Background: an optimization exercise with open tools, aiming at small area. Do not read the settings as production practice.
Function was checked by simulation only, so behaviour that the tests miss may differ from the original.
Not every run is shown, and edits may drop behaviour that the tests do not exercise.

**flow/config.mk**
```make
export PLATFORM = sky130hd
export DESIGN_NAME = ResonantLowPassFilter
export DESIGN_NICKNAME = ResonantLowPassFilter
export VERILOG_FILES = /design/flow/design.v
export SDC_FILE = /design/flow/constraint.sdc
export NUM_CORES = 4
export LEC_CHECK = 0
export CAP_MARGIN = 20
export CORE_MARGIN = 2
export CORE_UTILIZATION = 40
export SLEW_MARGIN = 20
```
**flow/constraint.sdc**
```tcl
create_clock -name core_clock -period 7.0 [get_ports {clk}]
set_input_delay 1.4000 -clock core_clock [delete_from_list [all_inputs] [get_ports {clk}]]
set_output_delay 1.4000 -clock core_clock [all_outputs]
set_load 0.01 [all_outputs]
```
**flow/design.v**
```verilog
module ResonantLowPassFilter(
    input clk,
    input signed [15:0] audio_in,
    input signed [15:0] cutoff,
    input signed [15:0] resonance,
    input signed [15:0] gain,
    input reset_n,
    output reg signed [15:0] filtered_audio
);
    parameter [15:0] MAX_POS_VALUE = 16'h7FFF;
    parameter [15:0] MIN_NEG_VALUE = -16'h8000;
    reg signed [15:0] state;
    reg signed [15:0] feedback;
    reg signed [15:0] output_reg;
    reg signed [15:0] alpha;
    reg signed [15:0] beta;
    reg signed [15:0] gamma;
    wire signed [31:0] fb_prod  = $signed(state) * $signed(beta);
    wire signed [31:0] out_prod = $signed(state) * $signed(alpha);
    wire signed [16:0] fb_full  = fb_prod >>> 15;
    wire signed [16:0] out_full = out_prod >>> 15;
    wire signed [16:0] st_full  = $signed(audio_in) - $signed(feedback);
    wire signed [16:0] fa_full  = $signed(output_reg) + ($signed(gamma) >>> 1);
    function signed [15:0] sat17;
        input signed [16:0] v;
        begin
            if (v > $signed({MAX_POS_VALUE[15], MAX_POS_VALUE}))
                sat17 = $signed(MAX_POS_VALUE);
            else if (v < $signed({MIN_NEG_VALUE[15], MIN_NEG_VALUE}))
                sat17 = $signed(MIN_NEG_VALUE);
            else
                sat17 = v[15:0];
        end
    endfunction
    always @(posedge clk or negedge reset_n) begin
        if (!reset_n) begin
            state <= $signed(16'h0000);
            feedback <= $signed(16'h0000);
            output_reg <= $signed(16'h0000);
            alpha <= $signed(16'h0000);
            beta <= $signed(16'h0000);
            gamma <= $signed(16'h0000);
            filtered_audio <= $signed(16'h0000);
        end else begin
            alpha <= $signed(cutoff);
            beta <= $signed(resonance);
            gamma <= $signed(gain);
            feedback <= sat17(fb_full);
            state <= sat17(st_full);
            output_reg <= sat17(out_full);
            filtered_audio <= sat17(fa_full);  
        end
    end
endmodule
```
**flow/run.sh**
```bash
#!/bin/bash
# synth_recipe.tcl (not shown) runs the flow's synth.tcl, then flattens the netlist and writes it again
# the make line also repeats each setting of config.mk as NAME=value (left out here)
make -C /OpenROAD-flow-scripts/flow DESIGN_CONFIG=/design/flow/config.mk WORK_HOME=/design/flow/orfs CLKGATE_MAP_FILE= SYNTH_SCRIPT=/design/flow/synth_recipe.tcl finish
```
==> run summary, run 1 <==
- Total length of routed met3 wires: 1870 um
- Most frequent cells after synthesis: inv_1, fa_1, nand2_1
- Status: complete, no violations
- Slowest-stage cell, CP: dfrtp_1
- GRT Total Usage: 0.195
- Synth top area share: 0.445
- Wire length per cell: 16.5 um
- Initial antenna violation count: 0
- Die X: 247 um
- Period Utilization, post-route: 0.952
- Seq cells post-synth: 111
- Yosys top cell by area: fa_1
- Asr flop ratio synth: 1.00
- Detail Route Antenna Nets: 0
- CTS root buf: clkbuf_16
- Hold Crit Start: gamma[1]
- CP Capture Type: flop
- RSZ-0062 raised after global routing: false
- Final Max Tran Viols: 0
- Netlist cell types: 63
- Post-CTS sizing: 0
- Pre-CTS setup slack: 0.141 ns
- WS Path Type: flop to flop
- Vias per Instance: 4.90
- Met3 Usage GRT: 0.0220
- Setup WS post-layout: 0.338 ns
- Worst Max-Slew Pin Slew: 0.992 ns
- Startpoint Class: flop
- Synth top area cells: fa_1, dfrtp_1, ha_1
- Met1 Use GR: 0.258
- Yosys warning count: 1
- Io pins: 82
- Placer Congestion: 0.833
- Antenna Cells: 0
- Synth Flop Type: dfrtp_1
- Skew-Pair Late Insertion Delay: 0.40 ns
- CTS clock-pin slew for the worst setup and hold paths: 0.09 ns
- Via Count: 16,167
- Crit path from: alpha[4]
- Worst R2R Start: alpha[4]
- Post-Synthesis Cells: 2,444
- Initial Util: 0.407
- M1 wire length: 23,700 um
- Top Family by Delay on Critical Path: adder cells
- CTS tree: done
- Slowest stage delay, CP: 0.57 ns
- Placed Area: 0.0257 sq mm
- Vias in the first global route: 18,094
- Cell Area, Synth: 0.0236 sq mm
- Worst r2r path cells: 22
- Max FO, Critical Path: 14
- CTS Buffer Depth: 2
- Busiest grt layer: met2
- Worst slew margin: 0.325
- Floorplan core area: 0.0579 sq mm
- Final min period: 6.66 ns
- Final Hold Vio Count: 0
- Port Buffers: 80
- WHS Path Cells: 3
- Synth-to-layout area growth: 10.5%
- Worst Setup EP: output_reg[3]
- CTS Buf Count: 9
- Hold slack final: 0.636 ns
- Final setup TNS: 0 ns
- CP arrival: 6.96 ns
- Worst path bufs/invs: 6
- DRC: 0
- Cell count after placement: 3,285
- Hold buffer count at CTS: 0
- Critical path cell sequence: and2_1 -> fa_1 -> inv_1 -> fa_1 -> fa_1 -> inv_1 -> fa_1 -> fa_1 -> inv_1 -> fa_1 -> inv_1 -> ha_1 -> a211oi_1 -> nand2_1 -> a311oi_1 -> buf_4 -> nand2_1 -> a31oi_4 -> o21ai_1 -> mux2i_1 -> buf_12 -> a31o_2
- Final WL: 54,600 um
- First-pass GRT wire length: 93,400 um
- Capture point of the worst reg-to-reg path: output_reg[3]
- Overflow left after global routing: 0
- EDFF count, synth: 0
- Crit path top cell by count: fa_1
- CTS sink count: 111
- Layout Nets: 3,311
- Largest net degree at the start of global routing: 58
- Skew final: 0.0138 ns
- Net Count, Synth: 3,224
- Met2 routed WL: 27,900 um
- Post-Layout Cell Count: 3,301
- Post-synthesis sequential area ratio: 0.118
- H-tree depth: 3
- Die Ht: 247 um
- Max Freq: 150 MHz
- Pre-antenna DRT Iters: 7
- Setup slack, reg-to-reg: 0.34 ns
- Top layer in use: met4
- Dpl hpwl: 45,500 um
- HP Class: flop to flop
- Cell with the most instances after synthesis: inv_1
run 1: kinds of logic (layout without fill, tap and decap cells):
logic type                 count (synthesis)  count (layout)  synth area share
and+or+nand+nor                          633             633             0.134
buffers and inverters                    695             787             0.112
DFF                                      111             111             0.118
AOI/OAI and AO/OA                        199             199            0.0542
xor gates and xnor gates                  69              69            0.0257
adders and majority gates                730             730             0.553
muxes                                      7               7           0.00324
run 1: placed cells by master, fill, tap and decap left out, types with 15 or more instances in the layout:
master           netlist  final
nand2b_1              15     15
inv_1                607    607
o21a_1                17     17
nor2_1                51     51
and2_1               244    244
o21ai_0               36     36
dfrtp_2                0     19
ha_1                 190    190
dfrtp_1              111     92
nand2_1              265    265
fa_1                 524    523
a21oi_1               72     72
nand3_1               17     17
xnor2_1               51     51
xor2_1                18     17
clkdlybuf4s50_1        0     79
buf_4                  1     78
run 1: cell type report:
cell class / instances / area, sq um
repair buffers: 164 / 1520
multi-input cells: 1638 / 18200
inverters: 607 / 2280
fillers: 5622 / 31900
flip-flops and latches: 111 / 2800
clock inverters: 7 / 80.1
well taps: 765 / 957
clock buffers: 9 / 225
Figure 1. M2 wires (run 1).
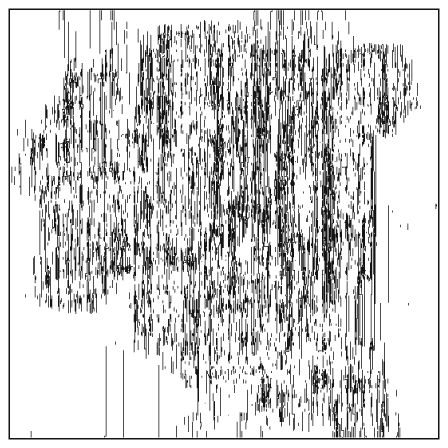
longest straight run: 67.0 um
share of all routed wire: 51%
wire length on this layer: 27.9 mm

Figure 2. Sequential cells colored by netlist name (run 1).
Scale bar: 50 um. Other sequential cells in the stronger gray, the rest of the logic in the fainter gray.
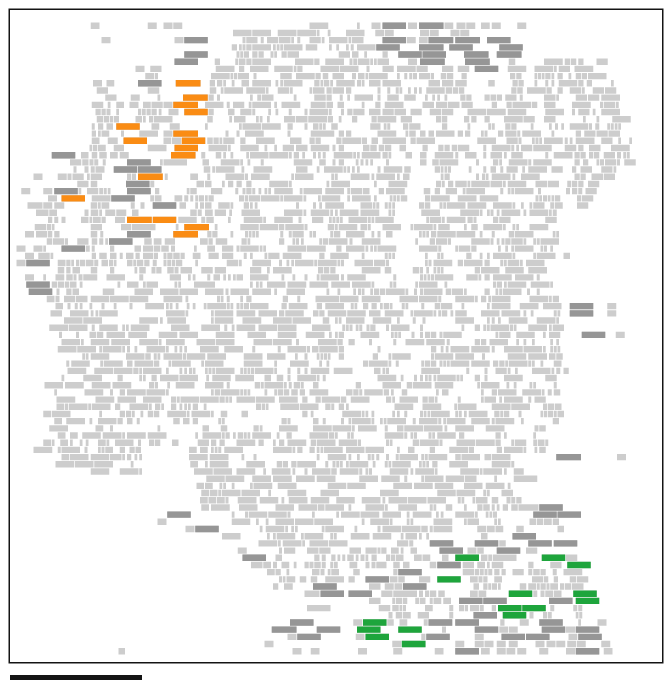
| signal | color | sequential cells | where |
|---|---|---|---|
| `gamma` | green | 15 | bottom right |
| `state` | orange | 16 | top left |
not colored: 80
Register Area: 0.00280 sq mm
Post-Route Utilization: 0.449
fraction of area in registers: 0.108

Figure 3. The whole layout, all layers (run 1).
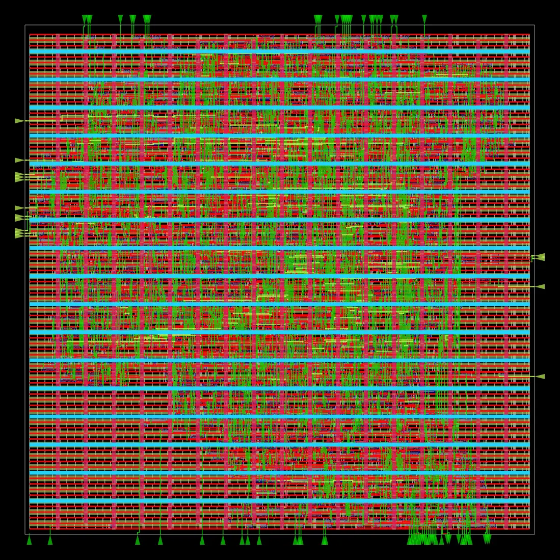
Die ar.: 0.0609 sq mm
num rows: 88
post-route cell area: 0.0260 sq mm

Figure 4. Selected gate families (run 1).
Scale bar: 50 um.
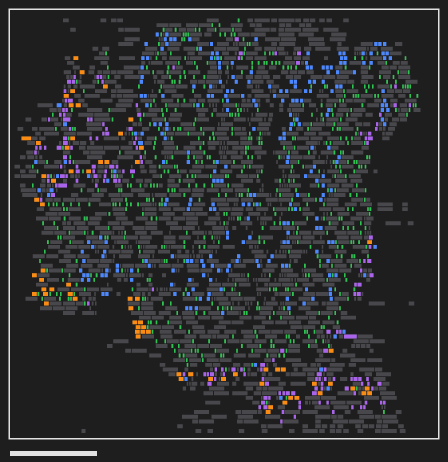

## Run 2: large edit since run 1, in outline
flow/design.v: 54 -> 2381 lines; modules unchanged: 0
  ResonantLowPassFilter: edited, 54 -> 2373 lines
  rlpf_fa: new, 4 lines
  rlpf_ha: new, 4 lines
==> module rlpf_fa as of run 2 <==
module rlpf_fa(input a, input b, input c, output s, output co);
    assign s = a ^ b ^ c;
    assign co = (a & b) | (a & c) | (b & c);
endmodule
==> module rlpf_ha as of run 2 <==
module rlpf_ha(input a, input b, output s, output co);
    assign s = a ^ b;
    assign co = a & b;
endmodule
--- a/flow/config.mk
+++ b/flow/config.mk
@@ -6,6 +6,9 @@
 export NUM_CORES = 4
 export LEC_CHECK = 0
-export CAP_MARGIN = 20
+export ABC_AREA = 1
+export CAP_MARGIN = 0
 export CORE_MARGIN = 2
-export CORE_UTILIZATION = 40
-export SLEW_MARGIN = 20
+export CORE_UTILIZATION = 60
+export CTS_BUF_LIST = sky130_fd_sc_hd__clkbuf_4 sky130_fd_sc_hd__clkbuf_8
+export SLEW_MARGIN = 0
+export SYNTH_HIERARCHICAL = 1
Figure 5. Selected gate families (run 2).
Scale bar: 50 um.
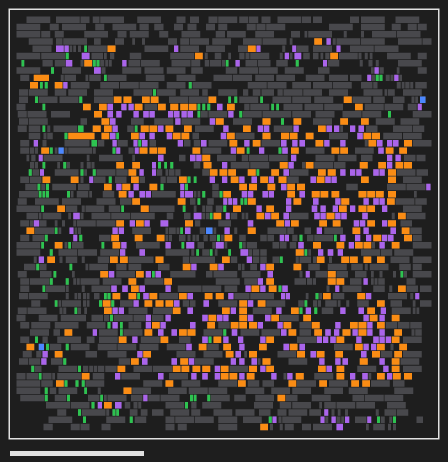
| family | color | cells |
|---|---|---|
| inv cells | green | 143 |
| aoi and oai cells | purple | 308 |
| and/or cells | blue | 4 |
| xor and xnor cells | orange | 290 |

Figure 6. Wires at chosen ports, followed through buffers (run 2).
Scale bar: 50 um.
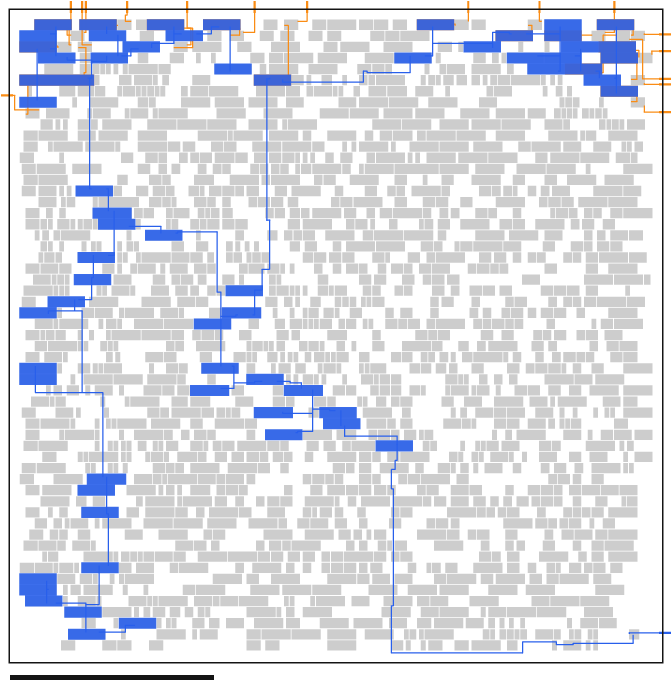
| port | color | direction | edge | end cells | buffers | wire |
|---|---|---|---|---|---|---|
| `filtered_audio` | orange | output | 10 top, 5 right, 1 left | 16 | 16 | 206 um |
| `reset_n` | blue | input | right | 64 | 1 | 730 um |
io pins: 82
Port Buffers: 80

Figure 7. The whole layout, all layers (run 2).
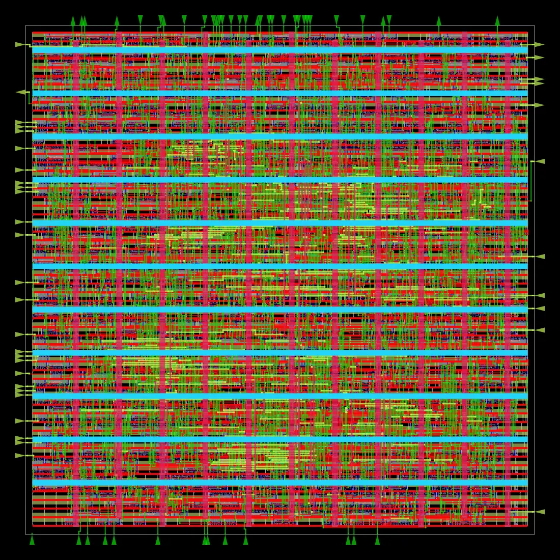
post-route cell area: 0.0159 sq mm
num rows: 57
final WL: 37,400 um
Post-Route Utilization: 0.661

==> run 2 against run 1 <==
Clock skew up 0.0017 ns. Utilization grew 21 points. Global-route usage grew 11 points. Via count is 29% lower. Fmax increased by 0.79%. Critical endpoint is now sum_reg[0].
==> run summary, run 2 <==
- Period Utilization, post-route: 0.944 (-0.00745)
- Fill count: 2,044 (-64%)
- Yosys top cell by area: fa_1
- Wire length per cell: 19.9 um (+20%)
- Synth top area share: 0.300 (-0.145)
- Worst Max-Slew Pin Slew: 0.948 ns (-0.0440 ns)
- Crit path from: state[11]
- Number of sequential cells: 96 (-14%)
- Via Count: 11,415 (-29%)
- Detail Route Antenna Nets: 0 (unchanged)
- DRC: 0 (unchanged)
- Placer Congestion: 0.883 (+6.0%)
- Seq cells post-synth: 96 (-14%)
- Worst R2R Start: state[11]
- CTS sink count: 96 (-14%)
- Max Freq: 151 MHz (+0.79%)
- Mux cell area share after synthesis: 0 (-0.00324)
- Most common cell after layout, fill and taps aside: xor2_1
- Fraction of area in registers: 0.141 (+0.0335)
- Synth top area cells: fa_1, xor2_1, dfrtp_1
- Worst Setup EP: sum_reg[0]
- Inverter count: 143 (-76%)
- Largest net degree at the start of global routing: 65 (+12%)
- Layout Nets: 1,949 (-41%)
- Synth Area in XOR/XNOR: 0.176 (+0.150)
- Comb_multi_in: 1,176 (-28%)
- Leading cell kind: multi-input combinational cells
- CP arrival: 6.94 ns (-0.02 ns)
- WS Path Type: flop to flop
- Crit path top cell by count: nand2_1
- Netlist cell types: 43 (-32%)
- Initial Util: 0.606 (+0.199)
- Floorplan core area: 0.0241 sq mm (-58%)
- First-pass GRT wire length: 62,100 um (-33%)
- Post-Synthesis Cells: 1,530 (-37%)
- Final Max Tran Viols: 0 (unchanged)
- Cell Area, Synth: 0.0146 sq mm (-38%)
- Hold buffer count at CTS: 0 (unchanged)
- Initial antenna violation count: 0 (unchanged)
- Share of layout cells above drive strength 1: 0.0649
- Yosys warning count: 7 (+6)
- EDFF count, synth: 0 (unchanged)
- Register Area: 0.00225 sq mm (-20%)
- Largest family of logic cells by synthesized area: adder cells
- Post-synthesis sequential area ratio: 0.154 (+0.0356)
- Antenna Cells: 0 (unchanged)
- Setup slack, reg-to-reg: 0.39 ns (+0.05 ns)
- Adder and majority cell fraction of the synthesized area: 0.396 (-0.157)
- Die X: 160 um (-35%)
- CTS tree: done
- Vias per Instance: 6.07 (+24%)
- Area of the multi-input gates: 0.0114 sq mm (-37%)
- CP Capture Type: flop
- Dpl hpwl: 28,600 um (-37%)
- Max FO, Critical Path: 16 (+2)
- Hold Crit Start: sum_reg[2]
- Worst slew margin: 0.368 (+0.0424)
- Final setup TNS: 0 ns (unchanged)
- Synth-to-layout area growth: 9.11%
- Asr flop ratio synth: 0.667 (-0.333)
- Placed Area: 0.0157 sq mm (-39%)
- Skew final: 0.0156 ns (+0.00175 ns)
- Overflow left after global routing: 0 (unchanged)
- Pre-CTS setup slack: 0.273 ns (+0.132 ns)
- CTS Buffer Depth: 2 (unchanged)
- Capture point of the worst reg-to-reg path: sum_reg[0]
- WHS Path Cells: 0 (-3)
- Cell with the most instances after synthesis: xor2_1
- Skew-Pair Late Insertion Delay: 0.39 ns (about the same)
- Status: complete, no violations
- Non-clk bufs: 126 (-23%)
- Slowest-stage cell, CP: dfrtp_2
- Non-clk buf share: 0.0718 (+0.0135)
- CTS Buf Count: 9 (unchanged)
- Die ar.: 0.0256 sq mm (-58%)
- Post-CTS sizing: 0 (unchanged)
- Clk_buf instances: 10 (+1)
- H-tree depth: 3 (unchanged)
- Most frequent cells after synthesis: xor2_1, o22ai_1, fa_1
- Vias in the first global route: 11,847 (-35%)
- Startpoint Class: flop
- Commonest non-fill, non-tap cells in the layout: xor2_1, o22ai_1, fa_1, inv_1, nand2_1
- Slowest stage delay, CP: 0.67 ns (+0.10 ns)
- CTS root buf: clkbuf_8
- Clk cell area share: 0.0140 (+0.00224)
- GRT Total Usage: 0.306 (+0.111)
- Pre-antenna DRT Iters: 5 (-2)
- Final Hold Vio Count: 0 (unchanged)
- Synth Flop Type: dfrtp_1
- TAP cells: 324 (-58%)
## run 2: cell count changes in the layout (fill, tap and decap cells not counted), sizes merged, moves of 47 or more
cell | previous run | this run
xor2 | 18 | 274
and2 | 244 | 0
fa | 524 | 219
ha | 190 | 112
o22ai | 5 | 238
inv | 611 | 146
nand2 | 265 | 143
dfrtp | 111 | 64
## run 2: worst max-delay path: cells and delay by family (launching register included)
family	cells	cell delay [ns]
simple gates	10	1.23
buf+inv	3	0.49
fa+ha+maj	6	2.52
xor+xnor	3	0.72
flops	1	0.67
compound gates	3	0.89
## run 2: metrics by stage
stage	util	hold WS, ns	std cells
detailed placement	0.650	0.335	1862
global route	0.661	0.370	1881
global placement	0.650	0.335	1862
CTS	0.660	0.359	1878
floorplan	-	0.331	1530
finish	0.661	0.358	1881
## run 2: routing by layer
layer | wire [um] | GRT usage
met2 | 17400 | 0.480
met5 | 0 | 0
met1 | 16200 | 0.440
met4 | 1220 | 0.101
met3 | 2600 | 0.0447
==> run 3, diff against run 2 <==
--- a/flow/config.mk
+++ b/flow/config.mk
@@ -6,9 +6,9 @@
 export NUM_CORES = 4
 export LEC_CHECK = 0
 export ABC_AREA = 1
-export CAP_MARGIN = 0
+export CAP_MARGIN = 20
 export CORE_MARGIN = 2
 export CORE_UTILIZATION = 60
 export CTS_BUF_LIST = sky130_fd_sc_hd__clkbuf_4 sky130_fd_sc_hd__clkbuf_8
-export SLEW_MARGIN = 0
+export SLEW_MARGIN = 20
 export SYNTH_HIERARCHICAL = 1
Figure 8. Clock tree branches (run 3).
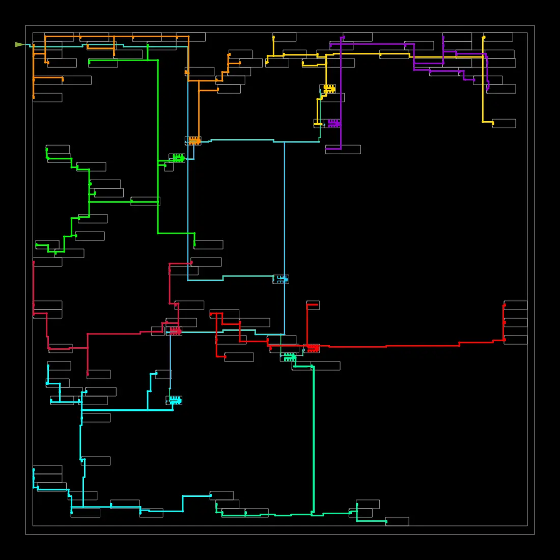
H-tree depth: 3
CTS Buf Count: 9
number of sequential cells: 96
CTS sink count: 96
CTS root buf: clkbuf_8

Figure 9. M2 wires (run 3).
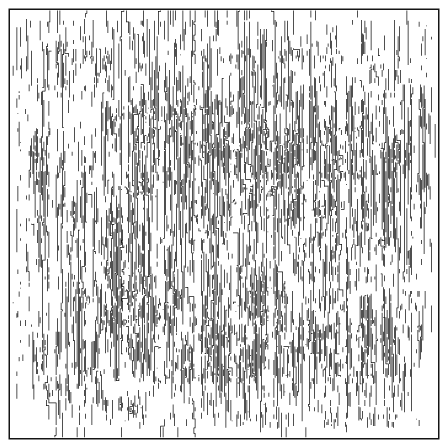
main direction: vertical
share of all routed wire: 47%
wire length on this layer: 17,400 um
Via Count: 11,415
met2 global-route usage: 0.480

==> run 3 against run 2 <==
Clock skew stayed put. Global-route usage unchanged. Worst hold slack is the same. Routed wire length did not move.
==> run summary, run 3 <==
- Dpl hpwl: 28,600 um (unchanged)
- Non-clk bufs: 126 (unchanged)
- Inverter count: 143 (unchanged)
- Top Family by Delay on Critical Path: adder cells
- First-pass GRT wire length: 62,100 um (unchanged)
- Clk cell area share: 0.0140 (unchanged)
- CTS Buffer Depth: 2 (unchanged)
- Num rows: 57 (unchanged)
- DRC: 0 (unchanged)
- Port Buffers: 80 (unchanged)
- Most frequent cells after synthesis: xor2_1, o22ai_1, fa_1
- Synth top area cells: fa_1, xor2_1, dfrtp_1
- Syn_area_per_cell: 9.55 sq um
- Final Hold Vio Count: 0 (unchanged)
- Synth Flop Type: dfrtp_1
- Worst slew margin: 0.368 (unchanged)
- Detail Route Antenna Nets: 0 (unchanged)
- Asr flop ratio synth: 0.667 (unchanged)
- Largest net degree at the start of global routing: 65 (unchanged)
- Leading cell kind: multi-input combinational cells
- Hold slack final: 0.358 ns (unchanged)
- Layout Nets: 1,949 (unchanged)
- Seq cells post-synth: 96 (unchanged)
- Worst Max-Slew Pin Slew: 0.948 ns (unchanged)
- Max Freq: 151 MHz (unchanged)
- EDFF count, synth: 0 (unchanged)
- Wire length per cell: 19.9 um (unchanged)
- CP arrival: 6.94 ns (about the same)
- Post-Layout Cell Count: 1,881 (unchanged)
- Largest family of logic cells by synthesized area: adder cells
- Post-Route Utilization: 0.661 (unchanged)
- Antenna Cells: 0 (unchanged)
- Final min period: 6.61 ns
- Final WL: 37,400 um (unchanged)
- Most common cell after layout, fill and taps aside: xor2_1
- Non-clk buf share: 0.0718 (unchanged)
- Period Utilization, post-route: 0.944 (unchanged)
- Placed Area: 0.0157 sq mm (unchanged)
- Cell with the most instances after synthesis: xor2_1
- Max FO, Critical Path: 16 (unchanged)
- Fraction of area in registers: 0.141 (unchanged)
- Hold Crit Start: sum_reg[2]
- Share of layout cells above drive strength 1: 0.0649 (unchanged)
- Capture point of the worst reg-to-reg path: sum_reg[0]
- Post-Synthesis Cells: 1,530 (unchanged)
- Yosys warning count: 7 (unchanged)
- Die ar.: 0.0256 sq mm (unchanged)
- Overflow left after global routing: 0 (unchanged)
- Placer Congestion: 0.883 (unchanged)
- Skew final: 0.0156 ns (unchanged)
- Cell count after placement: 1,862 (unchanged)
- Pre-antenna DRT Iters: 5 (unchanged)
- Cell Area, Synth: 0.0146 sq mm (unchanged)
- Vias per Instance: 6.07 (unchanged)
- Comb_multi_in: 1,176 (unchanged)
- Vias in the first global route: 11,847 (unchanged)
- Worst R2R Start: state[11]
- Hold buffer count at CTS: 0 (unchanged)
- Synth-to-layout area growth: 9.11% (unchanged)
- Commonest non-fill, non-tap cells in the layout: xor2_1, o22ai_1, fa_1, inv_1, nand2_1
- WS Path Type: flop to flop
- Yosys top cell by area: fa_1
- Clk_buf instances: 10 (unchanged)
- Post-CTS sizing: 0 (unchanged)
- Skew-Pair Late Insertion Delay: 0.39 ns (about the same)
- Initial antenna violation count: 0 (unchanged)
- Crit path top cell by count: nand2_1
- Final setup TNS: 0 ns (unchanged)
- Slowest-stage cell, CP: dfrtp_2
- Status: complete, no violations
- Post-route cell area: 0.0159 sq mm (unchanged)
- CTS tree: done
- Mux cell area share after synthesis: 0 (unchanged)
- Slowest stage delay, CP: 0.67 ns (about the same)
- CP Capture Type: flop
- Netlist cell types: 43 (unchanged)
- Pre-CTS setup slack: 0.273 ns (unchanged)
- Die X: 160 um (unchanged)
- Final Max Tran Viols: 0 (unchanged)
- Post-synthesis sequential area ratio: 0.154 (unchanged)
- Synth top area share: 0.300 (unchanged)
- Adder and majority cell fraction of the synthesized area: 0.396 (unchanged)
- Startpoint Class: flop
- Initial Util: 0.606 (unchanged)
- Fill count: 2,044 (unchanged)
- Io pins: 82 (unchanged)
- WHS Path Cells: 0 (unchanged)
- Floorplan core area: 0.0241 sq mm (unchanged)
- TAP cells: 324 (unchanged)
- Setup slack, reg-to-reg: 0.39 ns (about the same)
- GRT Total Usage: 0.306 (unchanged)
- Register Area: 0.00225 sq mm (unchanged)
- Area of the multi-input gates: 0.0114 sq mm (unchanged)
- Synth Area in XOR/XNOR: 0.176 (unchanged)
- Worst path bufs/invs: 3 (unchanged)
Figure 10. Cells colored by class (run 3).
Scale bar: 50 um.
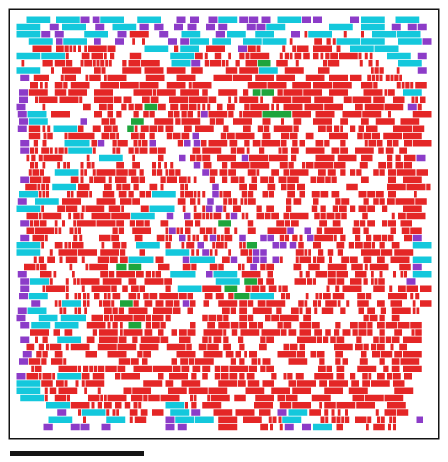
| class | color | cells |
|---|---|---|
| remaining buffers and delay cells | purple | 126 |
| sequential cells | cyan | 96 |
| remaining logic cells | red | 1,319 |
| clock drivers and dummy loads | green | 16 |

[run 3: cell counts after synthesis]
Identical to the previous run, type by type.
[run 3: worst max path at each step]
stage,from,endpoint,depth (start not counted)
after CTS,state[9],sum_reg[5],26
final,state[11],sum_reg[0],25
after global routing,state[11],sum_reg[3],25
after global placement,gain[3],sum_reg[13],21
after detailed placement,gain[3],sum_reg[0],21
after floorplan,state[3],sum_reg[0],27
[run 3: logic make-up (layout without fill, tap and decap cells)]
family / count (synthesis) / after routing
AOI/OAI and AO/OA: 321 / 321
and+or+nand+nor: 234 / 234
adders and majority gates: 331 / 331
xor gates and xnor gates: 290 / 290
buffers and inverters: 258 / 285
DFF: 96 / 96
[run 3: per-layer routing]
metal / global-route usage / share of wire / vias to the layer above
met1: 0.440 / 0.43 / 5665
met3: 0.0447 / 0.070 / 93
li1: - / - / 5157
met2: 0.480 / 0.47 / 500
met4: 0.101 / 0.033 / 0
met5: 0 / 0 / -
==> run 4, diff against run 3 <==
--- a/flow/config.mk
+++ b/flow/config.mk
@@ -8,7 +8,6 @@
 export ABC_AREA = 1
 export CAP_MARGIN = 20
 export CORE_MARGIN = 2
-export CORE_UTILIZATION = 60
-export CTS_BUF_LIST = sky130_fd_sc_hd__clkbuf_4 sky130_fd_sc_hd__clkbuf_8
+export CORE_UTILIZATION = 40
 export SLEW_MARGIN = 20
 export SYNTH_HIERARCHICAL = 1
Figure 11. M2 wires (run 4).
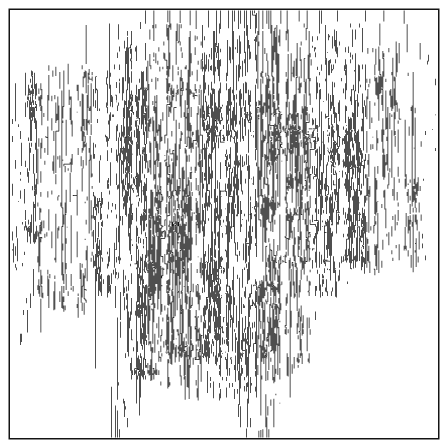
final WL: 38,500 um
Via Count: 11,295
met2 global-route usage: 0.340

Figure 12. Selected gate families (run 4).
Scale bar: 50 um.
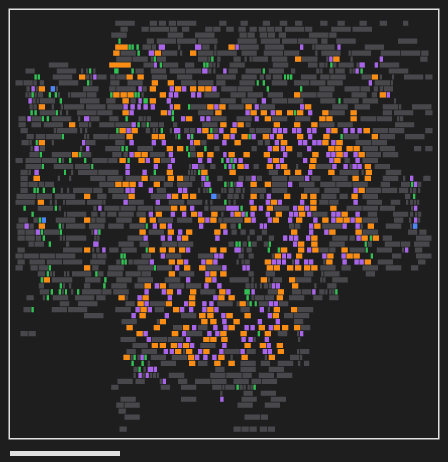
| family | color | cells |
|---|---|---|
| inv cells | green | 143 |
| and/or cells | blue | 4 |
| aoi and oai cells | purple | 308 |
| xor and xnor cells | orange | 290 |
most common cell after layout, fill and taps aside: xor2_1
multi-input combinational area share: 0.703
Post-Layout Cell Count: 2,020

==> run 4 against run 3 <==
Clock-buffer cell count stayed put. Final cell count is 7.4% higher. Global-route usage is 9.4 points lower. Worst hold slack worse by 0.0093 ns. Routed wire length is 3.1% higher. Cell area is 1.6% higher. Die area is 49% higher. Fmax is 1.6% higher. Sequential share of layout area is 0.22 points lower. Critical path type unchanged. Critical endpoint is now sum_reg[9]. Largest cell class unchanged.
==> run summary, run 4 <==
- Status: complete, no violations
- EDFF count, synth: 0 (unchanged)
- Synth Area in XOR/XNOR: 0.176 (unchanged)
- Max Freq: 154 MHz (+1.6%)
- Die ar.: 0.0381 sq mm (+49%)
- Cell with the most instances after synthesis: xor2_1
- Top Family by Delay on Critical Path: adder cells
- Share of layout cells above drive strength 1: 0.0661 (+0.00120)
- Area of the multi-input gates: 0.0114 sq mm (about the same)
- Crit path from: state[11]
- Vias in the first global route: 11,791 (-0.47%)
- Worst Setup EP: sum_reg[9]
- Yosys warning count: 7 (unchanged)
- Mux cell area share after synthesis: 0 (unchanged)
- Worst slew margin: 0.433 (+0.0656)
- Synth-to-layout area growth: 10.8%
- Io pins: 82 (unchanged)
- Setup slack, reg-to-reg: 0.49 ns (+0.10 ns)
- Pre-antenna DRT Iters: 8 (+3)
- CP arrival: 6.76 ns (-0.18 ns)
- Final Max Tran Viols: 0 (unchanged)
- First-pass GRT wire length: 63,800 um (+2.7%)
- Synth top area share: 0.300 (unchanged)
- Adder and majority cell fraction of the synthesized area: 0.396 (unchanged)
- Most frequent cells after synthesis: xor2_1, o22ai_1, fa_1
- CTS root buf: clkbuf_16
- WHS Path Cells: 0 (unchanged)
- Synth top area cells: fa_1, xor2_1, dfrtp_1
- Hold buffer count at CTS: 0 (unchanged)
- Placer Congestion: 0.881 (-0.28%)
- Worst path bufs/invs: 2 (-1)
- Hold Crit Start: sum_reg[3]
- Hold slack final: 0.348 ns (-0.00926 ns)
- Seq cells post-synth: 96 (unchanged)
- Final min period: 6.51 ns (-0.104 ns)
- Dpl hpwl: 30,100 um (+5.5%)
- Period Utilization, post-route: 0.929 (-0.0149)
- Skew-Pair Late Insertion Delay: 0.39 ns (about the same)
- Post-CTS sizing: 0 (unchanged)
- Worst R2R Start: state[11]
- Largest family of logic cells by synthesized area: adder cells
- WS Path Type: flop to flop
- DRC: 0 (unchanged)
- Max FO, Critical Path: 8 (-8)
- Asr flop ratio synth: 0.667 (unchanged)
- Commonest non-fill, non-tap cells in the layout: xor2_1, o22ai_1, fa_1, inv_1, nand2_1
- CTS sink count: 96 (unchanged)
- Placed Area: 0.0159 sq mm (+1.3%)
- Cell count after placement: 2,004 (+7.6%)
- Syn_area_per_cell: 9.55 sq um (unchanged)
- Pre-CTS setup slack: 0.280 ns (+0.00669 ns)
- Skew final: 0.0171 ns (+0.00154 ns)
- Synth Flop Type: dfrtp_1
- Crit path top cell by count: nand2_1
- CTS tree: done
Figure 13. Cells colored by class (run 4).
Scale bar: 50 um.
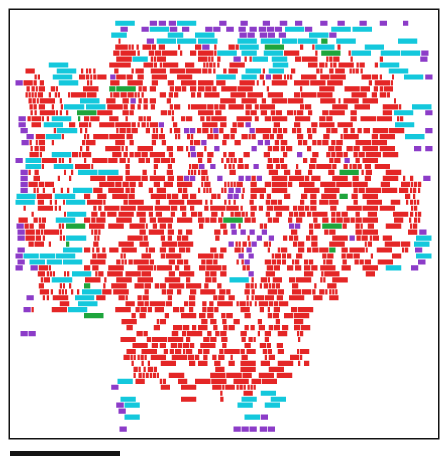
| class | color | cells |
|---|---|---|
| remaining buffers and delay cells | purple | 128 |
| clock drivers and dummy loads | green | 16 |
| sequential cells | cyan | 96 |
| remaining logic cells | red | 1,319 |
Post-Route Utilization: 0.453
num rows: 69
post-route cell area: 0.0162 sq mm

[run 4: cell counts after synthesis]
Identical to the previous run, type by type.
[run 4: layout make-up]
cell class,count,share of cell area
Clock inverter,6,0.00317
Tap cell,461,0.0356
Inverter,143,0.0337
Timing Repair Buffer,128,0.0716
Sequential cell,96,0.139
Clock buffer,10,0.0141
Multi-Input combinational cell,1176,0.703
[run 4: layer usage]
metal / up-vias / global-route usage / part of all wire
met3: 47 / 0.0380 / 0.076
met4: 0 / 0.0551 / 0.019
met2: 447 / 0.340 / 0.46
li1: 5166 / - / -
met5: - / 0 / 0
met1: 5635 / 0.295 / 0.44
[run 4: Yosys stat by module (local to each module, per instance)]
| module | cells inside | cell area (sq um) |
|---|---|---|
| rlpf_fa | 1 | 20.0 |
| ResonantLowPassFilter | 1293 | 10200 |
| rlpf_ha | 1 | 12.5 |
Figure 14. Clock tree branches (run 4).
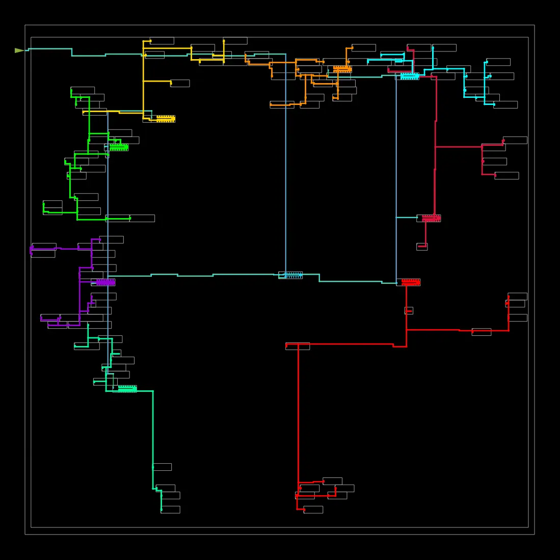

--- run 5: outline of the changes from run 4 ---
flow/design.v: 2381 -> 2326 lines; modules unchanged: 2
  ResonantLowPassFilter: edited, 2373 -> 2312 lines
  rlpf_xnor: new, 3 lines
  rlpf_or: new, 3 lines
==> module rlpf_xnor as of run 5 <==
module rlpf_xnor(input a, input b, output y);
    assign y = ~(a ^ b);
endmodule
==> module rlpf_or as of run 5 <==
module rlpf_or(input a, input b, output y);
    assign y = a | b;
endmodule
--- a/flow/config.mk
+++ b/flow/config.mk
@@ -9,5 +9,6 @@
 export CAP_MARGIN = 20
 export CORE_MARGIN = 2
-export CORE_UTILIZATION = 40
+export CORE_UTILIZATION = 60
+export CTS_BUF_LIST = sky130_fd_sc_hd__clkbuf_4 sky130_fd_sc_hd__clkbuf_8
 export SLEW_MARGIN = 20
 export SYNTH_HIERARCHICAL = 1
Figure 15. Clock tree branches (run 5).
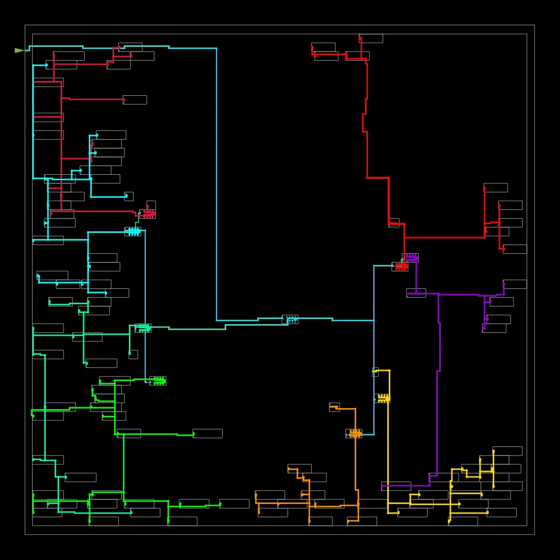

Figure 16. The whole layout, all layers (run 5).
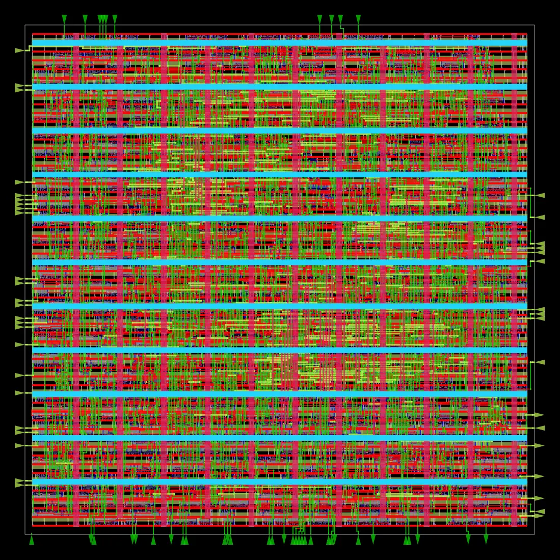
Die ar.: 0.0249 sq mm
post-route cell area: 0.0155 sq mm
Die Ht: 158 um

==> run 5 against run 4 <==
Worst setup slack improved by 0.062 ns. Worst hold slack improved by 0.0084 ns. Final cell count fell by 6.8%. Critical path depth fell by 3. Via count rose by 2.2%. Non-clock buffer count fell by 6. Routed wire length fell by 3.4%. Utilization rose by 21 points. Clock skew rose by 0.0019 ns. Critical endpoint is now sum_reg[3]. Highest routed layer unchanged.
==> run summary, run 5 <==
- Status: complete, no violations
- Synth top area share: 0.268 (-0.0324)
- Comb_multi_in: 1,200 (+2.0%)
- WS Path Type: primary input to flop
- Share of layout cells above drive strength 1: 0.0793 (+0.0132)
- Non-clk buf share: 0.0718 (+0.000215)
- Vias in the first global route: 11,245 (-4.6%)
- WHS Path Cells: 0 (unchanged)
- Final Max Tran Viols: 0 (unchanged)
- Leading cell kind: multi-input combinational cells
- TAP cells: 319 (-31%)
- Skew-Pair Late Insertion Delay: 0.40 ns (about the same)
- Commonest non-fill, non-tap cells in the layout: xor2_1, o22ai_1, fa_1, nand2_1, inv_1
- Yosys warning count: 7 (unchanged)
- Worst Setup EP: sum_reg[3]
- Max Freq: 155 MHz (+0.97%)
- Hold slack final: 0.357 ns (+0.00843 ns)
- Fraction of area in registers: 0.147 (+0.00776)
- Yosys top cell by area: fa_1
- Area of the multi-input gates: 0.0110 sq mm (-3.2%)
- Max FO, Critical Path: 9 (+1)
- Largest family of logic cells by synthesized area: adder cells
- Multi-input combinational area share: 0.712 (+0.00907)
- Io pins: 82 (unchanged)
- Hold Crit Start: sum_reg[8]
- Met2 global-route usage: 0.498 (+0.158)
- Non-clk bufs: 122 (-4.7%)
- CTS root buf: clkbuf_8
- Worst R2R Start: state[3]
- Number of sequential cells: 96 (unchanged)
- CP arrival: 6.71 ns (-0.05 ns)
- Crit path top cell by count: nand2_1
- First-pass GRT wire length: 60,300 um (-5.4%)
- Hold buffer count at CTS: 0 (unchanged)
- Dpl hpwl: 28,300 um (-5.9%)
- Crit path from: gain[2]
- DRC: 0 (unchanged)
- Mux cell area share after synthesis: 0 (unchanged)
- Adder and majority cell fraction of the synthesized area: 0.367 (-0.0288)
- Pre-antenna DRT Iters: 6 (-2)
- CTS tree: done
- Synth Area in XOR/XNOR: 0.177 (+0.00128)
- Seq cells post-synth: 96 (unchanged)
- Top layer in use: met4
- Met1 Use GR: 0.441 (+0.146)
- EDFF count, synth: 0 (unchanged)
- Synth top area cells: fa_1, xor2_1, o22ai_1
- Final WL: 37,200 um (-3.4%)
- Busiest grt layer: met2
- Placer Congestion: 0.888 (+0.87%)
- Met2 routed WL: 17,400 um (-2.4%)
- Syn_area_per_cell: 9.23 sq um (-3.3%)
- Worst slew margin: 0.463 (+0.0298)
- Via Count: 11,543 (+2.2%)
- Period Utilization, post-route: 0.920 (-0.00889)
- Cell with the most instances after synthesis: xor2_1
- Startpoint Class: primary input
- Post-CTS sizing: 0 (unchanged)
- Met3 Usage GRT: 0.0402 (+0.00224)
- Clk cell area share: 0.0120 (-0.00535)
- Top Family by Delay on Critical Path: adder cells
- Worst path bufs/invs: 3 (+1)
- Setup slack, reg-to-reg: 0.62 ns (+0.13 ns)
- Synth-to-layout area growth: 8.96%
- Netlist cell types: 39
- Clk_buf instances: 10 (unchanged)
- Most common cell after layout, fill and taps aside: xor2_1
- Fill count: 1,993
- Synth Flop Type: dfrtp_1
- CTS sink count: 96 (unchanged)
- Inverter count: 130 (-9.1%)
- M1 wire length: 15,700 um (-7.6%)
Figure 17. Cells colored by class (run 5).
Scale bar: 50 um.
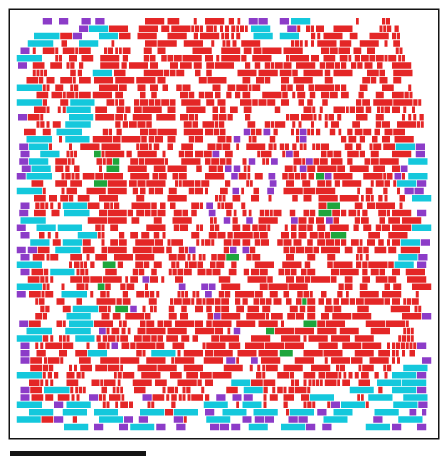
| class | color | cells |
|---|---|---|
| remaining logic cells | red | 1,330 |
| remaining buffers and delay cells | purple | 122 |
| sequential cells | cyan | 96 |
| clock drivers and dummy loads | green | 16 |
num rows: 56
floorplan core area: 0.0233 sq mm

==> run 5: cell count changes after synthesis, sizes merged, moves of 5 or more <==
| cell | change |
|---|---|
| o21ai | +20 |
| xnor2 | -16 |
| nand2 | +12 |
| fa | -29 |
| dfstp | +16 |
| xor2 | +13 |
| a21o | -9 |
| inv | -14 |
| buf | +5 |
| clkbuf | -7 |
| dfrtp | -16 |
| nor2 | +34 |
==> run 5: how the worst min path moves through the flow <==
stage,end
final,filtered_audio[8]
after floorplan,filtered_audio[0]
after global routing,filtered_audio[10]
after CTS,filtered_audio[8]
after detailed placement,filtered_audio[2]
after global placement,filtered_audio[4]
==> run 5: stage by stage <==
step	instances	instance area (sq um)	TNS (ns)	util	setup WS (ns)
CTS	1883	15500	0	0.663	0.313
global placement	1867	15300	-0.0419	0.655	-0.0140
global route	1883	15500	0	0.663	0.210
finish	1883	15500	0	0.663	0.557
detailed placement	1867	15300	-0.528	0.655	-0.0973
floorplan	1539	14200	0	-	1.34
==> run 5: per-module statistics from Yosys, one instance, submodules excluded <==
module	times used	area (sq um)	cells
rlpf_ha	83	12.5	1
rlpf_fa	190	20.0	1
ResonantLowPassFilter	1	9360	1266
Figure 18. Selected gate families (run 5).
Scale bar: 50 um.
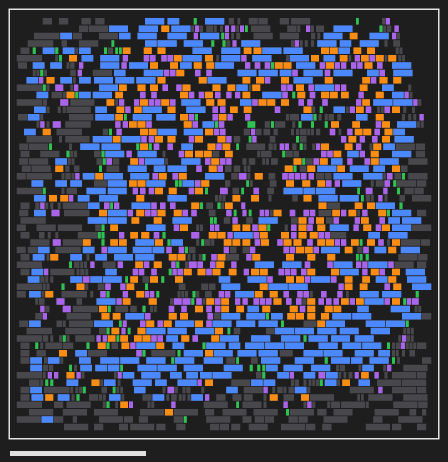

==> run 6, diff against run 5 <==
==> flow/flow/run.sh (new file) <==
#!/bin/bash
# The standard layout, with the smallest buffer on the ports and power (size) recovery after global routing.
set -euo pipefail
bash standard.sh "BUFFER_PORTS_ARGS=-buffer_cell sky130_fd_sc_hd__buf_1" RECOVER_POWER=100 finish > standard_flow.log 2>&1
==> flow/standard.sh (new file) <==
#!/bin/bash
# synth_recipe.tcl (not shown) runs the flow's synth.tcl, then flattens the netlist and writes it again
# the make line also repeats each setting of config.mk as NAME=value (left out here)
make -C /OpenROAD-flow-scripts/flow DESIGN_CONFIG=/design/flow/config.mk WORK_HOME=/design/flow/orfs CLKGATE_MAP_FILE= SYNTH_SCRIPT=/design/flow/synth_recipe.tcl "${@:-finish}"
--- a/flow/config.mk
+++ b/flow/config.mk
@@ -8,7 +8,7 @@
 export ABC_AREA = 1
 export CAP_MARGIN = 20
 export CORE_MARGIN = 2
-export CORE_UTILIZATION = 60
+export CORE_UTILIZATION = 75
 export CTS_BUF_LIST = sky130_fd_sc_hd__clkbuf_4 sky130_fd_sc_hd__clkbuf_8
 export SLEW_MARGIN = 20
 export SYNTH_HIERARCHICAL = 1
removed: flow/run.sh
Figure 19. Selected gate families (run 6).
Scale bar: 50 um.
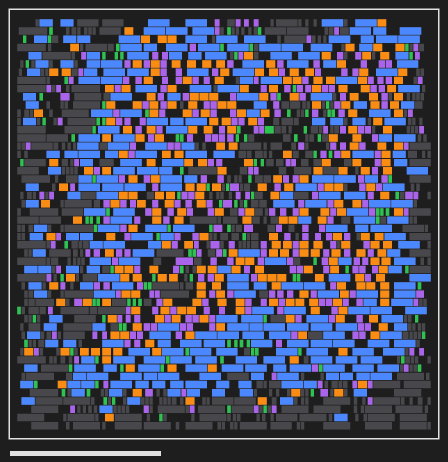
| family | color | cells | most used |
|---|---|---|---|
| inv cells | green | 130 | inv_1 |
| xor and xnor cells | orange | 287 | xor2_1 |
| aoi and oai cells | purple | 324 | o22ai_1 |
| fa/ha/maj cells | blue | 303 | fa_1 |

Figure 20. Clock tree branches (run 6).
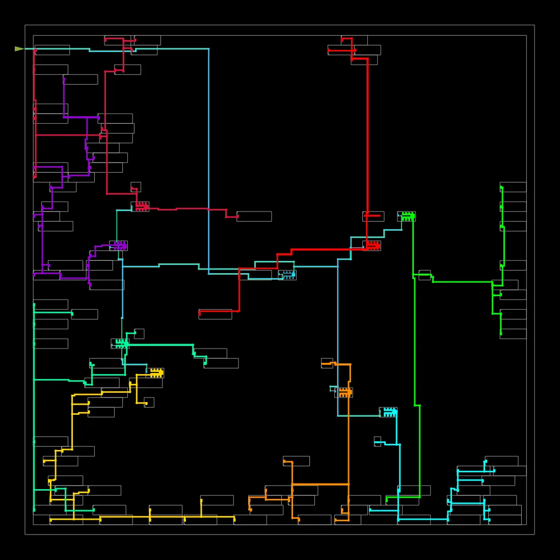

Figure 21. Wires at chosen ports, followed through buffers (run 6).
Scale bar: 50 um.
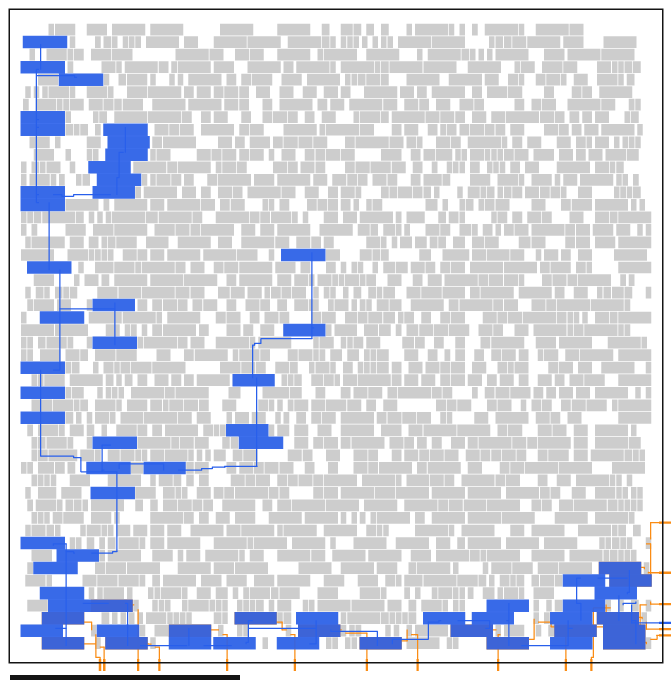
| port | color | direction | edge | end cells | buffers | wire |
|---|---|---|---|---|---|---|
| `filtered_audio` | orange | output | 11 bottom, 5 right | 16 | 16 | 163 um |
| `reset_n` | blue | input | right | 64 | 2 | 499 um |

==> run 6 against run 5 <==
The layout now fails its checks (capacitance limit, slew limit). Clock skew is 0.0045 ns lower. Synthesized area is the same. Clock-buffer cell count unchanged. Worst setup slack worse by 0.037 ns. Synthesized cell count unchanged.
==> run summary, run 6 <==
- CP arrival: 6.75 ns (+0.04 ns)
- WS Path Type: flop to flop
- Met3 Usage GRT: 0.0850 (+0.0448)
- Cell count after placement: 1,775 (-4.9%)
- Vias in the first global route: 12,027 (+7.0%)
- Slowest stage delay, CP: 0.63 ns
- Hold buffer count at CTS: 0 (unchanged)
- Most common cell after layout, fill and taps aside: xor2_1
- Largest family of logic cells by synthesized area: adder cells
- Seq cells post-synth: 96 (unchanged)
- Post-Route Utilization: 0.792 (+0.129)
- Iter 0 DRT Violations: 1,341
- DRC: 0 (unchanged)
- Met2 routed WL: 17,400 um (-0.25%)
- Floorplan core area: 0.0186 sq mm (-20%)
- Wire length per cell: 20.9 um
- Worst slew margin: -1.28 (-1.74)
- CTS tree: done
- Skew-Pair Late Insertion Delay: 0.40 ns (about the same)
- Cell with the most instances after synthesis: xor2_1
- Fill count: 1,309 (-34%)
- Mux cell area share after synthesis: 0 (unchanged)
- Dpl hpwl: 27,500 um (-3.0%)
- Io pins: 82 (unchanged)
- Met1 Use GR: 0.528 (+0.0865)
- Met2 global-route usage: 0.611 (+0.113)
- Maxcap violations: 1
- Worst path bufs/invs: 2 (-1)
- Post-route cell area: 0.0148 sq mm (-4.6%)
- Final setup TNS: 0 ns (unchanged)
- Synth top area share: 0.268 (unchanged)
- Num rows: 50 (-11%)
- Placer Congestion: 0.941 (+5.9%)
- Crit path top cell by count: nand2_1
- Die ar.: 0.0201 sq mm (-20%)
- Worst R2R Start: state[13]
- Pre-antenna DRT Iters: 6 (unchanged)
- Share of layout cells above drive strength 1: 0.0649 (-0.0144)
- Pre-CTS setup slack: 0.164 ns (+0.261 ns)
- Yosys top cell by area: fa_1
- Worst Setup EP: sum_reg[13]
- Period Utilization, post-route: 0.926 (+0.00528)
- Netlist cell types: 39 (unchanged)
- Crit path from: state[13]
- Syn_area_per_cell: 9.23 sq um (unchanged)
- Synth top area cells: fa_1, xor2_1, o22ai_1
- CTS root buf: clkbuf_8
- Max Freq: 154 MHz (-0.57%)
- Hold slack final: 0.356 ns (-0.000944 ns)
- First-pass GRT wire length: 61,100 um (+1.2%)
- Max FO, Critical Path: 17 (+8)
- Yosys warning count: 7 (unchanged)
- RSZ-0062 raised after global routing: false
- CTS sink count: 96 (unchanged)
- Top layer in use: met4
- Commonest non-fill, non-tap cells in the layout: xor2_1, o22ai_1, fa_1, nand2_1, inv_1
- Worst Max-Slew Pin Slew: 3.41 ns
- Synth-to-layout area growth: 4.00%
- EDFF count, synth: 0 (unchanged)
- Adder and majority cell fraction of the synthesized area: 0.367 (unchanged)
- Setup WS post-layout: 0.520 ns (-0.0369 ns)
- WHS Path Cells: 0 (unchanged)
- Synth Area in XOR/XNOR: 0.177 (unchanged)
- Hold path endpoint: filtered_audio[2]
- Status: finished with violations
- Layout check faults: capacitance limit, slew limit
- Busiest grt layer: met2
- Via Count: 12,005 (+4.0%)
- Post-CTS sizing: 0 (unchanged)
- M1 wire length: 14,300 um (-9.1%)
- Hold Crit Start: sum_reg[2]
- Final Max Tran Viols: 65 (+65)
- Startpoint Class: flop
- Placed Area: 0.0146 sq mm (-4.3%)
- Post-Layout Cell Count: 1,791 (-4.9%)
- Top Family by Delay on Critical Path: adder cells
- Final WL: 37,500 um (+0.85%)
- Total length of routed met3 wires: 4140 um
- Synth Flop Type: dfrtp_1
- Die Ht: 142 um (-10%)
- Setup slack, reg-to-reg: 0.52 ns (-0.10 ns)
run 6: cell types whose count changed in the layout (fill, tap and decap cells not counted):
cell / previous run / this run
buf_1: 0 / 79
nand2_2: 12 / 5
o21ai_4: 0 / 1
clkbuf_1: 0 / 1
nand2_4: 3 / 1
o21ai_0: 35 / 42
nand2_1: 139 / 148
buf_4: 42 / 34
o21ai_1: 4 / 3
clkdlybuf4s50_1: 79 / 0
o21ai_2: 13 / 6
run 6: final cells by class:
cell class	count	area, sq um	area share
tap	234	293	0.0198
clock buffer	10	131	0.00889
multi-input combinational	1200	11000	0.743
inverter	130	493	0.0334
sequential	96	2270	0.154
clock inverter	6	53.8	0.00364
timing repair buffer	115	561	0.0380
run 6: modules after synthesis, one instance, submodules excluded:
module,flops+latches,area (sq um),times used
ResonantLowPassFilter,96,9360,1
rlpf_fa,0,20.0,190
rlpf_ha,0,12.5,83
Figure 22. The whole layout, all layers (run 6).
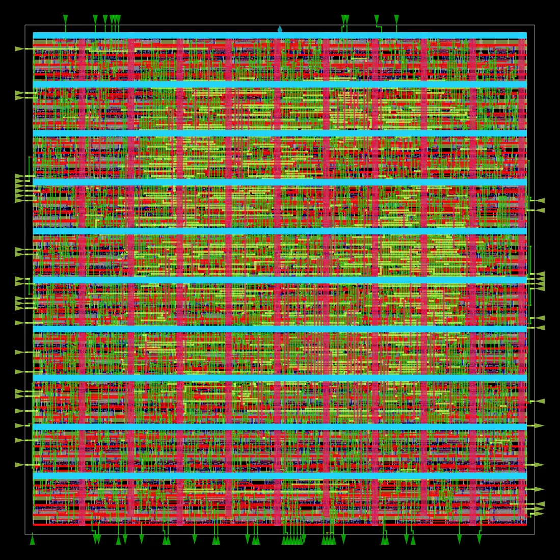

==> run 7, diff against run 6 <==
--- a/flow/config.mk
+++ b/flow/config.mk
@@ -8,7 +8,7 @@
 export ABC_AREA = 1
 export CAP_MARGIN = 20
 export CORE_MARGIN = 2
-export CORE_UTILIZATION = 75
+export CORE_UTILIZATION = 60
 export CTS_BUF_LIST = sky130_fd_sc_hd__clkbuf_4 sky130_fd_sc_hd__clkbuf_8
 export SLEW_MARGIN = 20
 export SYNTH_HIERARCHICAL = 1
Figure 23. The whole layout, all layers (run 7).
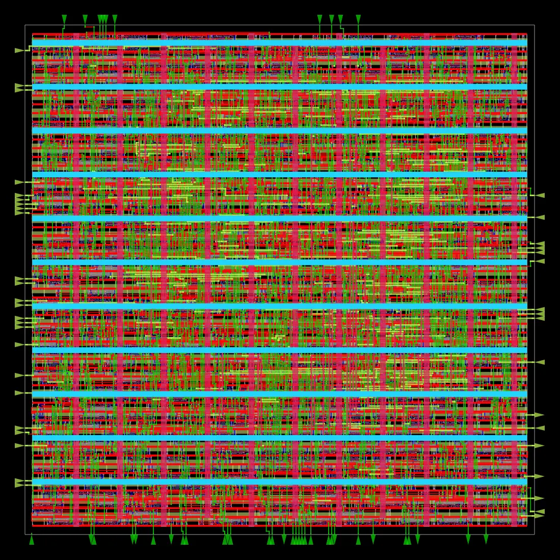
final WL: 36,800 um
post-route cell area: 0.0149 sq mm
Post-Layout Cell Count: 1,874

Figure 24. Selected gate families (run 7).
Scale bar: 50 um.
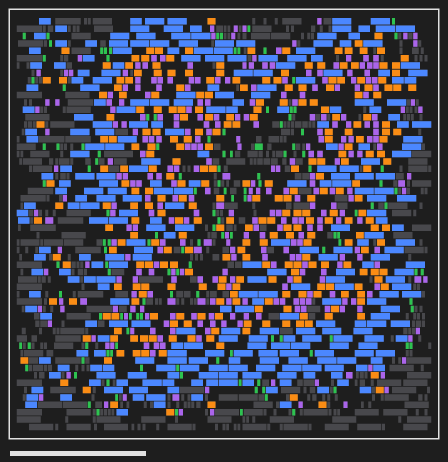
| family | color | cells | most used |
|---|---|---|---|
| xor and xnor cells | orange | 287 | xor2_1 |
| fa/ha/maj cells | blue | 303 | fa_1 |
| aoi and oai cells | purple | 324 | o22ai_1 |
| inv cells | green | 130 | inv_1 |

==> run 7 against run 6 <==
Synthesized cell count unchanged. The layout still fails its checks (capacitance limit, slew limit). Worst hold slack better by 0.0016 ns. Sequential share of layout area down 0.11 points. Critical path type unchanged. Highest routed layer unchanged. Synthesized area unchanged. Global-route usage down 7.6 points. First-iteration DRC count down 36%. Cell area up 0.75%.
==> run summary, run 7 <==
- Crit path from: state[1]
- Initial antenna violation count: 0
- Post-CTS setup buffer count: 0
- WS Path Type: flop to flop
- Area fraction in compound gates after synthesis: 0.143
- Synth Area in XOR/XNOR: 0.177 (unchanged)
- Non-clk buf share: 0.0364 (-0.00154)
- Vias in the first global route: 11,243 (-6.5%)
- Largest net degree at the start of global routing: 65
- H-tree depth: 3
- Num rows: 56 (+12%)
- Adder and majority cell fraction of the synthesized area: 0.367 (unchanged)
- Top Family by Delay on Critical Path: adder cells
- Post-Synthesis Cells: 1,539
- Hold Crit Start: sum_reg[1]
- Fraction of area in registers: 0.153 (-0.00114)
- Most frequent cells after synthesis: xor2_1, o22ai_1, fa_1
- RSZ-0062 raised after global routing: false
- CTS clock-pin slew for the worst setup and hold paths: 0.12 ns
- Wire length per cell: 19.7 um (-6.1%)
- Fill count: 2,027 (+55%)
- Number of sequential cells: 96 (unchanged)
- Cell with the most instances after synthesis: xor2_1
- CTS root buf: clkbuf_8
- Largest family of logic cells by synthesized area: adder cells
- Slowest-stage cell, CP: dfrtp_1
- Synth Flop Type: dfrtp_1
- Slowest stage delay, CP: 0.75 ns (+0.12 ns)
- Max FO, Critical Path: 32 (+15)
- Initial Util: 0.609
- First-pass GRT wire length: 60,300 um (-1.2%)
- Cell Area, Synth: 0.0142 sq mm
- Maxcap violations: 1 (unchanged)
- Critical path cell sequence: nand2_2 -> nand2_4 -> inv_2 -> o21ai_0 -> xor2_1 -> fa_1 -> fa_1 -> fa_1 -> fa_1 -> ha_1 -> nand2_1 -> nor2_1 -> a211oi_1 -> o221a_2 -> nand2_2 -> nand2_1 -> nand2_1 -> nand2_1 -> nand2_1 -> ha_1 -> nor2_1 -> xor2_1 -> nand2_1 -> o21ai_0
- Iter 0 DRT Violations: 863 (-36%)
- Asr flop ratio synth: 0.667
- Synth top area cells: fa_1, xor2_1, o22ai_1
- Overflow left after global routing: 0
- Hold buffer count at CTS: 0 (unchanged)
- CTS Buffer Depth: 2
- Register Area: 0.00227 sq mm (unchanged)
- Placer Congestion: 0.875 (-7.0%)
- Pre-antenna DRT Iters: 5 (-1)
- Detail Route Antenna Nets: 0
- Die ar.: 0.0249 sq mm (+24%)
- Multi-input combinational area share: 0.736 (-0.00633)
- Layout Nets: 1,919
- Post-CTS sizing: 0 (unchanged)
- Period Utilization, post-route: 0.928 (+0.00201)
- DRC: 0 (unchanged)
- Skew final: 0.0224 ns
- Die X: 158 um
- Final Max Tran Viols: 65 (unchanged)
- Cell count after placement: 1,858 (+4.7%)
- Netlist cell types: 39 (unchanged)
- Hold slack final: 0.357 ns (+0.00163 ns)
- Die Ht: 158 um (+11%)
- Inverter count: 130 (unchanged)
- Comb_multi_in: 1,200 (unchanged)
- Commonest non-fill, non-tap cells in the layout: xor2_1, o22ai_1, fa_1, nand2_1, inv_1
- Area of the multi-input gates: 0.0110 sq mm (-0.11%)
- Most common cell after layout, fill and taps aside: xor2_1
- Floorplan core area: 0.0233 sq mm (+25%)
- Antenna Cells: 0
- Skew-Pair Late Insertion Delay: 0.40 ns (about the same)
- Worst path bufs/invs: 1 (-1)
- Via Count: 11,199 (-6.7%)
- Startpoint Class: flop
- Synth top area share: 0.268 (unchanged)
- Non-clk bufs: 113 (-1.7%)
- Pre-CTS setup slack: 0.609 ns (+0.445 ns)
- EDFF count, synth: 0 (unchanged)
- Post-Route Utilization: 0.638 (-0.155)
- CP Capture Type: flop
- Max Freq: 154 MHz (-0.22%)
- Clk_buf instances: 9 (-1)
- Synth-to-layout area growth: 4.77%
- Endpoints failing setup: 0
- Net Count, Synth: 1,908
- Worst Max-Slew Pin Slew: 3.42 ns (+0.00357 ns)
- HP Class: flop to flop
- Clk cell area share: 0.0148 (+0.00226)
- Post-synthesis sequential area ratio: 0.159
- Status: finished with violations
- CP arrival: 6.81 ns (+0.06 ns)
- GRT Total Usage: 0.312
- Final setup TNS: 0 ns (unchanged)
- Worst slew margin: -1.28 (-0.00238)
- Seq cells post-synth: 96 (unchanged)
- Setup WS post-layout: 0.506 ns (-0.0140 ns)
- Final min period: 6.49 ns
- CTS tree: done
- Post-Synth Simple-Gate Area: 0.0869
- Mux cell area share after synthesis: 0 (unchanged)
- Worst R2R Start: state[1]
- Crit path top cell by count: nand2_1
- Yosys warning count: 7 (unchanged)
- Syn_area_per_cell: 9.23 sq um (unchanged)
- Final Hold Vio Count: 0
- CTS sink count: 96 (unchanged)
- Leading cell kind: multi-input combinational cells
- Layout check faults: capacitance limit, slew limit
- Vias per Instance: 5.98
- Yosys top cell by area: fa_1
- Dpl hpwl: 28,300 um (+2.8%)
- CTS Buf Count: 9
- Placed Area: 0.0147 sq mm (+0.62%)
- Share of layout cells above drive strength 1: 0.0630 (-0.00185)
- Io pins: 82 (unchanged)
- Port Buffers: 80
- Critical Path RT: 7.31 ns
- TAP cells: 319 (+36%)
Figure 25. Cells colored by class (run 7).
Scale bar: 50 um.
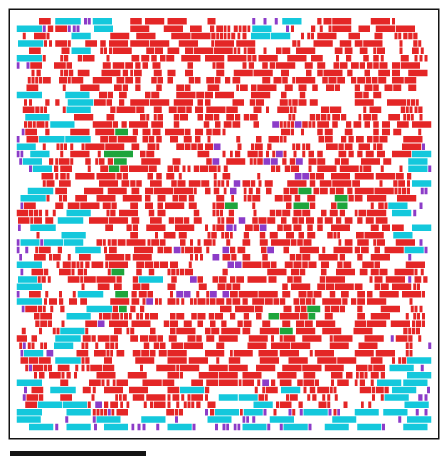
| class | color | cells |
|---|---|---|
| sequential cells | cyan | 96 |
| remaining buffers and delay cells | purple | 113 |
| remaining logic cells | red | 1,330 |
| clock drivers and dummy loads | green | 16 |

run 7: metal layers:
layer / GRT usage / routed length, um / vias up
li1: - / - / 5197
met1: 0.449 / 16300 / 5466
met2: 0.479 / 16900 / 453
met3: 0.0506 / 2460 / 83
met4: 0.108 / 1210 / 0
met5: 0 / 0 / -
run 7: final timing paths:
check,end,slack (ns),depth (start not counted)
max,sum_reg[2],0.51,24
min,filtered_audio[1],0.36,0
max reg2reg,sum_reg[2],0.51,24
min reg2reg,filtered_audio[1],0.36,0
max in group asynchronous,state[3],2.58,2
min in group asynchronous,sum_reg[8],2.24,2
run 7: per-module statistics from Yosys (local to each module, per instance):
module	times used	area (sq um)	flops+latches
ResonantLowPassFilter	1	9360	96
rlpf_fa	190	20.0	0
rlpf_ha	83	12.5	0
Figure 26. Wires at chosen ports, followed through buffers (run 7).
Scale bar: 50 um.
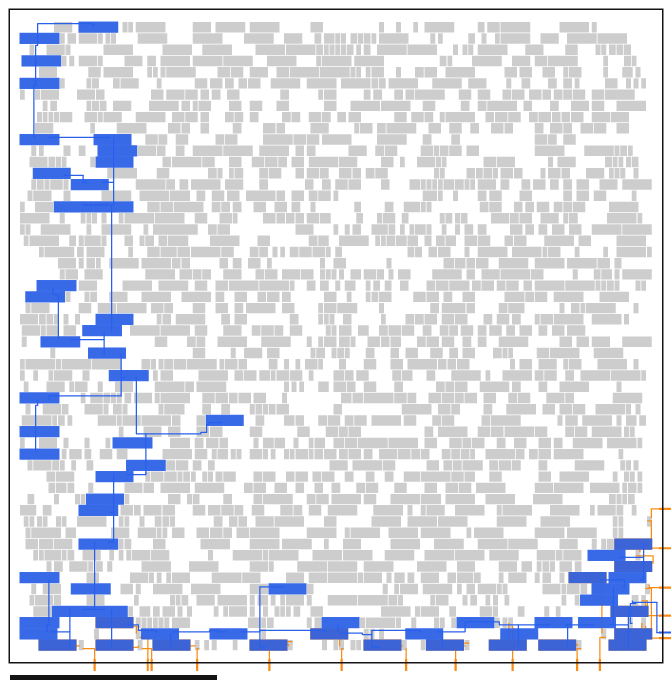

==> run 8, diff against run 7 <==
==> flow/flow/run.sh (replaced) <==
#!/bin/bash
# The standard layout, with the smallest buffer on the ports.
set -euo pipefail
bash standard.sh "BUFFER_PORTS_ARGS=-buffer_cell sky130_fd_sc_hd__buf_1" finish > standard_flow.log 2>&1
--- a/flow/config.mk
+++ b/flow/config.mk
@@ -8,7 +8,7 @@
 export ABC_AREA = 1
 export CAP_MARGIN = 20
 export CORE_MARGIN = 2
-export CORE_UTILIZATION = 60
+export CORE_UTILIZATION = 75
 export CTS_BUF_LIST = sky130_fd_sc_hd__clkbuf_4 sky130_fd_sc_hd__clkbuf_8
 export SLEW_MARGIN = 20
 export SYNTH_HIERARCHICAL = 1
Figure 27. Wires at chosen ports, followed through buffers (run 8).
Scale bar: 50 um.
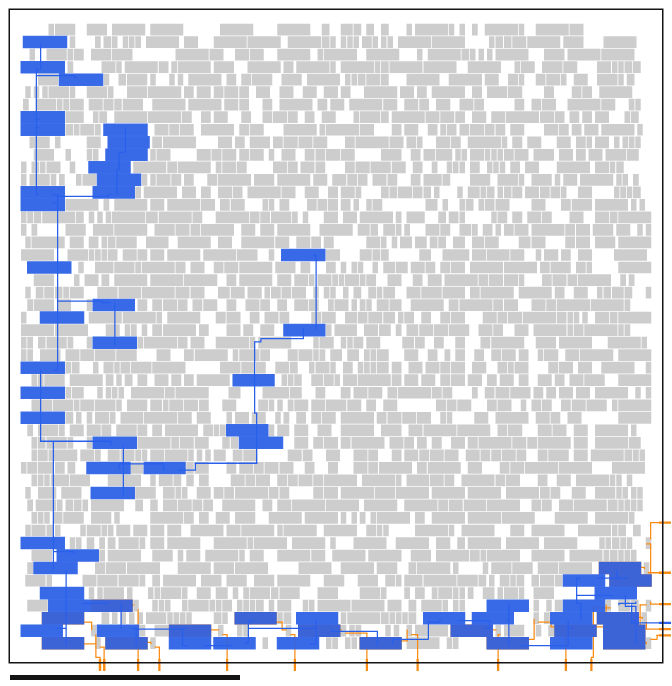
| port | color | direction | edge | end cells | buffers | wire |
|---|---|---|---|---|---|---|
| `reset_n` | blue | input | right | 64 | 2 | 501 um |
| `filtered_audio` | orange | output | 11 bottom, 5 right | 16 | 16 | 163 um |

Figure 28. M2 wires (run 8).
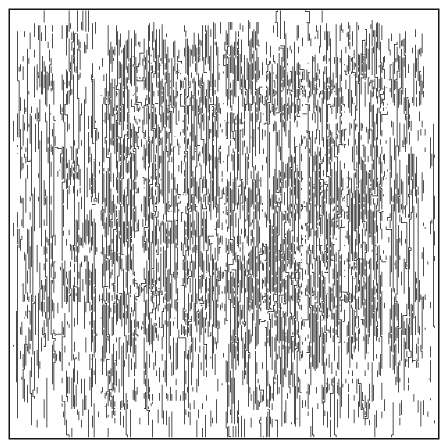
main direction: vertical
wire length on this layer: 17,600 um
final WL: 37,500 um
met2 global-route usage: 0.611
Via Count: 11,974

Figure 29. Selected gate families (run 8).
Scale bar: 50 um.
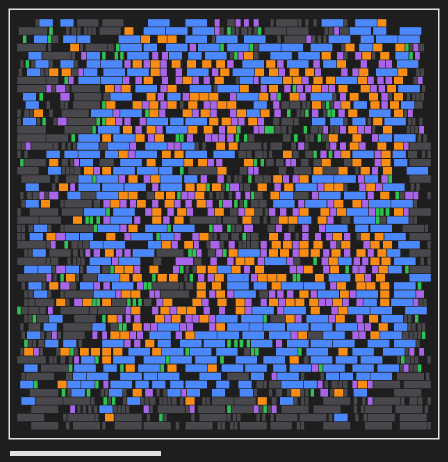
| family | color | cells | most used |
|---|---|---|---|
| inv cells | green | 130 | inv_1 |
| fa/ha/maj cells | blue | 303 | fa_1 |
| aoi and oai cells | purple | 324 | o22ai_1 |
| xor and xnor cells | orange | 287 | xor2_1 |
multi-input combinational area share: 0.743
Post-Layout Cell Count: 1,791

==> run 8 against run 7 <==
Now clean on timing, DRC and antenna. Non-clock buffer count up 2. Sequential cell count unchanged. Critical path depth up 1. Utilization up 16 points. Synthesized cell count unchanged. Synthesized area unchanged. Clock skew down 0.0075 ns. Critical path type unchanged.
==> run summary, run 8 <==
- Register Area: 0.00227 sq mm (unchanged)
- Vias per Instance: 6.69 (+12%)
- Detail Route Antenna Nets: 0 (unchanged)
- Vias in the first global route: 12,027 (+7.0%)
- Capture point of the worst reg-to-reg path: sum_reg[13]
- Met1 Use GR: 0.528 (+0.0790)
- Cell with the most instances after synthesis: xor2_1
- Worst r2r path cells: 25 (+4.2%)
- Top Family by Delay on Critical Path: adder cells
- Post-route cell area: 0.0148 sq mm (-0.34%)
- Net Count, Synth: 1,908 (unchanged)
- Maxcap violations: 0 (-1)
- Total length of routed met3 wires: 4140 um (+68%)
- Fraction of area in registers: 0.153 (+0.000528)
- Most common cell after layout, fill and taps aside: xor2_1
- H-tree depth: 3 (unchanged)
- Synth top area cells: fa_1, xor2_1, o22ai_1
- Share of layout cells above drive strength 1: 0.0751 (+0.0121)
- Post-Route Utilization: 0.795 (+0.158)
- CTS clock-pin slew for the worst setup and hold paths: 0.11 ns (about the same)
- Clk_buf instances: 10 (+1)
- Final min period: 6.46 ns (-0.0376 ns)
- Die X: 142 um (-10%)
- Max FO, Critical Path: 17 (-47%)
- Post-CTS setup buffer count: 0 (unchanged)
- EDFF count, synth: 0 (unchanged)
- DRC: 0 (unchanged)
- Final Hold Vio Count: 0 (unchanged)
- First-pass GRT wire length: 61,100 um (+1.2%)
- Skew-Pair Late Insertion Delay: 0.40 ns (about the same)
- Layout Nets: 1,921 (+0.10%)
- Pre-antenna DRT Iters: 6 (+1)
- CTS Buffer Depth: 2 (unchanged)
- Hold Crit Start: sum_reg[2]
- WHS Path Cells: 0 (unchanged)
- CP Capture Type: flop
- Non-clk buf share: 0.0381 (+0.00164)
- Yosys warning count: 7 (unchanged)
- Iter 0 DRT Violations: 1,386 (+61%)
- HP Class: flop to flop
- Startpoint Class: flop
- Largest net degree at the start of global routing: 65 (unchanged)
- Final setup TNS: 0 ns (unchanged)
- Crit path top cell by count: nand2_1
- Worst Setup EP: sum_reg[13]
- Die ar.: 0.0201 sq mm (-20%)
- Initial Util: 0.762 (+0.153)
- Num rows: 50 (-11%)
- CTS Buf Count: 9 (unchanged)
- Placed Area: 0.0146 sq mm (-0.62%)
- Floorplan core area: 0.0186 sq mm (-20%)
- Cell Area, Synth: 0.0142 sq mm (unchanged)
- Synth-to-layout area growth: 4.41%
- CTS tree: done
- Skew final: 0.0149 ns (-0.00747 ns)
- Initial antenna violation count: 0 (unchanged)
- Worst Max-Slew Pin Slew: 0.825 ns (-2.59 ns)
- CTS sink count: 96 (unchanged)
- Period Utilization, post-route: 0.922 (-0.00537)
- Worst R2R Start: state[13]
- Final Max Tran Viols: 0 (-100%)
- Endpoints failing setup: 0 (unchanged)
- Io pins: 82 (unchanged)
- Port Buffers: 80 (unchanged)
- Comb_multi_in: 1,200 (unchanged)
- CP arrival: 6.73 ns (-0.08 ns)
- M1 wire length: 14,200 um (-13%)
- Slowest-stage cell, CP: dfrtp_2
- Slowest stage delay, CP: 0.63 ns (-0.12 ns)
- Hold slack final: 0.356 ns (-0.00150 ns)
- Yosys top cell by area: fa_1
- Pre-CTS setup slack: 0.164 ns (-0.445 ns)
- Most frequent cells after synthesis: xor2_1, o22ai_1, fa_1
- Commonest non-fill, non-tap cells in the layout: xor2_1, o22ai_1, fa_1, nand2_1, inv_1
- Fill count: 1,288 (-36%)
- Hold path endpoint: filtered_audio[2]
- Status: complete, no violations
- Leading cell kind: multi-input combinational cells
- Inverter count: 130 (unchanged)
- WS Path Type: flop to flop
- CTS root buf: clkbuf_8
- Met2 routed WL: 17,600 um (+4.4%)
- Cell count after placement: 1,775 (-4.5%)
- Antenna Cells: 0 (unchanged)
- Setup slack, reg-to-reg: 0.54 ns (+0.04 ns)
- Dpl hpwl: 27,500 um (-2.7%)
- Die Ht: 142 um (-10%)
- Top layer in use: met4
- RSZ-0062 raised after global routing: false
- Hold buffer count at CTS: 0 (unchanged)
- Syn_area_per_cell: 9.23 sq um (unchanged)
- Post-CTS sizing: 0 (unchanged)
- Crit path from: state[13]
- Met3 Usage GRT: 0.0850 (+0.0344)
==> run 8: changes by cell type in the layout (fill, tap and decap cells not counted), moves of 2 or more <==
cell / before / now
nand2_2: 6 / 12
nand2_1: 146 / 139
o21ai_0: 42 / 35
inv_6: 1 / 3
o21ai_2: 7 / 12
inv_8: 3 / 0
clkbuf_1: 2 / 0
buf_4: 31 / 35
==> run 8: logic make-up (layout without fill, tap and decap cells) <==
group / Yosys count / after routing / synth area share
AOI/OAI and AO/OA: 331 / 331 / 0.143
xor gates and xnor gates: 287 / 287 / 0.177
adders and majority gates: 303 / 303 / 0.367
buffers and inverters: 243 / 261 / 0.0669
DFF: 96 / 96 / 0.159
and+or+nand+nor: 279 / 279 / 0.0869
==> run 8: modules after synthesis, one instance, submodules excluded <==
module	area, sq um	cells inside	flip-flops and latches	times used
rlpf_fa	20.0	1	0	190
rlpf_ha	12.5	1	0	83
ResonantLowPassFilter	9360	1266	96	1
Figure 30. Cells colored by class (run 8).
Scale bar: 50 um.
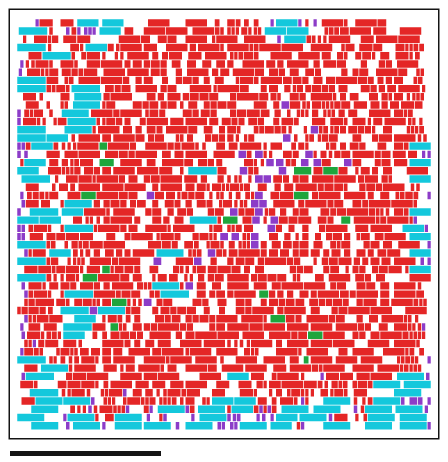

==> run 9, diff against run 8 <==
--- a/flow/config.mk
+++ b/flow/config.mk
@@ -8,7 +8,8 @@
 export ABC_AREA = 1
 export CAP_MARGIN = 20
 export CORE_MARGIN = 2
-export CORE_UTILIZATION = 75
+export CORE_UTILIZATION = 60
 export CTS_BUF_LIST = sky130_fd_sc_hd__clkbuf_4 sky130_fd_sc_hd__clkbuf_8
+export CTS_CLUSTER_SIZE = 10
 export SLEW_MARGIN = 20
 export SYNTH_HIERARCHICAL = 1
Figure 31. Cells colored by class (run 9).
Scale bar: 50 um.
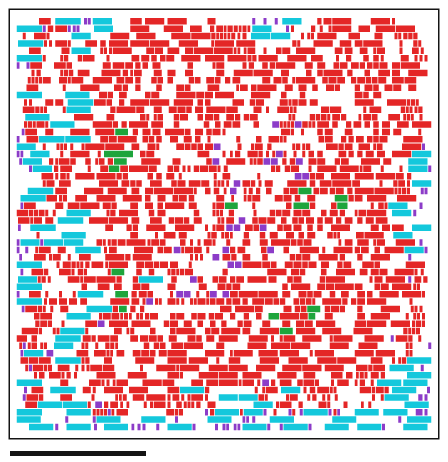
| class | color | cells |
|---|---|---|
| remaining logic cells | red | 1,330 |
| remaining buffers and delay cells | purple | 113 |
| sequential cells | cyan | 96 |
| clock drivers and dummy loads | green | 16 |

Figure 32. Selected gate families (run 9).
Scale bar: 50 um.
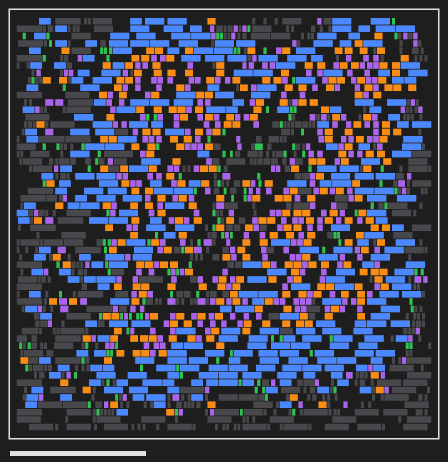
| family | color | cells | most used |
|---|---|---|---|
| xor and xnor cells | orange | 287 | xor2_1 |
| aoi and oai cells | purple | 324 | o22ai_1 |
| inv cells | green | 130 | inv_1 |
| fa/ha/maj cells | blue | 303 | fa_1 |

==> run 9 against run 8 <==
Cell area is 0.78% higher. Utilization fell by 15 points. Synthesized area stayed put. Via count shrank 6.1%. First-iteration DRC count fell by 32%. Clock skew up 0.0085 ns. Worst hold slack improved by 0.0026 ns. Fmax is 0.20% lower. Critical path depth decreased by 1. Non-clock buffer count shrank 2. Worst setup slack got worse by 0.013 ns. Largest cell class unchanged.
==> run summary, run 9 <==
- Status: complete, no violations
- CP arrival: 6.79 ns (+0.06 ns)
- CTS tree: done
- Pre-CTS setup slack: 0.609 ns (+0.445 ns)
- WS Path Type: flop to flop
- Fill count: 2,016 (+57%)
- Skew final: 0.0234 ns (+0.00851 ns)
- CTS Buf Count: 9 (unchanged)
- Share of layout cells above drive strength 1: 0.0733 (-0.00183)
- Synth-to-layout area growth: 5.23%
- Post-Layout Cell Count: 1,874 (+4.6%)
- Slowest stage delay, CP: 0.74 ns (+0.11 ns)
- Floorplan core area: 0.0233 sq mm (+25%)
- Post-CTS sizing: 0 (unchanged)
- CTS Buffer Depth: 2 (unchanged)
- Largest net degree at the start of global routing: 65 (unchanged)
- Via Count: 11,249 (-6.1%)
- Cell Area, Synth: 0.0142 sq mm (unchanged)
- Final Hold Vio Count: 0 (unchanged)
- Dpl hpwl: 28,300 um (+2.8%)
- Period Utilization, post-route: 0.924 (+0.00183)
- Top layer in use: met4
- Skew-Pair Late Insertion Delay: 0.40 ns (about the same)
- H-tree depth: 3 (unchanged)
- Layout Nets: 1,919 (-0.10%)
- Vias per Instance: 6.00 (-10%)
- Placed Area: 0.0147 sq mm (+0.62%)
- Net Count, Synth: 1,908 (unchanged)
- Initial Util: 0.609 (-0.153)
- Met2 global-route usage: 0.479 (-0.132)
- Pre-antenna DRT Iters: 5 (-1)
- Final setup TNS: 0 ns (unchanged)
- Crit path top cell by count: nand2_1
- Yosys top cell by area: fa_1
- Syn_area_per_cell: 9.23 sq um (unchanged)
- CTS sink count: 96 (unchanged)
- Hold slack final: 0.359 ns (+0.00264 ns)
- Final min period: 6.47 ns (+0.0128 ns)
- Num rows: 56 (+12%)
- Yosys warning count: 7 (unchanged)
- Max FO, Critical Path: 32 (+15)
- Cell count after placement: 1,858 (+4.7%)
- Detail Route Antenna Nets: 0 (unchanged)
- DRC: 0 (unchanged)
- HP Class: flop to flop
- Synth top area cells: fa_1, xor2_1, o22ai_1
- Most common cell after layout, fill and taps aside: xor2_1
- EDFF count, synth: 0 (unchanged)
- CTS clock-pin slew for the worst setup and hold paths: 0.12 ns (about the same)
Figure 33. The whole layout, all layers (run 9).
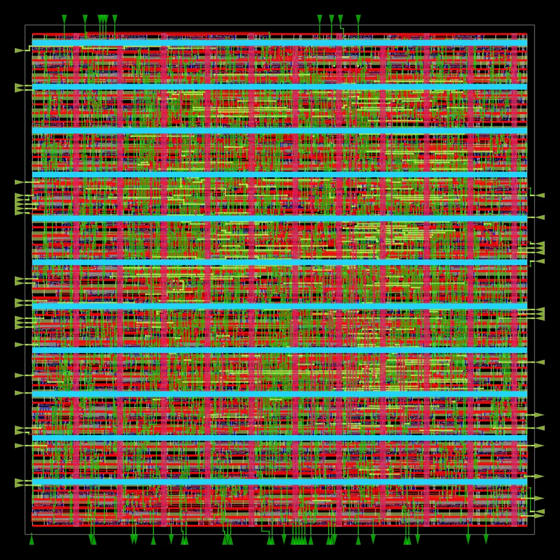
Die X: 158 um
final WL: 36,900 um
Post-Route Utilization: 0.641
post-route cell area: 0.0149 sq mm

==> run 9: cell counts after synthesis <==
Identical to the previous run, type by type.
==> run 9: logic make-up after synthesis <==
logic type,Yosys count,share of synthesized area
DFF,96,0.159
adders and majority gates,303,0.367
buffers and inverters,243,0.0669
and+or+nand+nor,279,0.0869
xor gates and xnor gates,287,0.177
AOI/OAI and AO/OA,331,0.143
==> run 9: path summary, 6_finish.rpt <==
path / cells past startpoint / slack [ns] / startpoint / to
setup / recovery: 24 / 0.53 / state[1] / sum_reg[14]
hold reg to reg: 0 / 0.36 / sum_reg[1] / filtered_audio[1]
hold / removal: 0 / 0.36 / sum_reg[1] / filtered_audio[1]
min in group asynchronous: 2 / 1.17 / reset_n / filtered_audio[4]
setup reg to reg: 24 / 0.53 / state[1] / sum_reg[14]
max in group asynchronous: 2 / 5.23 / reset_n / state[3]
==> run 9: cell type report <==
cell class | count | area share
inverter | 130 | 0.0330
multi-input combinational | 1200 | 0.737
clock inverter | 7 | 0.00645
timing repair buffer | 113 | 0.0368
tap | 319 | 0.0267
sequential | 96 | 0.152
clock buffer | 9 | 0.00829
==> run 10, diff against run 9 <==
--- a/flow/config.mk
+++ b/flow/config.mk
@@ -10,6 +10,5 @@
 export CORE_MARGIN = 2
 export CORE_UTILIZATION = 60
 export CTS_BUF_LIST = sky130_fd_sc_hd__clkbuf_4 sky130_fd_sc_hd__clkbuf_8
-export CTS_CLUSTER_SIZE = 10
 export SLEW_MARGIN = 20
 export SYNTH_HIERARCHICAL = 1
Figure 34. Wires at chosen ports, followed through buffers (run 10).
Scale bar: 50 um.
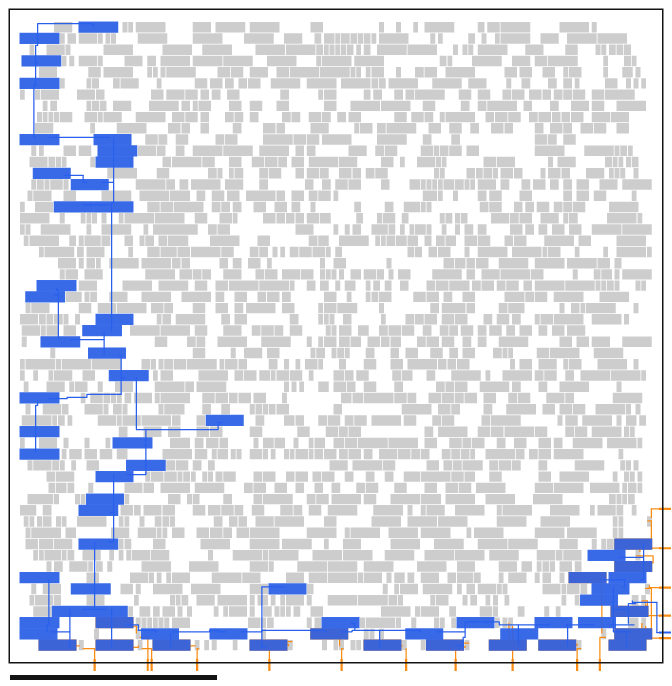
| port | color | direction | edge | end cells | buffers | wire |
|---|---|---|---|---|---|---|
| `filtered_audio` | orange | output | 11 bottom, 5 right | 16 | 16 | 164 um |
| `reset_n` | blue | input | right | 64 | 2 | 543 um |

Figure 35. Clock tree branches (run 10).
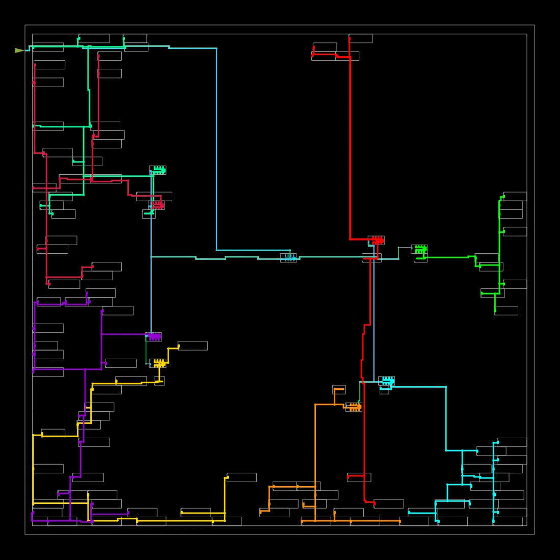

Figure 36. M2 wires (run 10).
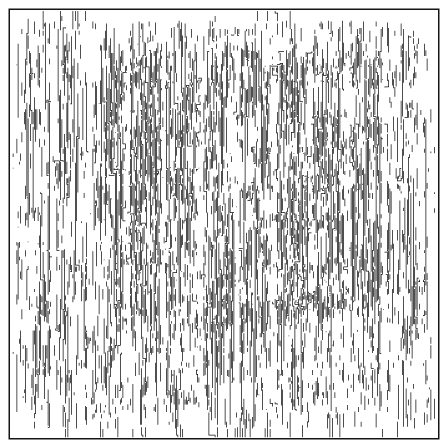
met2 global-route usage: 0.479
Via Count: 11,249

==> run 10 against run 9 <==
Still clean on timing, DRC and antenna. Die area is the same. Sequential share of layout area unchanged. Register-to-register slack hardly changed. First-iteration DRC count unchanged. Non-clock buffer count did not move. Utilization did not move. Highest routed layer unchanged.
==> run summary, run 10 <==
- Antenna Cells: 0
- Vias in the first global route: 11,243
- Hold buffer count at CTS: 0
- Overflow left after global routing: 0
- Floorplan core area: 0.0233 sq mm (unchanged)
- Share of layout cells above drive strength 1: 0.0733 (unchanged)
- Netlist cell types: 39
- Worst R2R Start: state[1]
- Skew final: 0.0234 ns (unchanged)
- Iter 0 DRT Violations: 945
- Largest net degree at the start of global routing: 65 (unchanged)
- CP Depth: 24 (unchanged)
- Critical path cell sequence: nand2_2 -> nand2_4 -> inv_2 -> o21ai_0 -> xor2_1 -> fa_1 -> fa_1 -> fa_1 -> fa_1 -> ha_1 -> nand2_1 -> nor2_1 -> a211oi_1 -> o221a_2 -> nand2_2 -> nand2_1 -> nand2_2 -> nand2_1 -> nand2_1 -> ha_1 -> nor2_1 -> xor2_1 -> nand2_1 -> o21ai_0
- DRC: 0 (unchanged)
- Yosys top cell by area: fa_1
- Final WL: 36,900 um (unchanged)
- CP arrival: 6.79 ns (about the same)
- Hold slack final: 0.359 ns (unchanged)
- Critical Path RT: 7.32 ns
- CTS Buf Count: 9 (unchanged)
- Slowest-stage cell, CP: dfrtp_1
- Num rows: 56 (unchanged)
- Pre-antenna DRT Iters: 5 (unchanged)
- RSZ-0062 raised after global routing: false
- Worst slew margin: 0.451
- Die X: 158 um (unchanged)
- Hold path endpoint: filtered_audio[1]
- Post-Layout Cell Count: 1,874 (unchanged)
- Post-Route Utilization: 0.641 (unchanged)
- Pre-CTS setup slack: 0.609 ns (unchanged)
- Synth-to-layout area growth: 5.23% (unchanged)
- Fill count: 2,016 (unchanged)
- Vias per Instance: 6.00 (unchanged)
- Layout Nets: 1,919 (unchanged)
- Wire length per cell: 19.7 um
- CTS clock-pin slew for the worst setup and hold paths: 0.12 ns (about the same)
- Maxcap violations: 0
- Placer Congestion: 0.875
- Most common cell after layout, fill and taps aside: xor2_1
- CTS tree: done
- Status: complete, no violations
- CP Capture Type: flop
- H-tree depth: 3 (unchanged)
- Setup WS post-layout: 0.530 ns
- CTS Buffer Depth: 2 (unchanged)
- Endpoints failing setup: 0
- Final Hold Vio Count: 0 (unchanged)
- Skew-Pair Late Insertion Delay: 0.40 ns (about the same)
- Detail Route Antenna Nets: 0 (unchanged)
- WS Path Type: flop to flop
- Post-route cell area: 0.0149 sq mm (unchanged)
- Most frequent cells after synthesis: xor2_1, o22ai_1, fa_1
- Period Utilization, post-route: 0.924 (unchanged)
- CTS sink count: 96 (unchanged)
- Worst Max-Slew Pin Slew: 0.824 ns
- Syn_area_per_cell: 9.23 sq um (unchanged)
- Final Max Tran Viols: 0
- Worst path bufs/invs: 1
- CTS root buf: clkbuf_8
- Final min period: 6.47 ns (unchanged)
- Cell Area, Synth: 0.0142 sq mm (unchanged)
- Final setup TNS: 0 ns (unchanged)
- Post-synthesis sequential area ratio: 0.159
- Dpl hpwl: 28,300 um (unchanged)
- Commonest non-fill, non-tap cells in the layout: xor2_1, o22ai_1, fa_1, nand2_1, inv_1
- First-pass GRT wire length: 60,300 um
- Net Count, Synth: 1,908 (unchanged)
- HP Class: flop to flop
- Max Freq: 155 MHz
- Setup slack, reg-to-reg: 0.53 ns (about the same)
- Die Ht: 158 um
- Yosys warning count: 7 (unchanged)
- GRT Total Usage: 0.312
- Top Family by Delay on Critical Path: adder cells
- Synth top area cells: fa_1, xor2_1, o22ai_1
- Slowest stage delay, CP: 0.74 ns (about the same)
- Cell count after placement: 1,858 (unchanged)
- Initial Util: 0.609 (unchanged)
- Seq cells post-synth: 96
- EDFF count, synth: 0 (unchanged)
- WHS Path Cells: 0 (unchanged)
- Crit path top cell by count: nand2_1
- Initial antenna violation count: 0
- Asr flop ratio synth: 0.667
- Io pins: 82
- Post-Synthesis Cells: 1,539
- Max FO, Critical Path: 32 (unchanged)
- Post-CTS sizing: 0 (unchanged)
- Die ar.: 0.0249 sq mm
- Cell with the most instances after synthesis: xor2_1
- Startpoint Class: flop
- Placed Area: 0.0147 sq mm (unchanged)
- Capture point of the worst reg-to-reg path: sum_reg[14]
- Hold Crit Start: sum_reg[1]
- Worst r2r path cells: 24 (unchanged)
run 10: per-layer routing:
metal / track usage / vias up / wire [um]
met5: 0 / - / 0
met2: 0.479 / 459 / 17000
met4: 0.108 / 0 / 1200
met3: 0.0506 / 86 / 2490
li1: - / 5197 / -
met1: 0.449 / 5507 / 16200
run 10: layout make-up:
| class | instances | area (sq um) | share of cell area |
|---|---|---|---|
| clock buffer | 9 | 124 | 0.00829 |
| inverter | 130 | 493 | 0.0330 |
| sequential | 96 | 2270 | 0.152 |
| tap | 319 | 399 | 0.0267 |
| clock inverter | 7 | 96.3 | 0.00645 |
| timing repair buffer | 113 | 549 | 0.0368 |
| multi-input combinational | 1200 | 11000 | 0.737 |
run 10: worst max path at each step:
stage,startpoint,to,slack [ns]
6_report,state[1],sum_reg[14],0.53
3_3_place_gp,state[1],sum_reg[14],0.69
4_1_cts,state[1],sum_reg[2],0.57
5_1_grt,state[1],sum_reg[2],0.05
3_5_place_dp,state[1],sum_reg[2],0.61
2_1_floorplan,state[9],sum_reg[11],1.34
run 10: cells by family after synthesis:
family	after synthesis	synth area share
fa+ha+maj	303	0.367
compound gates	331	0.143
xor+xnor	287	0.177
flops	96	0.159
buf+inv	243	0.0669
simple gates	279	0.0869
==> run 11, diff against run 10 <==
==> flow/flow/run.sh (replaced) <==
#!/bin/bash
# The standard layout, with the smallest buffer on the ports and a clock
# tree without dummy loads.
set -euo pipefail
bash standard.sh \
  "BUFFER_PORTS_ARGS=-buffer_cell sky130_fd_sc_hd__buf_1" \
  "CTS_ARGS=-sink_clustering_enable -repair_clock_nets -dont_use_dummy_load -buf_list {sky130_fd_sc_hd__clkbuf_4 sky130_fd_sc_hd__clkbuf_8}" \
  finish > standard_flow.log 2>&1
--- a/flow/config.mk
+++ b/flow/config.mk
@@ -9,6 +9,7 @@
 export CAP_MARGIN = 20
 export CORE_MARGIN = 2
 export CORE_UTILIZATION = 60
-export CTS_BUF_LIST = sky130_fd_sc_hd__clkbuf_4 sky130_fd_sc_hd__clkbuf_8
+export GPL_ROUTABILITY_DRIVEN = 0
+export GPL_TIMING_DRIVEN = 0
 export SLEW_MARGIN = 20
 export SYNTH_HIERARCHICAL = 1
Figure 37. Selected gate families (run 11).
Scale bar: 50 um.
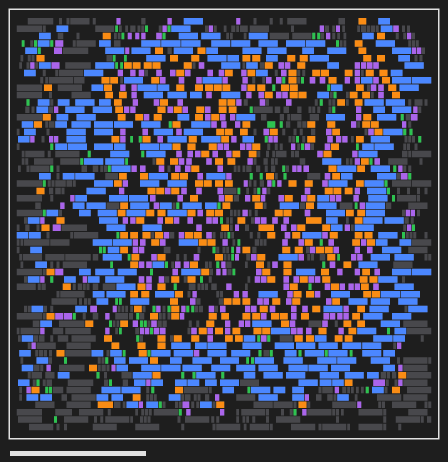
multi-input combinational area share: 0.729
Post-Layout Cell Count: 1,947

Figure 38. The whole layout, all layers (run 11).
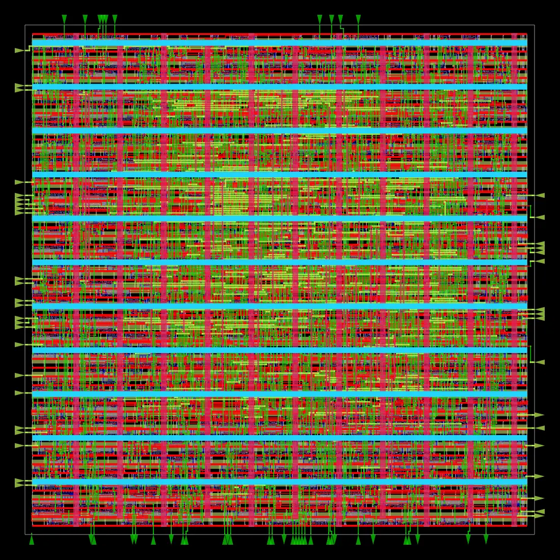
post-route cell area: 0.0151 sq mm
final WL: 40,100 um

==> run 11 against run 10 <==
Utilization rose by 0.80 points. Still clean. Largest cell class unchanged. Critical endpoint is now sum_reg[11]. Final cell count rose by 3.9%. First-iteration DRC count rose by 23%.
==> run summary, run 11 <==
- Skew-Pair Late Insertion Delay: 0.39 ns (about the same)
- Largest net degree at the start of global routing: 32 (-51%)
- Leading cell kind: multi-input combinational cells
- Dpl hpwl: 33,400 um (+18%)
- Post-Synthesis Cells: 1,539 (unchanged)
- HP Class: flop to flop
- Worst path bufs/invs: 5 (+4)
- Worst r2r path cells: 31 (+29%)
- Worst R2R Start: state[13]
- First-pass GRT wire length: 64,400 um (+6.7%)
- Die Ht: 158 um (unchanged)
- Die ar.: 0.0249 sq mm (unchanged)
- Initial antenna violation count: 0 (unchanged)
- Final min period: 6.53 ns (+0.0565 ns)
- Worst slew margin: 0.401 (-0.0496)
- Crit path from: state[13]
- Fill count: 2,009 (-0.35%)
- Post-CTS setup buffer count: 0
- Non-clk bufs: 193 (+71%)
- Wire length per cell: 20.6 um (+4.7%)
- Met2 global-route usage: 0.536 (+0.0567)
- Setup slack, reg-to-reg: 0.47 ns (-0.06 ns)
- Layout Nets: 1,999 (+4.2%)
- Seq cells post-synth: 96 (unchanged)
- Yosys top cell by area: fa_1
- Comb_multi_in: 1,200 (unchanged)
- Antenna Cells: 0 (unchanged)
- Final setup TNS: 0 ns (unchanged)
- Status: complete, no violations
- Slowest stage delay, CP: 0.52 ns (-0.22 ns)
- Syn_area_per_cell: 9.23 sq um (unchanged)
- Synth top area cells: fa_1, xor2_1, o22ai_1
- GRT Total Usage: 0.341 (+0.0293)
- Non-clk buf share: 0.0538 (+0.0171)
- Max FO, Critical Path: 10 (-69%)
- CTS Buf Count: 9 (unchanged)
- Maxcap violations: 0 (unchanged)
- CTS root buf: clkbuf_8
- Yosys warning count: 7 (unchanged)
- RSZ-0062 raised after global routing: false
- WS Path Type: flop to flop
- Initial Util: 0.609 (unchanged)
- Via Count: 11,696 (+4.0%)
- DRC: 0 (unchanged)
- Pre-antenna DRT Iters: 8 (+3)
- Total length of routed met3 wires: 3750 um (+51%)
- Capture point of the worst reg-to-reg path: sum_reg[11]
- Vias per Instance: 6.01 (about the same)
- Overflow left after global routing: 0 (unchanged)
- Fraction of area in registers: 0.150 (-0.00197)
- Iter 0 DRT Violations: 1,158 (+23%)
- Hold path endpoint: filtered_audio[12]
- Top layer in use: met4
- H-tree depth: 3 (unchanged)
- Num rows: 56 (unchanged)
- Netlist cell types: 39 (unchanged)
- CTS tree: done
- Floorplan core area: 0.0233 sq mm (unchanged)
- Synth-to-layout area growth: 6.55%
- Final Hold Vio Count: 0 (unchanged)
- Hold buffer count at CTS: 0 (unchanged)
- Share of layout cells above drive strength 1: 0.0651 (-0.00820)
- Cell with the most instances after synthesis: xor2_1
- Asr flop ratio synth: 0.667 (unchanged)
- Top Family by Delay on Critical Path: adder cells
- Met1 Use GR: 0.470 (+0.0211)
- Final Max Tran Viols: 0 (unchanged)
- Slowest-stage cell, CP: fa_1
- Worst Max-Slew Pin Slew: 0.898 ns (+0.0744 ns)
- CP arrival: 6.80 ns (about the same)
- Busiest grt layer: met2
- Die X: 158 um (unchanged)
- Critical Path RT: 7.27 ns (-0.05 ns)
- Number of sequential cells: 96 (unchanged)
- Io pins: 82 (unchanged)
- Endpoints failing setup: 0 (unchanged)
- EDFF count, synth: 0 (unchanged)
- TAP cells: 319 (unchanged)
- M1 wire length: 16,600 um (+2.1%)
- Area of the multi-input gates: 0.0110 sq mm (+0.18%)
- Clk_buf instances: 9 (unchanged)
- Hold Crit Start: sum_reg[12]
- Most common cell after layout, fill and taps aside: xor2_1
- CTS clock-pin slew for the worst setup and hold paths: 0.12 ns (about the same)
- CTS sink count: 96 (unchanged)
- Register Area: 0.00227 sq mm (about the same)
- Worst Setup EP: sum_reg[11]
- Cell Area, Synth: 0.0142 sq mm (unchanged)
- CP Depth: 31 (+29%)
- Inverter count: 130 (unchanged)
- Period Utilization, post-route: 0.932 (+0.00807)
- Net Count, Synth: 1,908 (unchanged)
- Clk cell area share: 0.00819 (-0.00655)
- Skew final: 0.0354 ns (+0.0120 ns)
- Post-CTS sizing: 6 (+6)
- WHS Path Cells: 0 (unchanged)
- Detail Route Antenna Nets: 0 (unchanged)
Figure 39. Clock tree branches (run 11).
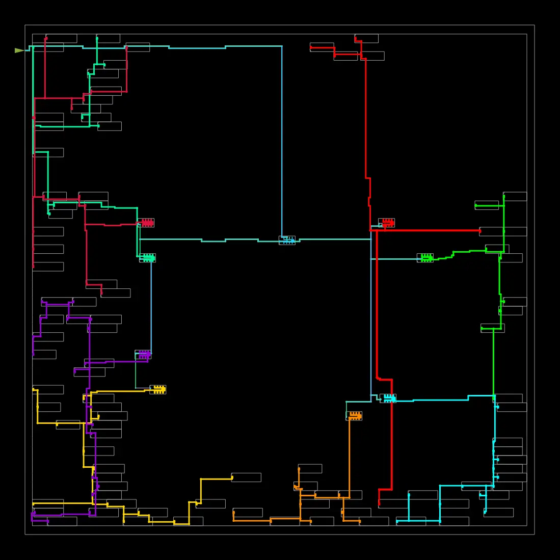

[run 11: changes by cell type in the layout (fill, tap and decap cells not counted), moves of 3 or more]
cell,delta
clkbuf_1,+65
buf_4,-32
buf_1,+17
buf_2,+16
clkbuf_2,+8
o21ai_1,+6
o21ai_2,-6
inv_8,-3
xor2_1,-3
xor2_2,+3
[run 11: through the flow]
step / util / cells / setup WS (ns)
final: 0.649 / 1947 / 0.474
after global routing: 0.649 / 1947 / 0.0128
after CTS: 0.646 / 1948 / 0.0190
after detailed placement: 0.640 / 1940 / -0.304
after global placement: 0.639 / 1938 / -0.271
after floorplan: - / 1539 / 1.34
[run 11: logic make-up (layout without fill, tap and decap cells)]
logic type	after synthesis	after routing	share of synthesized area
DFF	96	96	0.159
and+or+nand+nor	279	279	0.0869
xor gates and xnor gates	287	287	0.177
buffers and inverters	243	332	0.0669
AOI/OAI and AO/OA	331	331	0.143
adders and majority gates	303	303	0.367
Figure 40. Wires at chosen ports, followed through buffers (run 11).
Scale bar: 50 um.
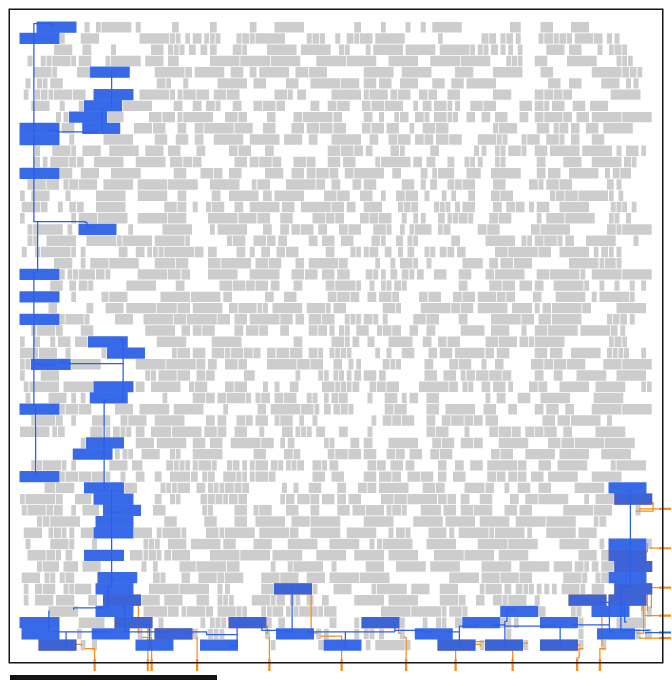

==> run 12, diff against run 11 <==
--- a/flow/config.mk
+++ b/flow/config.mk
@@ -9,7 +9,6 @@
 export CAP_MARGIN = 20
 export CORE_MARGIN = 2
 export CORE_UTILIZATION = 60
-export GPL_ROUTABILITY_DRIVEN = 0
 export GPL_TIMING_DRIVEN = 0
 export SLEW_MARGIN = 20
 export SYNTH_HIERARCHICAL = 1
Figure 41. Wires at chosen ports, followed through buffers (run 12).
Scale bar: 50 um.
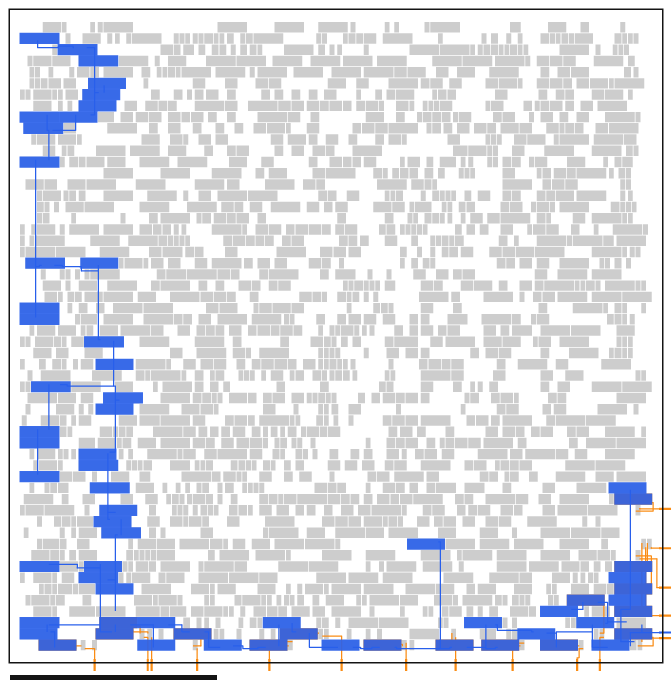
| port | color | direction | edge | end cells | buffers | wire |
|---|---|---|---|---|---|---|
| `filtered_audio` | orange | output | 11 bottom, 5 right | 16 | 16 | 196 um |
| `reset_n` | blue | input | right | 64 | 3 | 504 um |

Figure 42. Cells colored by class (run 12).
Scale bar: 50 um.
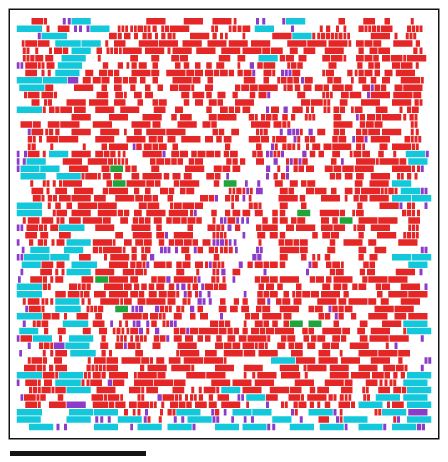
| class | color | cells |
|---|---|---|
| clock-net drivers | green | 9 |
| remaining buffers and delay cells | purple | 193 |
| sequential cells | cyan | 96 |
| remaining logic cells | red | 1,330 |

==> run 12 against run 11 <==
Still clean. Routed wire length increased by 2.0%. Fmax shrank 1.1%.
==> run summary, run 12 <==
- Cell with the most instances after synthesis: xor2_1
- Number of sequential cells: 96 (unchanged)
- Die Ht: 158 um (unchanged)
- Hold buffer count at CTS: 0 (unchanged)
- Comb_multi_in: 1,200 (unchanged)
- Capture point of the worst reg-to-reg path: sum_reg[13]
- Asr flop ratio synth: 0.667 (unchanged)
- CTS clock-pin slew for the worst setup and hold paths: 0.12 ns (about the same)
- Worst slew margin: 0.383 (-0.0180)
- Fill count: 2,061 (+2.6%)
- H-tree depth: 3 (unchanged)
- Post-route cell area: 0.0151 sq mm (about the same)
- Final WL: 40,900 um (+2.0%)
- Cell count after placement: 1,940 (unchanged)
- Busiest grt layer: met2
- Yosys warning count: 7 (unchanged)
- Cell Area, Synth: 0.0142 sq mm (unchanged)
- Largest net degree at the start of global routing: 31 (-3.1%)
- Hold path endpoint: filtered_audio[13]
- Post-Route Utilization: 0.648 (about the same)
- Register Area: 0.00227 sq mm (about the same)
- Top layer in use: met4
- WS Path Type: flop to flop
- Detail Route Antenna Nets: 0 (unchanged)
- CTS root buf: clkbuf_8
- CTS Buffer Depth: 2
- Floorplan core area: 0.0233 sq mm (unchanged)
- Hold Crit Start: sum_reg[13]
- Met2 global-route usage: 0.548 (+0.0122)
- Clk cell area share: 0.00819 (about the same)
- Synth top area cells: fa_1, xor2_1, o22ai_1
- Worst R2R Start: state[13]
- Yosys top cell by area: fa_1
- GRT Total Usage: 0.343 (+0.00260)
- Post-Synthesis Cells: 1,539 (unchanged)
- Iter 0 DRT Violations: 1,224 (+5.7%)
- Initial Util: 0.609 (unchanged)
- Fraction of area in registers: 0.150 (about the same)
- Synth-to-layout area growth: 6.45% (about the same)
- Endpoints failing setup: 0 (unchanged)
- Setup slack, reg-to-reg: 0.40 ns (-0.07 ns)
- Post-Layout Cell Count: 1,947 (unchanged)
- Max FO, Critical Path: 10 (unchanged)
- Commonest non-fill, non-tap cells in the layout: xor2_1, o22ai_1, fa_1, nand2_1, inv_1
- Leading cell kind: multi-input combinational cells
- Vias per Instance: 6.05 (+0.68%)
- DRC: 0 (unchanged)
- Inverter count: 130 (unchanged)
- Wire length per cell: 21.0 um (+2.0%)
- Non-clk bufs: 193 (unchanged)
- Final setup TNS: 0 ns (unchanged)
- Share of layout cells above drive strength 1: 0.0633 (-0.00184)
- WHS Path Cells: 0 (unchanged)
- TAP cells: 319 (unchanged)
- Die ar.: 0.0249 sq mm (unchanged)
- Dpl hpwl: 34,100 um (+1.8%)
- Critical Path RT: 7.32 ns (+0.05 ns)
- Antenna Cells: 0 (unchanged)
- Seq cells post-synth: 96 (unchanged)
- Skew final: 0.0470 ns (+0.0115 ns)
- Io pins: 82 (unchanged)
- Area of the multi-input gates: 0.0110 sq mm (about the same)
- Net Count, Synth: 1,908 (unchanged)
- Pre-CTS setup slack: -0.394 ns (-0.0901 ns)
- CP Depth: 30 (-3.2%)
- Final Hold Vio Count: 0 (unchanged)
- Clk_buf instances: 9 (unchanged)
- Layout Nets: 1,999 (unchanged)
- Met1 Use GR: 0.477 (+0.00737)
- Period Utilization, post-route: 0.943 (+0.0105)
- Maxcap violations: 0 (unchanged)
- CTS tree: done
- First-pass GRT wire length: 64,900 um (+0.73%)
- Skew-Pair Late Insertion Delay: 0.41 ns (+0.02 ns)
- Multi-input combinational area share: 0.729 (about the same)
- Non-clk buf share: 0.0535 (-0.000360)
- Slowest stage delay, CP: 0.57 ns (+0.05 ns)
- Worst Max-Slew Pin Slew: 0.925 ns (+0.0270 ns)
- Initial antenna violation count: 0 (unchanged)
- Top Family by Delay on Critical Path: adder cells
- CTS Buf Count: 9 (unchanged)
- Worst r2r path cells: 30 (-3.2%)
- Worst path bufs/invs: 5 (unchanged)
- Total length of routed met3 wires: 3700 um (-1.2%)
- Final Max Tran Viols: 0 (unchanged)
- Status: complete, no violations
- EDFF count, synth: 0 (unchanged)
- Num rows: 56 (unchanged)
- Most common cell after layout, fill and taps aside: xor2_1
- Setup WS post-layout: 0.400 ns (-0.0738 ns)
- Netlist cell types: 39 (unchanged)
- CTS sink count: 96 (unchanged)
- Final min period: 6.60 ns (+0.0738 ns)
- RSZ-0062 raised after global routing: false
- Via Count: 11,775 (+0.68%)
Figure 43. Clock tree branches (run 12).
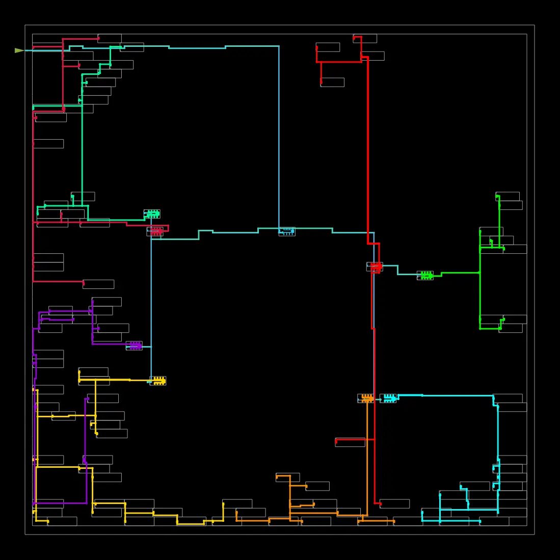

==> run 12: cell counts after synthesis <==
No cell type changed its count.
==> run 12: timing repair <==
action | 4_1_cts | 5_1_grt
buffers inserted | 0 | 0
endpoints found under the hold margin | 0 | 0
cloned | 0 | 0
resized for setup | 9 | 22
setup endpoints to repair | 15 | 15
==> run 12: cell families (layout without fill, tap and decap cells) <==
logic type      Yosys count  after routing  share of synthesized area
compound gates          331            331                      0.143
fa+ha+maj               303            303                      0.367
flops                    96             96                      0.159
buf+inv                 243            332                     0.0669
xor+xnor                287            287                      0.177
simple gates            279            279                     0.0869
==> run 12: worst max path at each step <==
| stage | from | to | slack [ns] |
|---|---|---|---|
| after floorplan | state[9] | sum_reg[11] | 1.34 |
| after global placement | state[3] | sum_reg[13] | -0.30 |
| after detailed placement | state[3] | sum_reg[13] | -0.39 |
| after CTS | state[3] | sum_reg[13] | 0.0004 |
| after global routing | state[13] | sum_reg[7] | 0.004 |
| final | state[13] | sum_reg[13] | 0.40 |
==> run 12: worst register-to-register path, delay by kind of cell (launching register included) <==
family          cells  cell delay (ns)
xor+xnor            2             0.45
flops               1             0.50
buf+inv             5             1.25
fa+ha+maj           6             2.26
compound gates      1             0.14
simple gates       16             1.92

## Gallery

Clock tree branches.
(a)
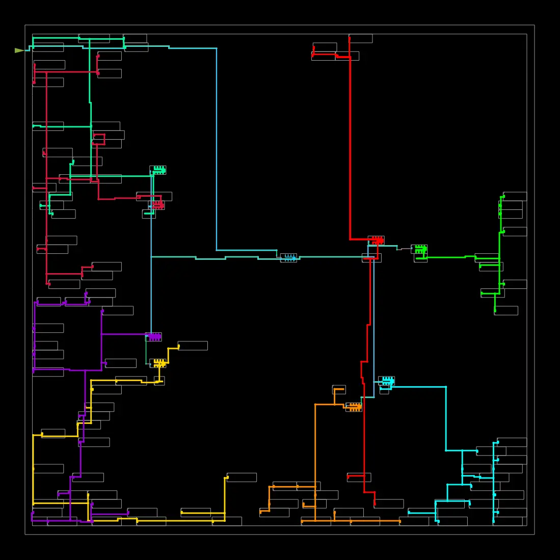
(b)
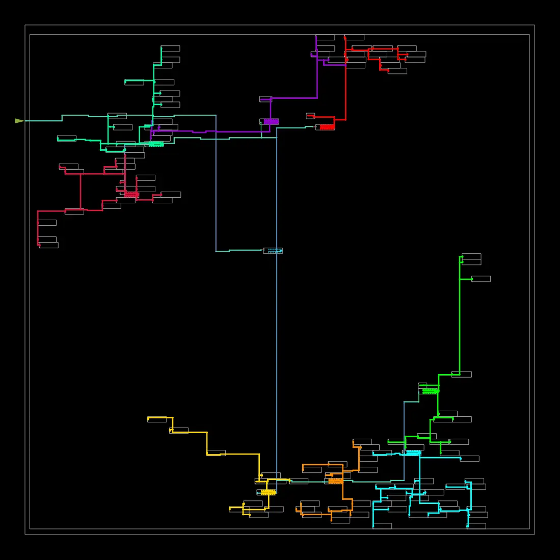
run 7 -> (a)
run 1 -> (b)


## Gallery

Wires at chosen ports, followed through buffers.
Scale bar: 50 um.
panel A
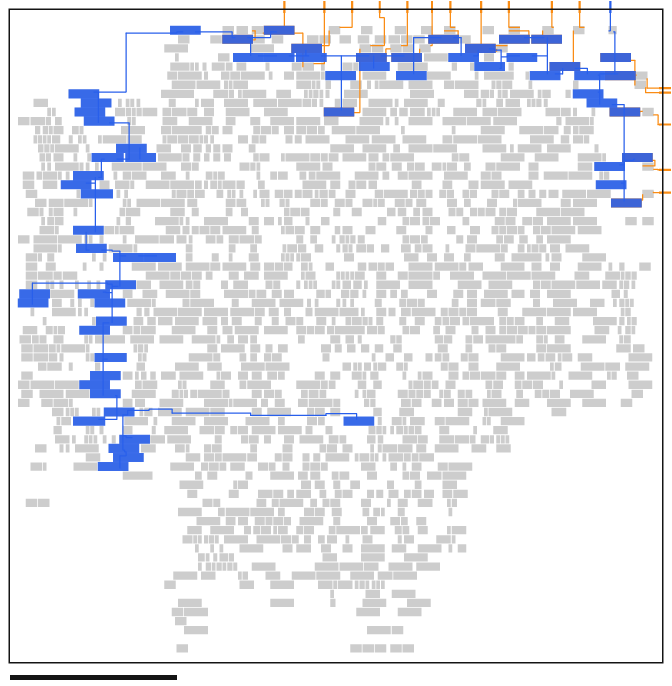
panel B
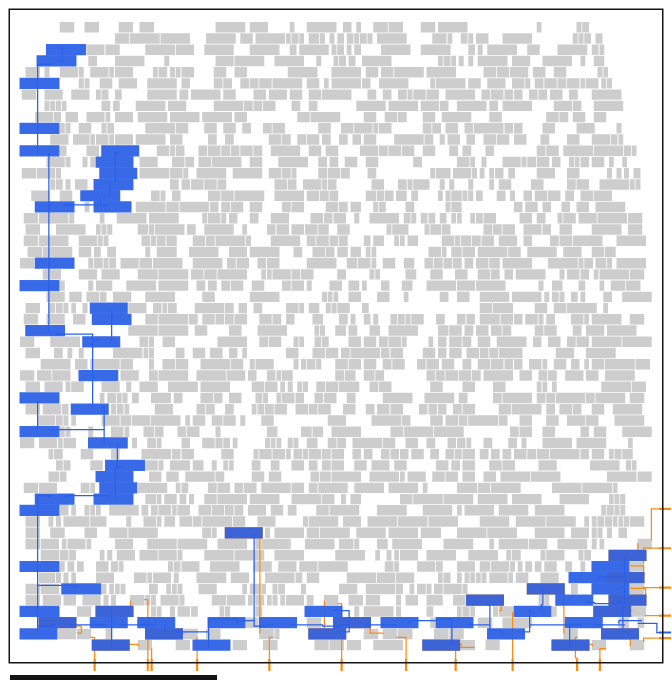
panel C
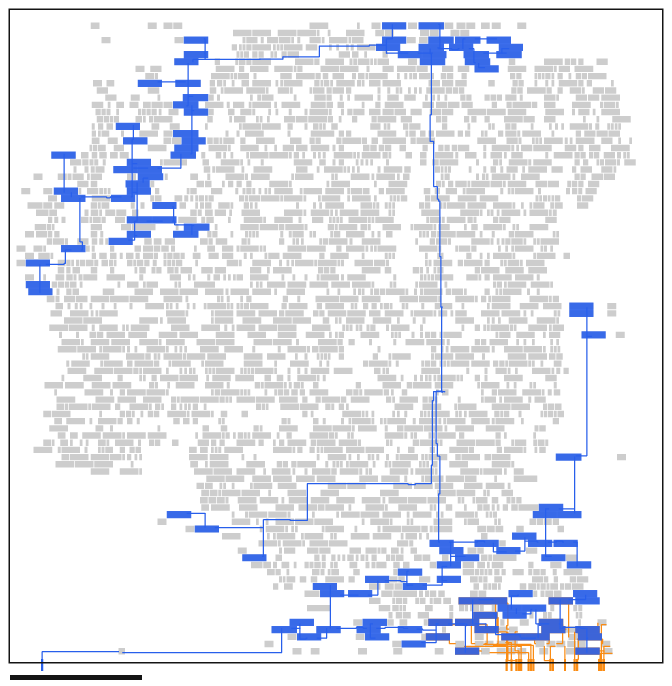
panel C: run 1
panel B: run 5
panel A: run 4
- smallest die: panel B
- largest die: panel C

Key to panel C:
| port | color | direction | edge | end cells | buffers | wire |
|---|---|---|---|---|---|---|
| `reset_n` | blue | input | bottom | 111 | 2 | 1,330 um |
| `filtered_audio` | orange | output | bottom | 16 | 16 | 325 um |

==> port drivers added, routing unchanged <==
The results above use ideal ports. As a check the final layouts listed here were re-extracted and re-timed, cells and wires unchanged. Step 1 sets driving cells, clkbuf_16 on the clock port and buf_2 on the other inputs (assumed; they add their load-dependent delay and slew). Step 2 also shifts input and output timing later by t, the mid clock arrival at the registers, as if the neighbouring blocks saw the same clock. Three values: no drivers, after step 1, after step 2; two values: the first two.
run | t, ns | setup slack, ns | worst hold slack (ns) | worst register clock-pin slew, ns
run 1 | 0.448 | 0.338 / 0.338 / 0.338 | 0.636 / 0.636 / 0.636 | 0.09 / 0.09
run 2 | 0.434 | 0.390 / 0.390 / 0.356 | 0.358 / 0.358 / 0.358 | 0.12 / 0.12
run 3 | 0.434 | 0.390 / 0.390 / 0.356 | 0.358 / 0.358 / 0.358 | 0.12 / 0.12
run 4 | 0.433 | 0.494 / 0.494 / 0.322 | 0.348 / 0.348 / 0.348 | 0.08 / 0.08
run 5 | 0.434 | 0.557 / 0.579 / 0.144 | 0.357 / 0.357 / 0.357 | 0.12 / 0.12
run 6 | 0.434 | 0.520 / 0.520 / 0.409 | 0.356 / 0.356 / 0.356 | 0.11 / 0.11
run 7 | 0.434 | 0.506 / 0.506 / 0.506 | 0.357 / 0.357 / 0.357 | 0.12 / 0.12
run 8 | 0.435 | 0.543 / 0.543 / 0.451 | 0.356 / 0.356 / 0.356 | 0.11 / 0.11
run 9 | 0.434 | 0.530 / 0.530 / 0.530 | 0.359 / 0.359 / 0.359 | 0.12 / 0.12
run 10 | 0.434 | 0.530 / 0.530 / 0.530 | 0.359 / 0.359 / 0.359 | 0.12 / 0.12
run 11 | 0.421 | 0.474 / 0.474 / 0.474 | 0.339 / 0.339 / 0.339 | 0.12 / 0.12
run 12 | 0.428 | 0.400 / 0.400 / 0.400 | 0.352 / 0.352 / 0.352 | 0.12 / 0.12
The setup slack of run 5, which loses most, moves by +0.022 ns with the drivers and by -0.413 ns with both steps.
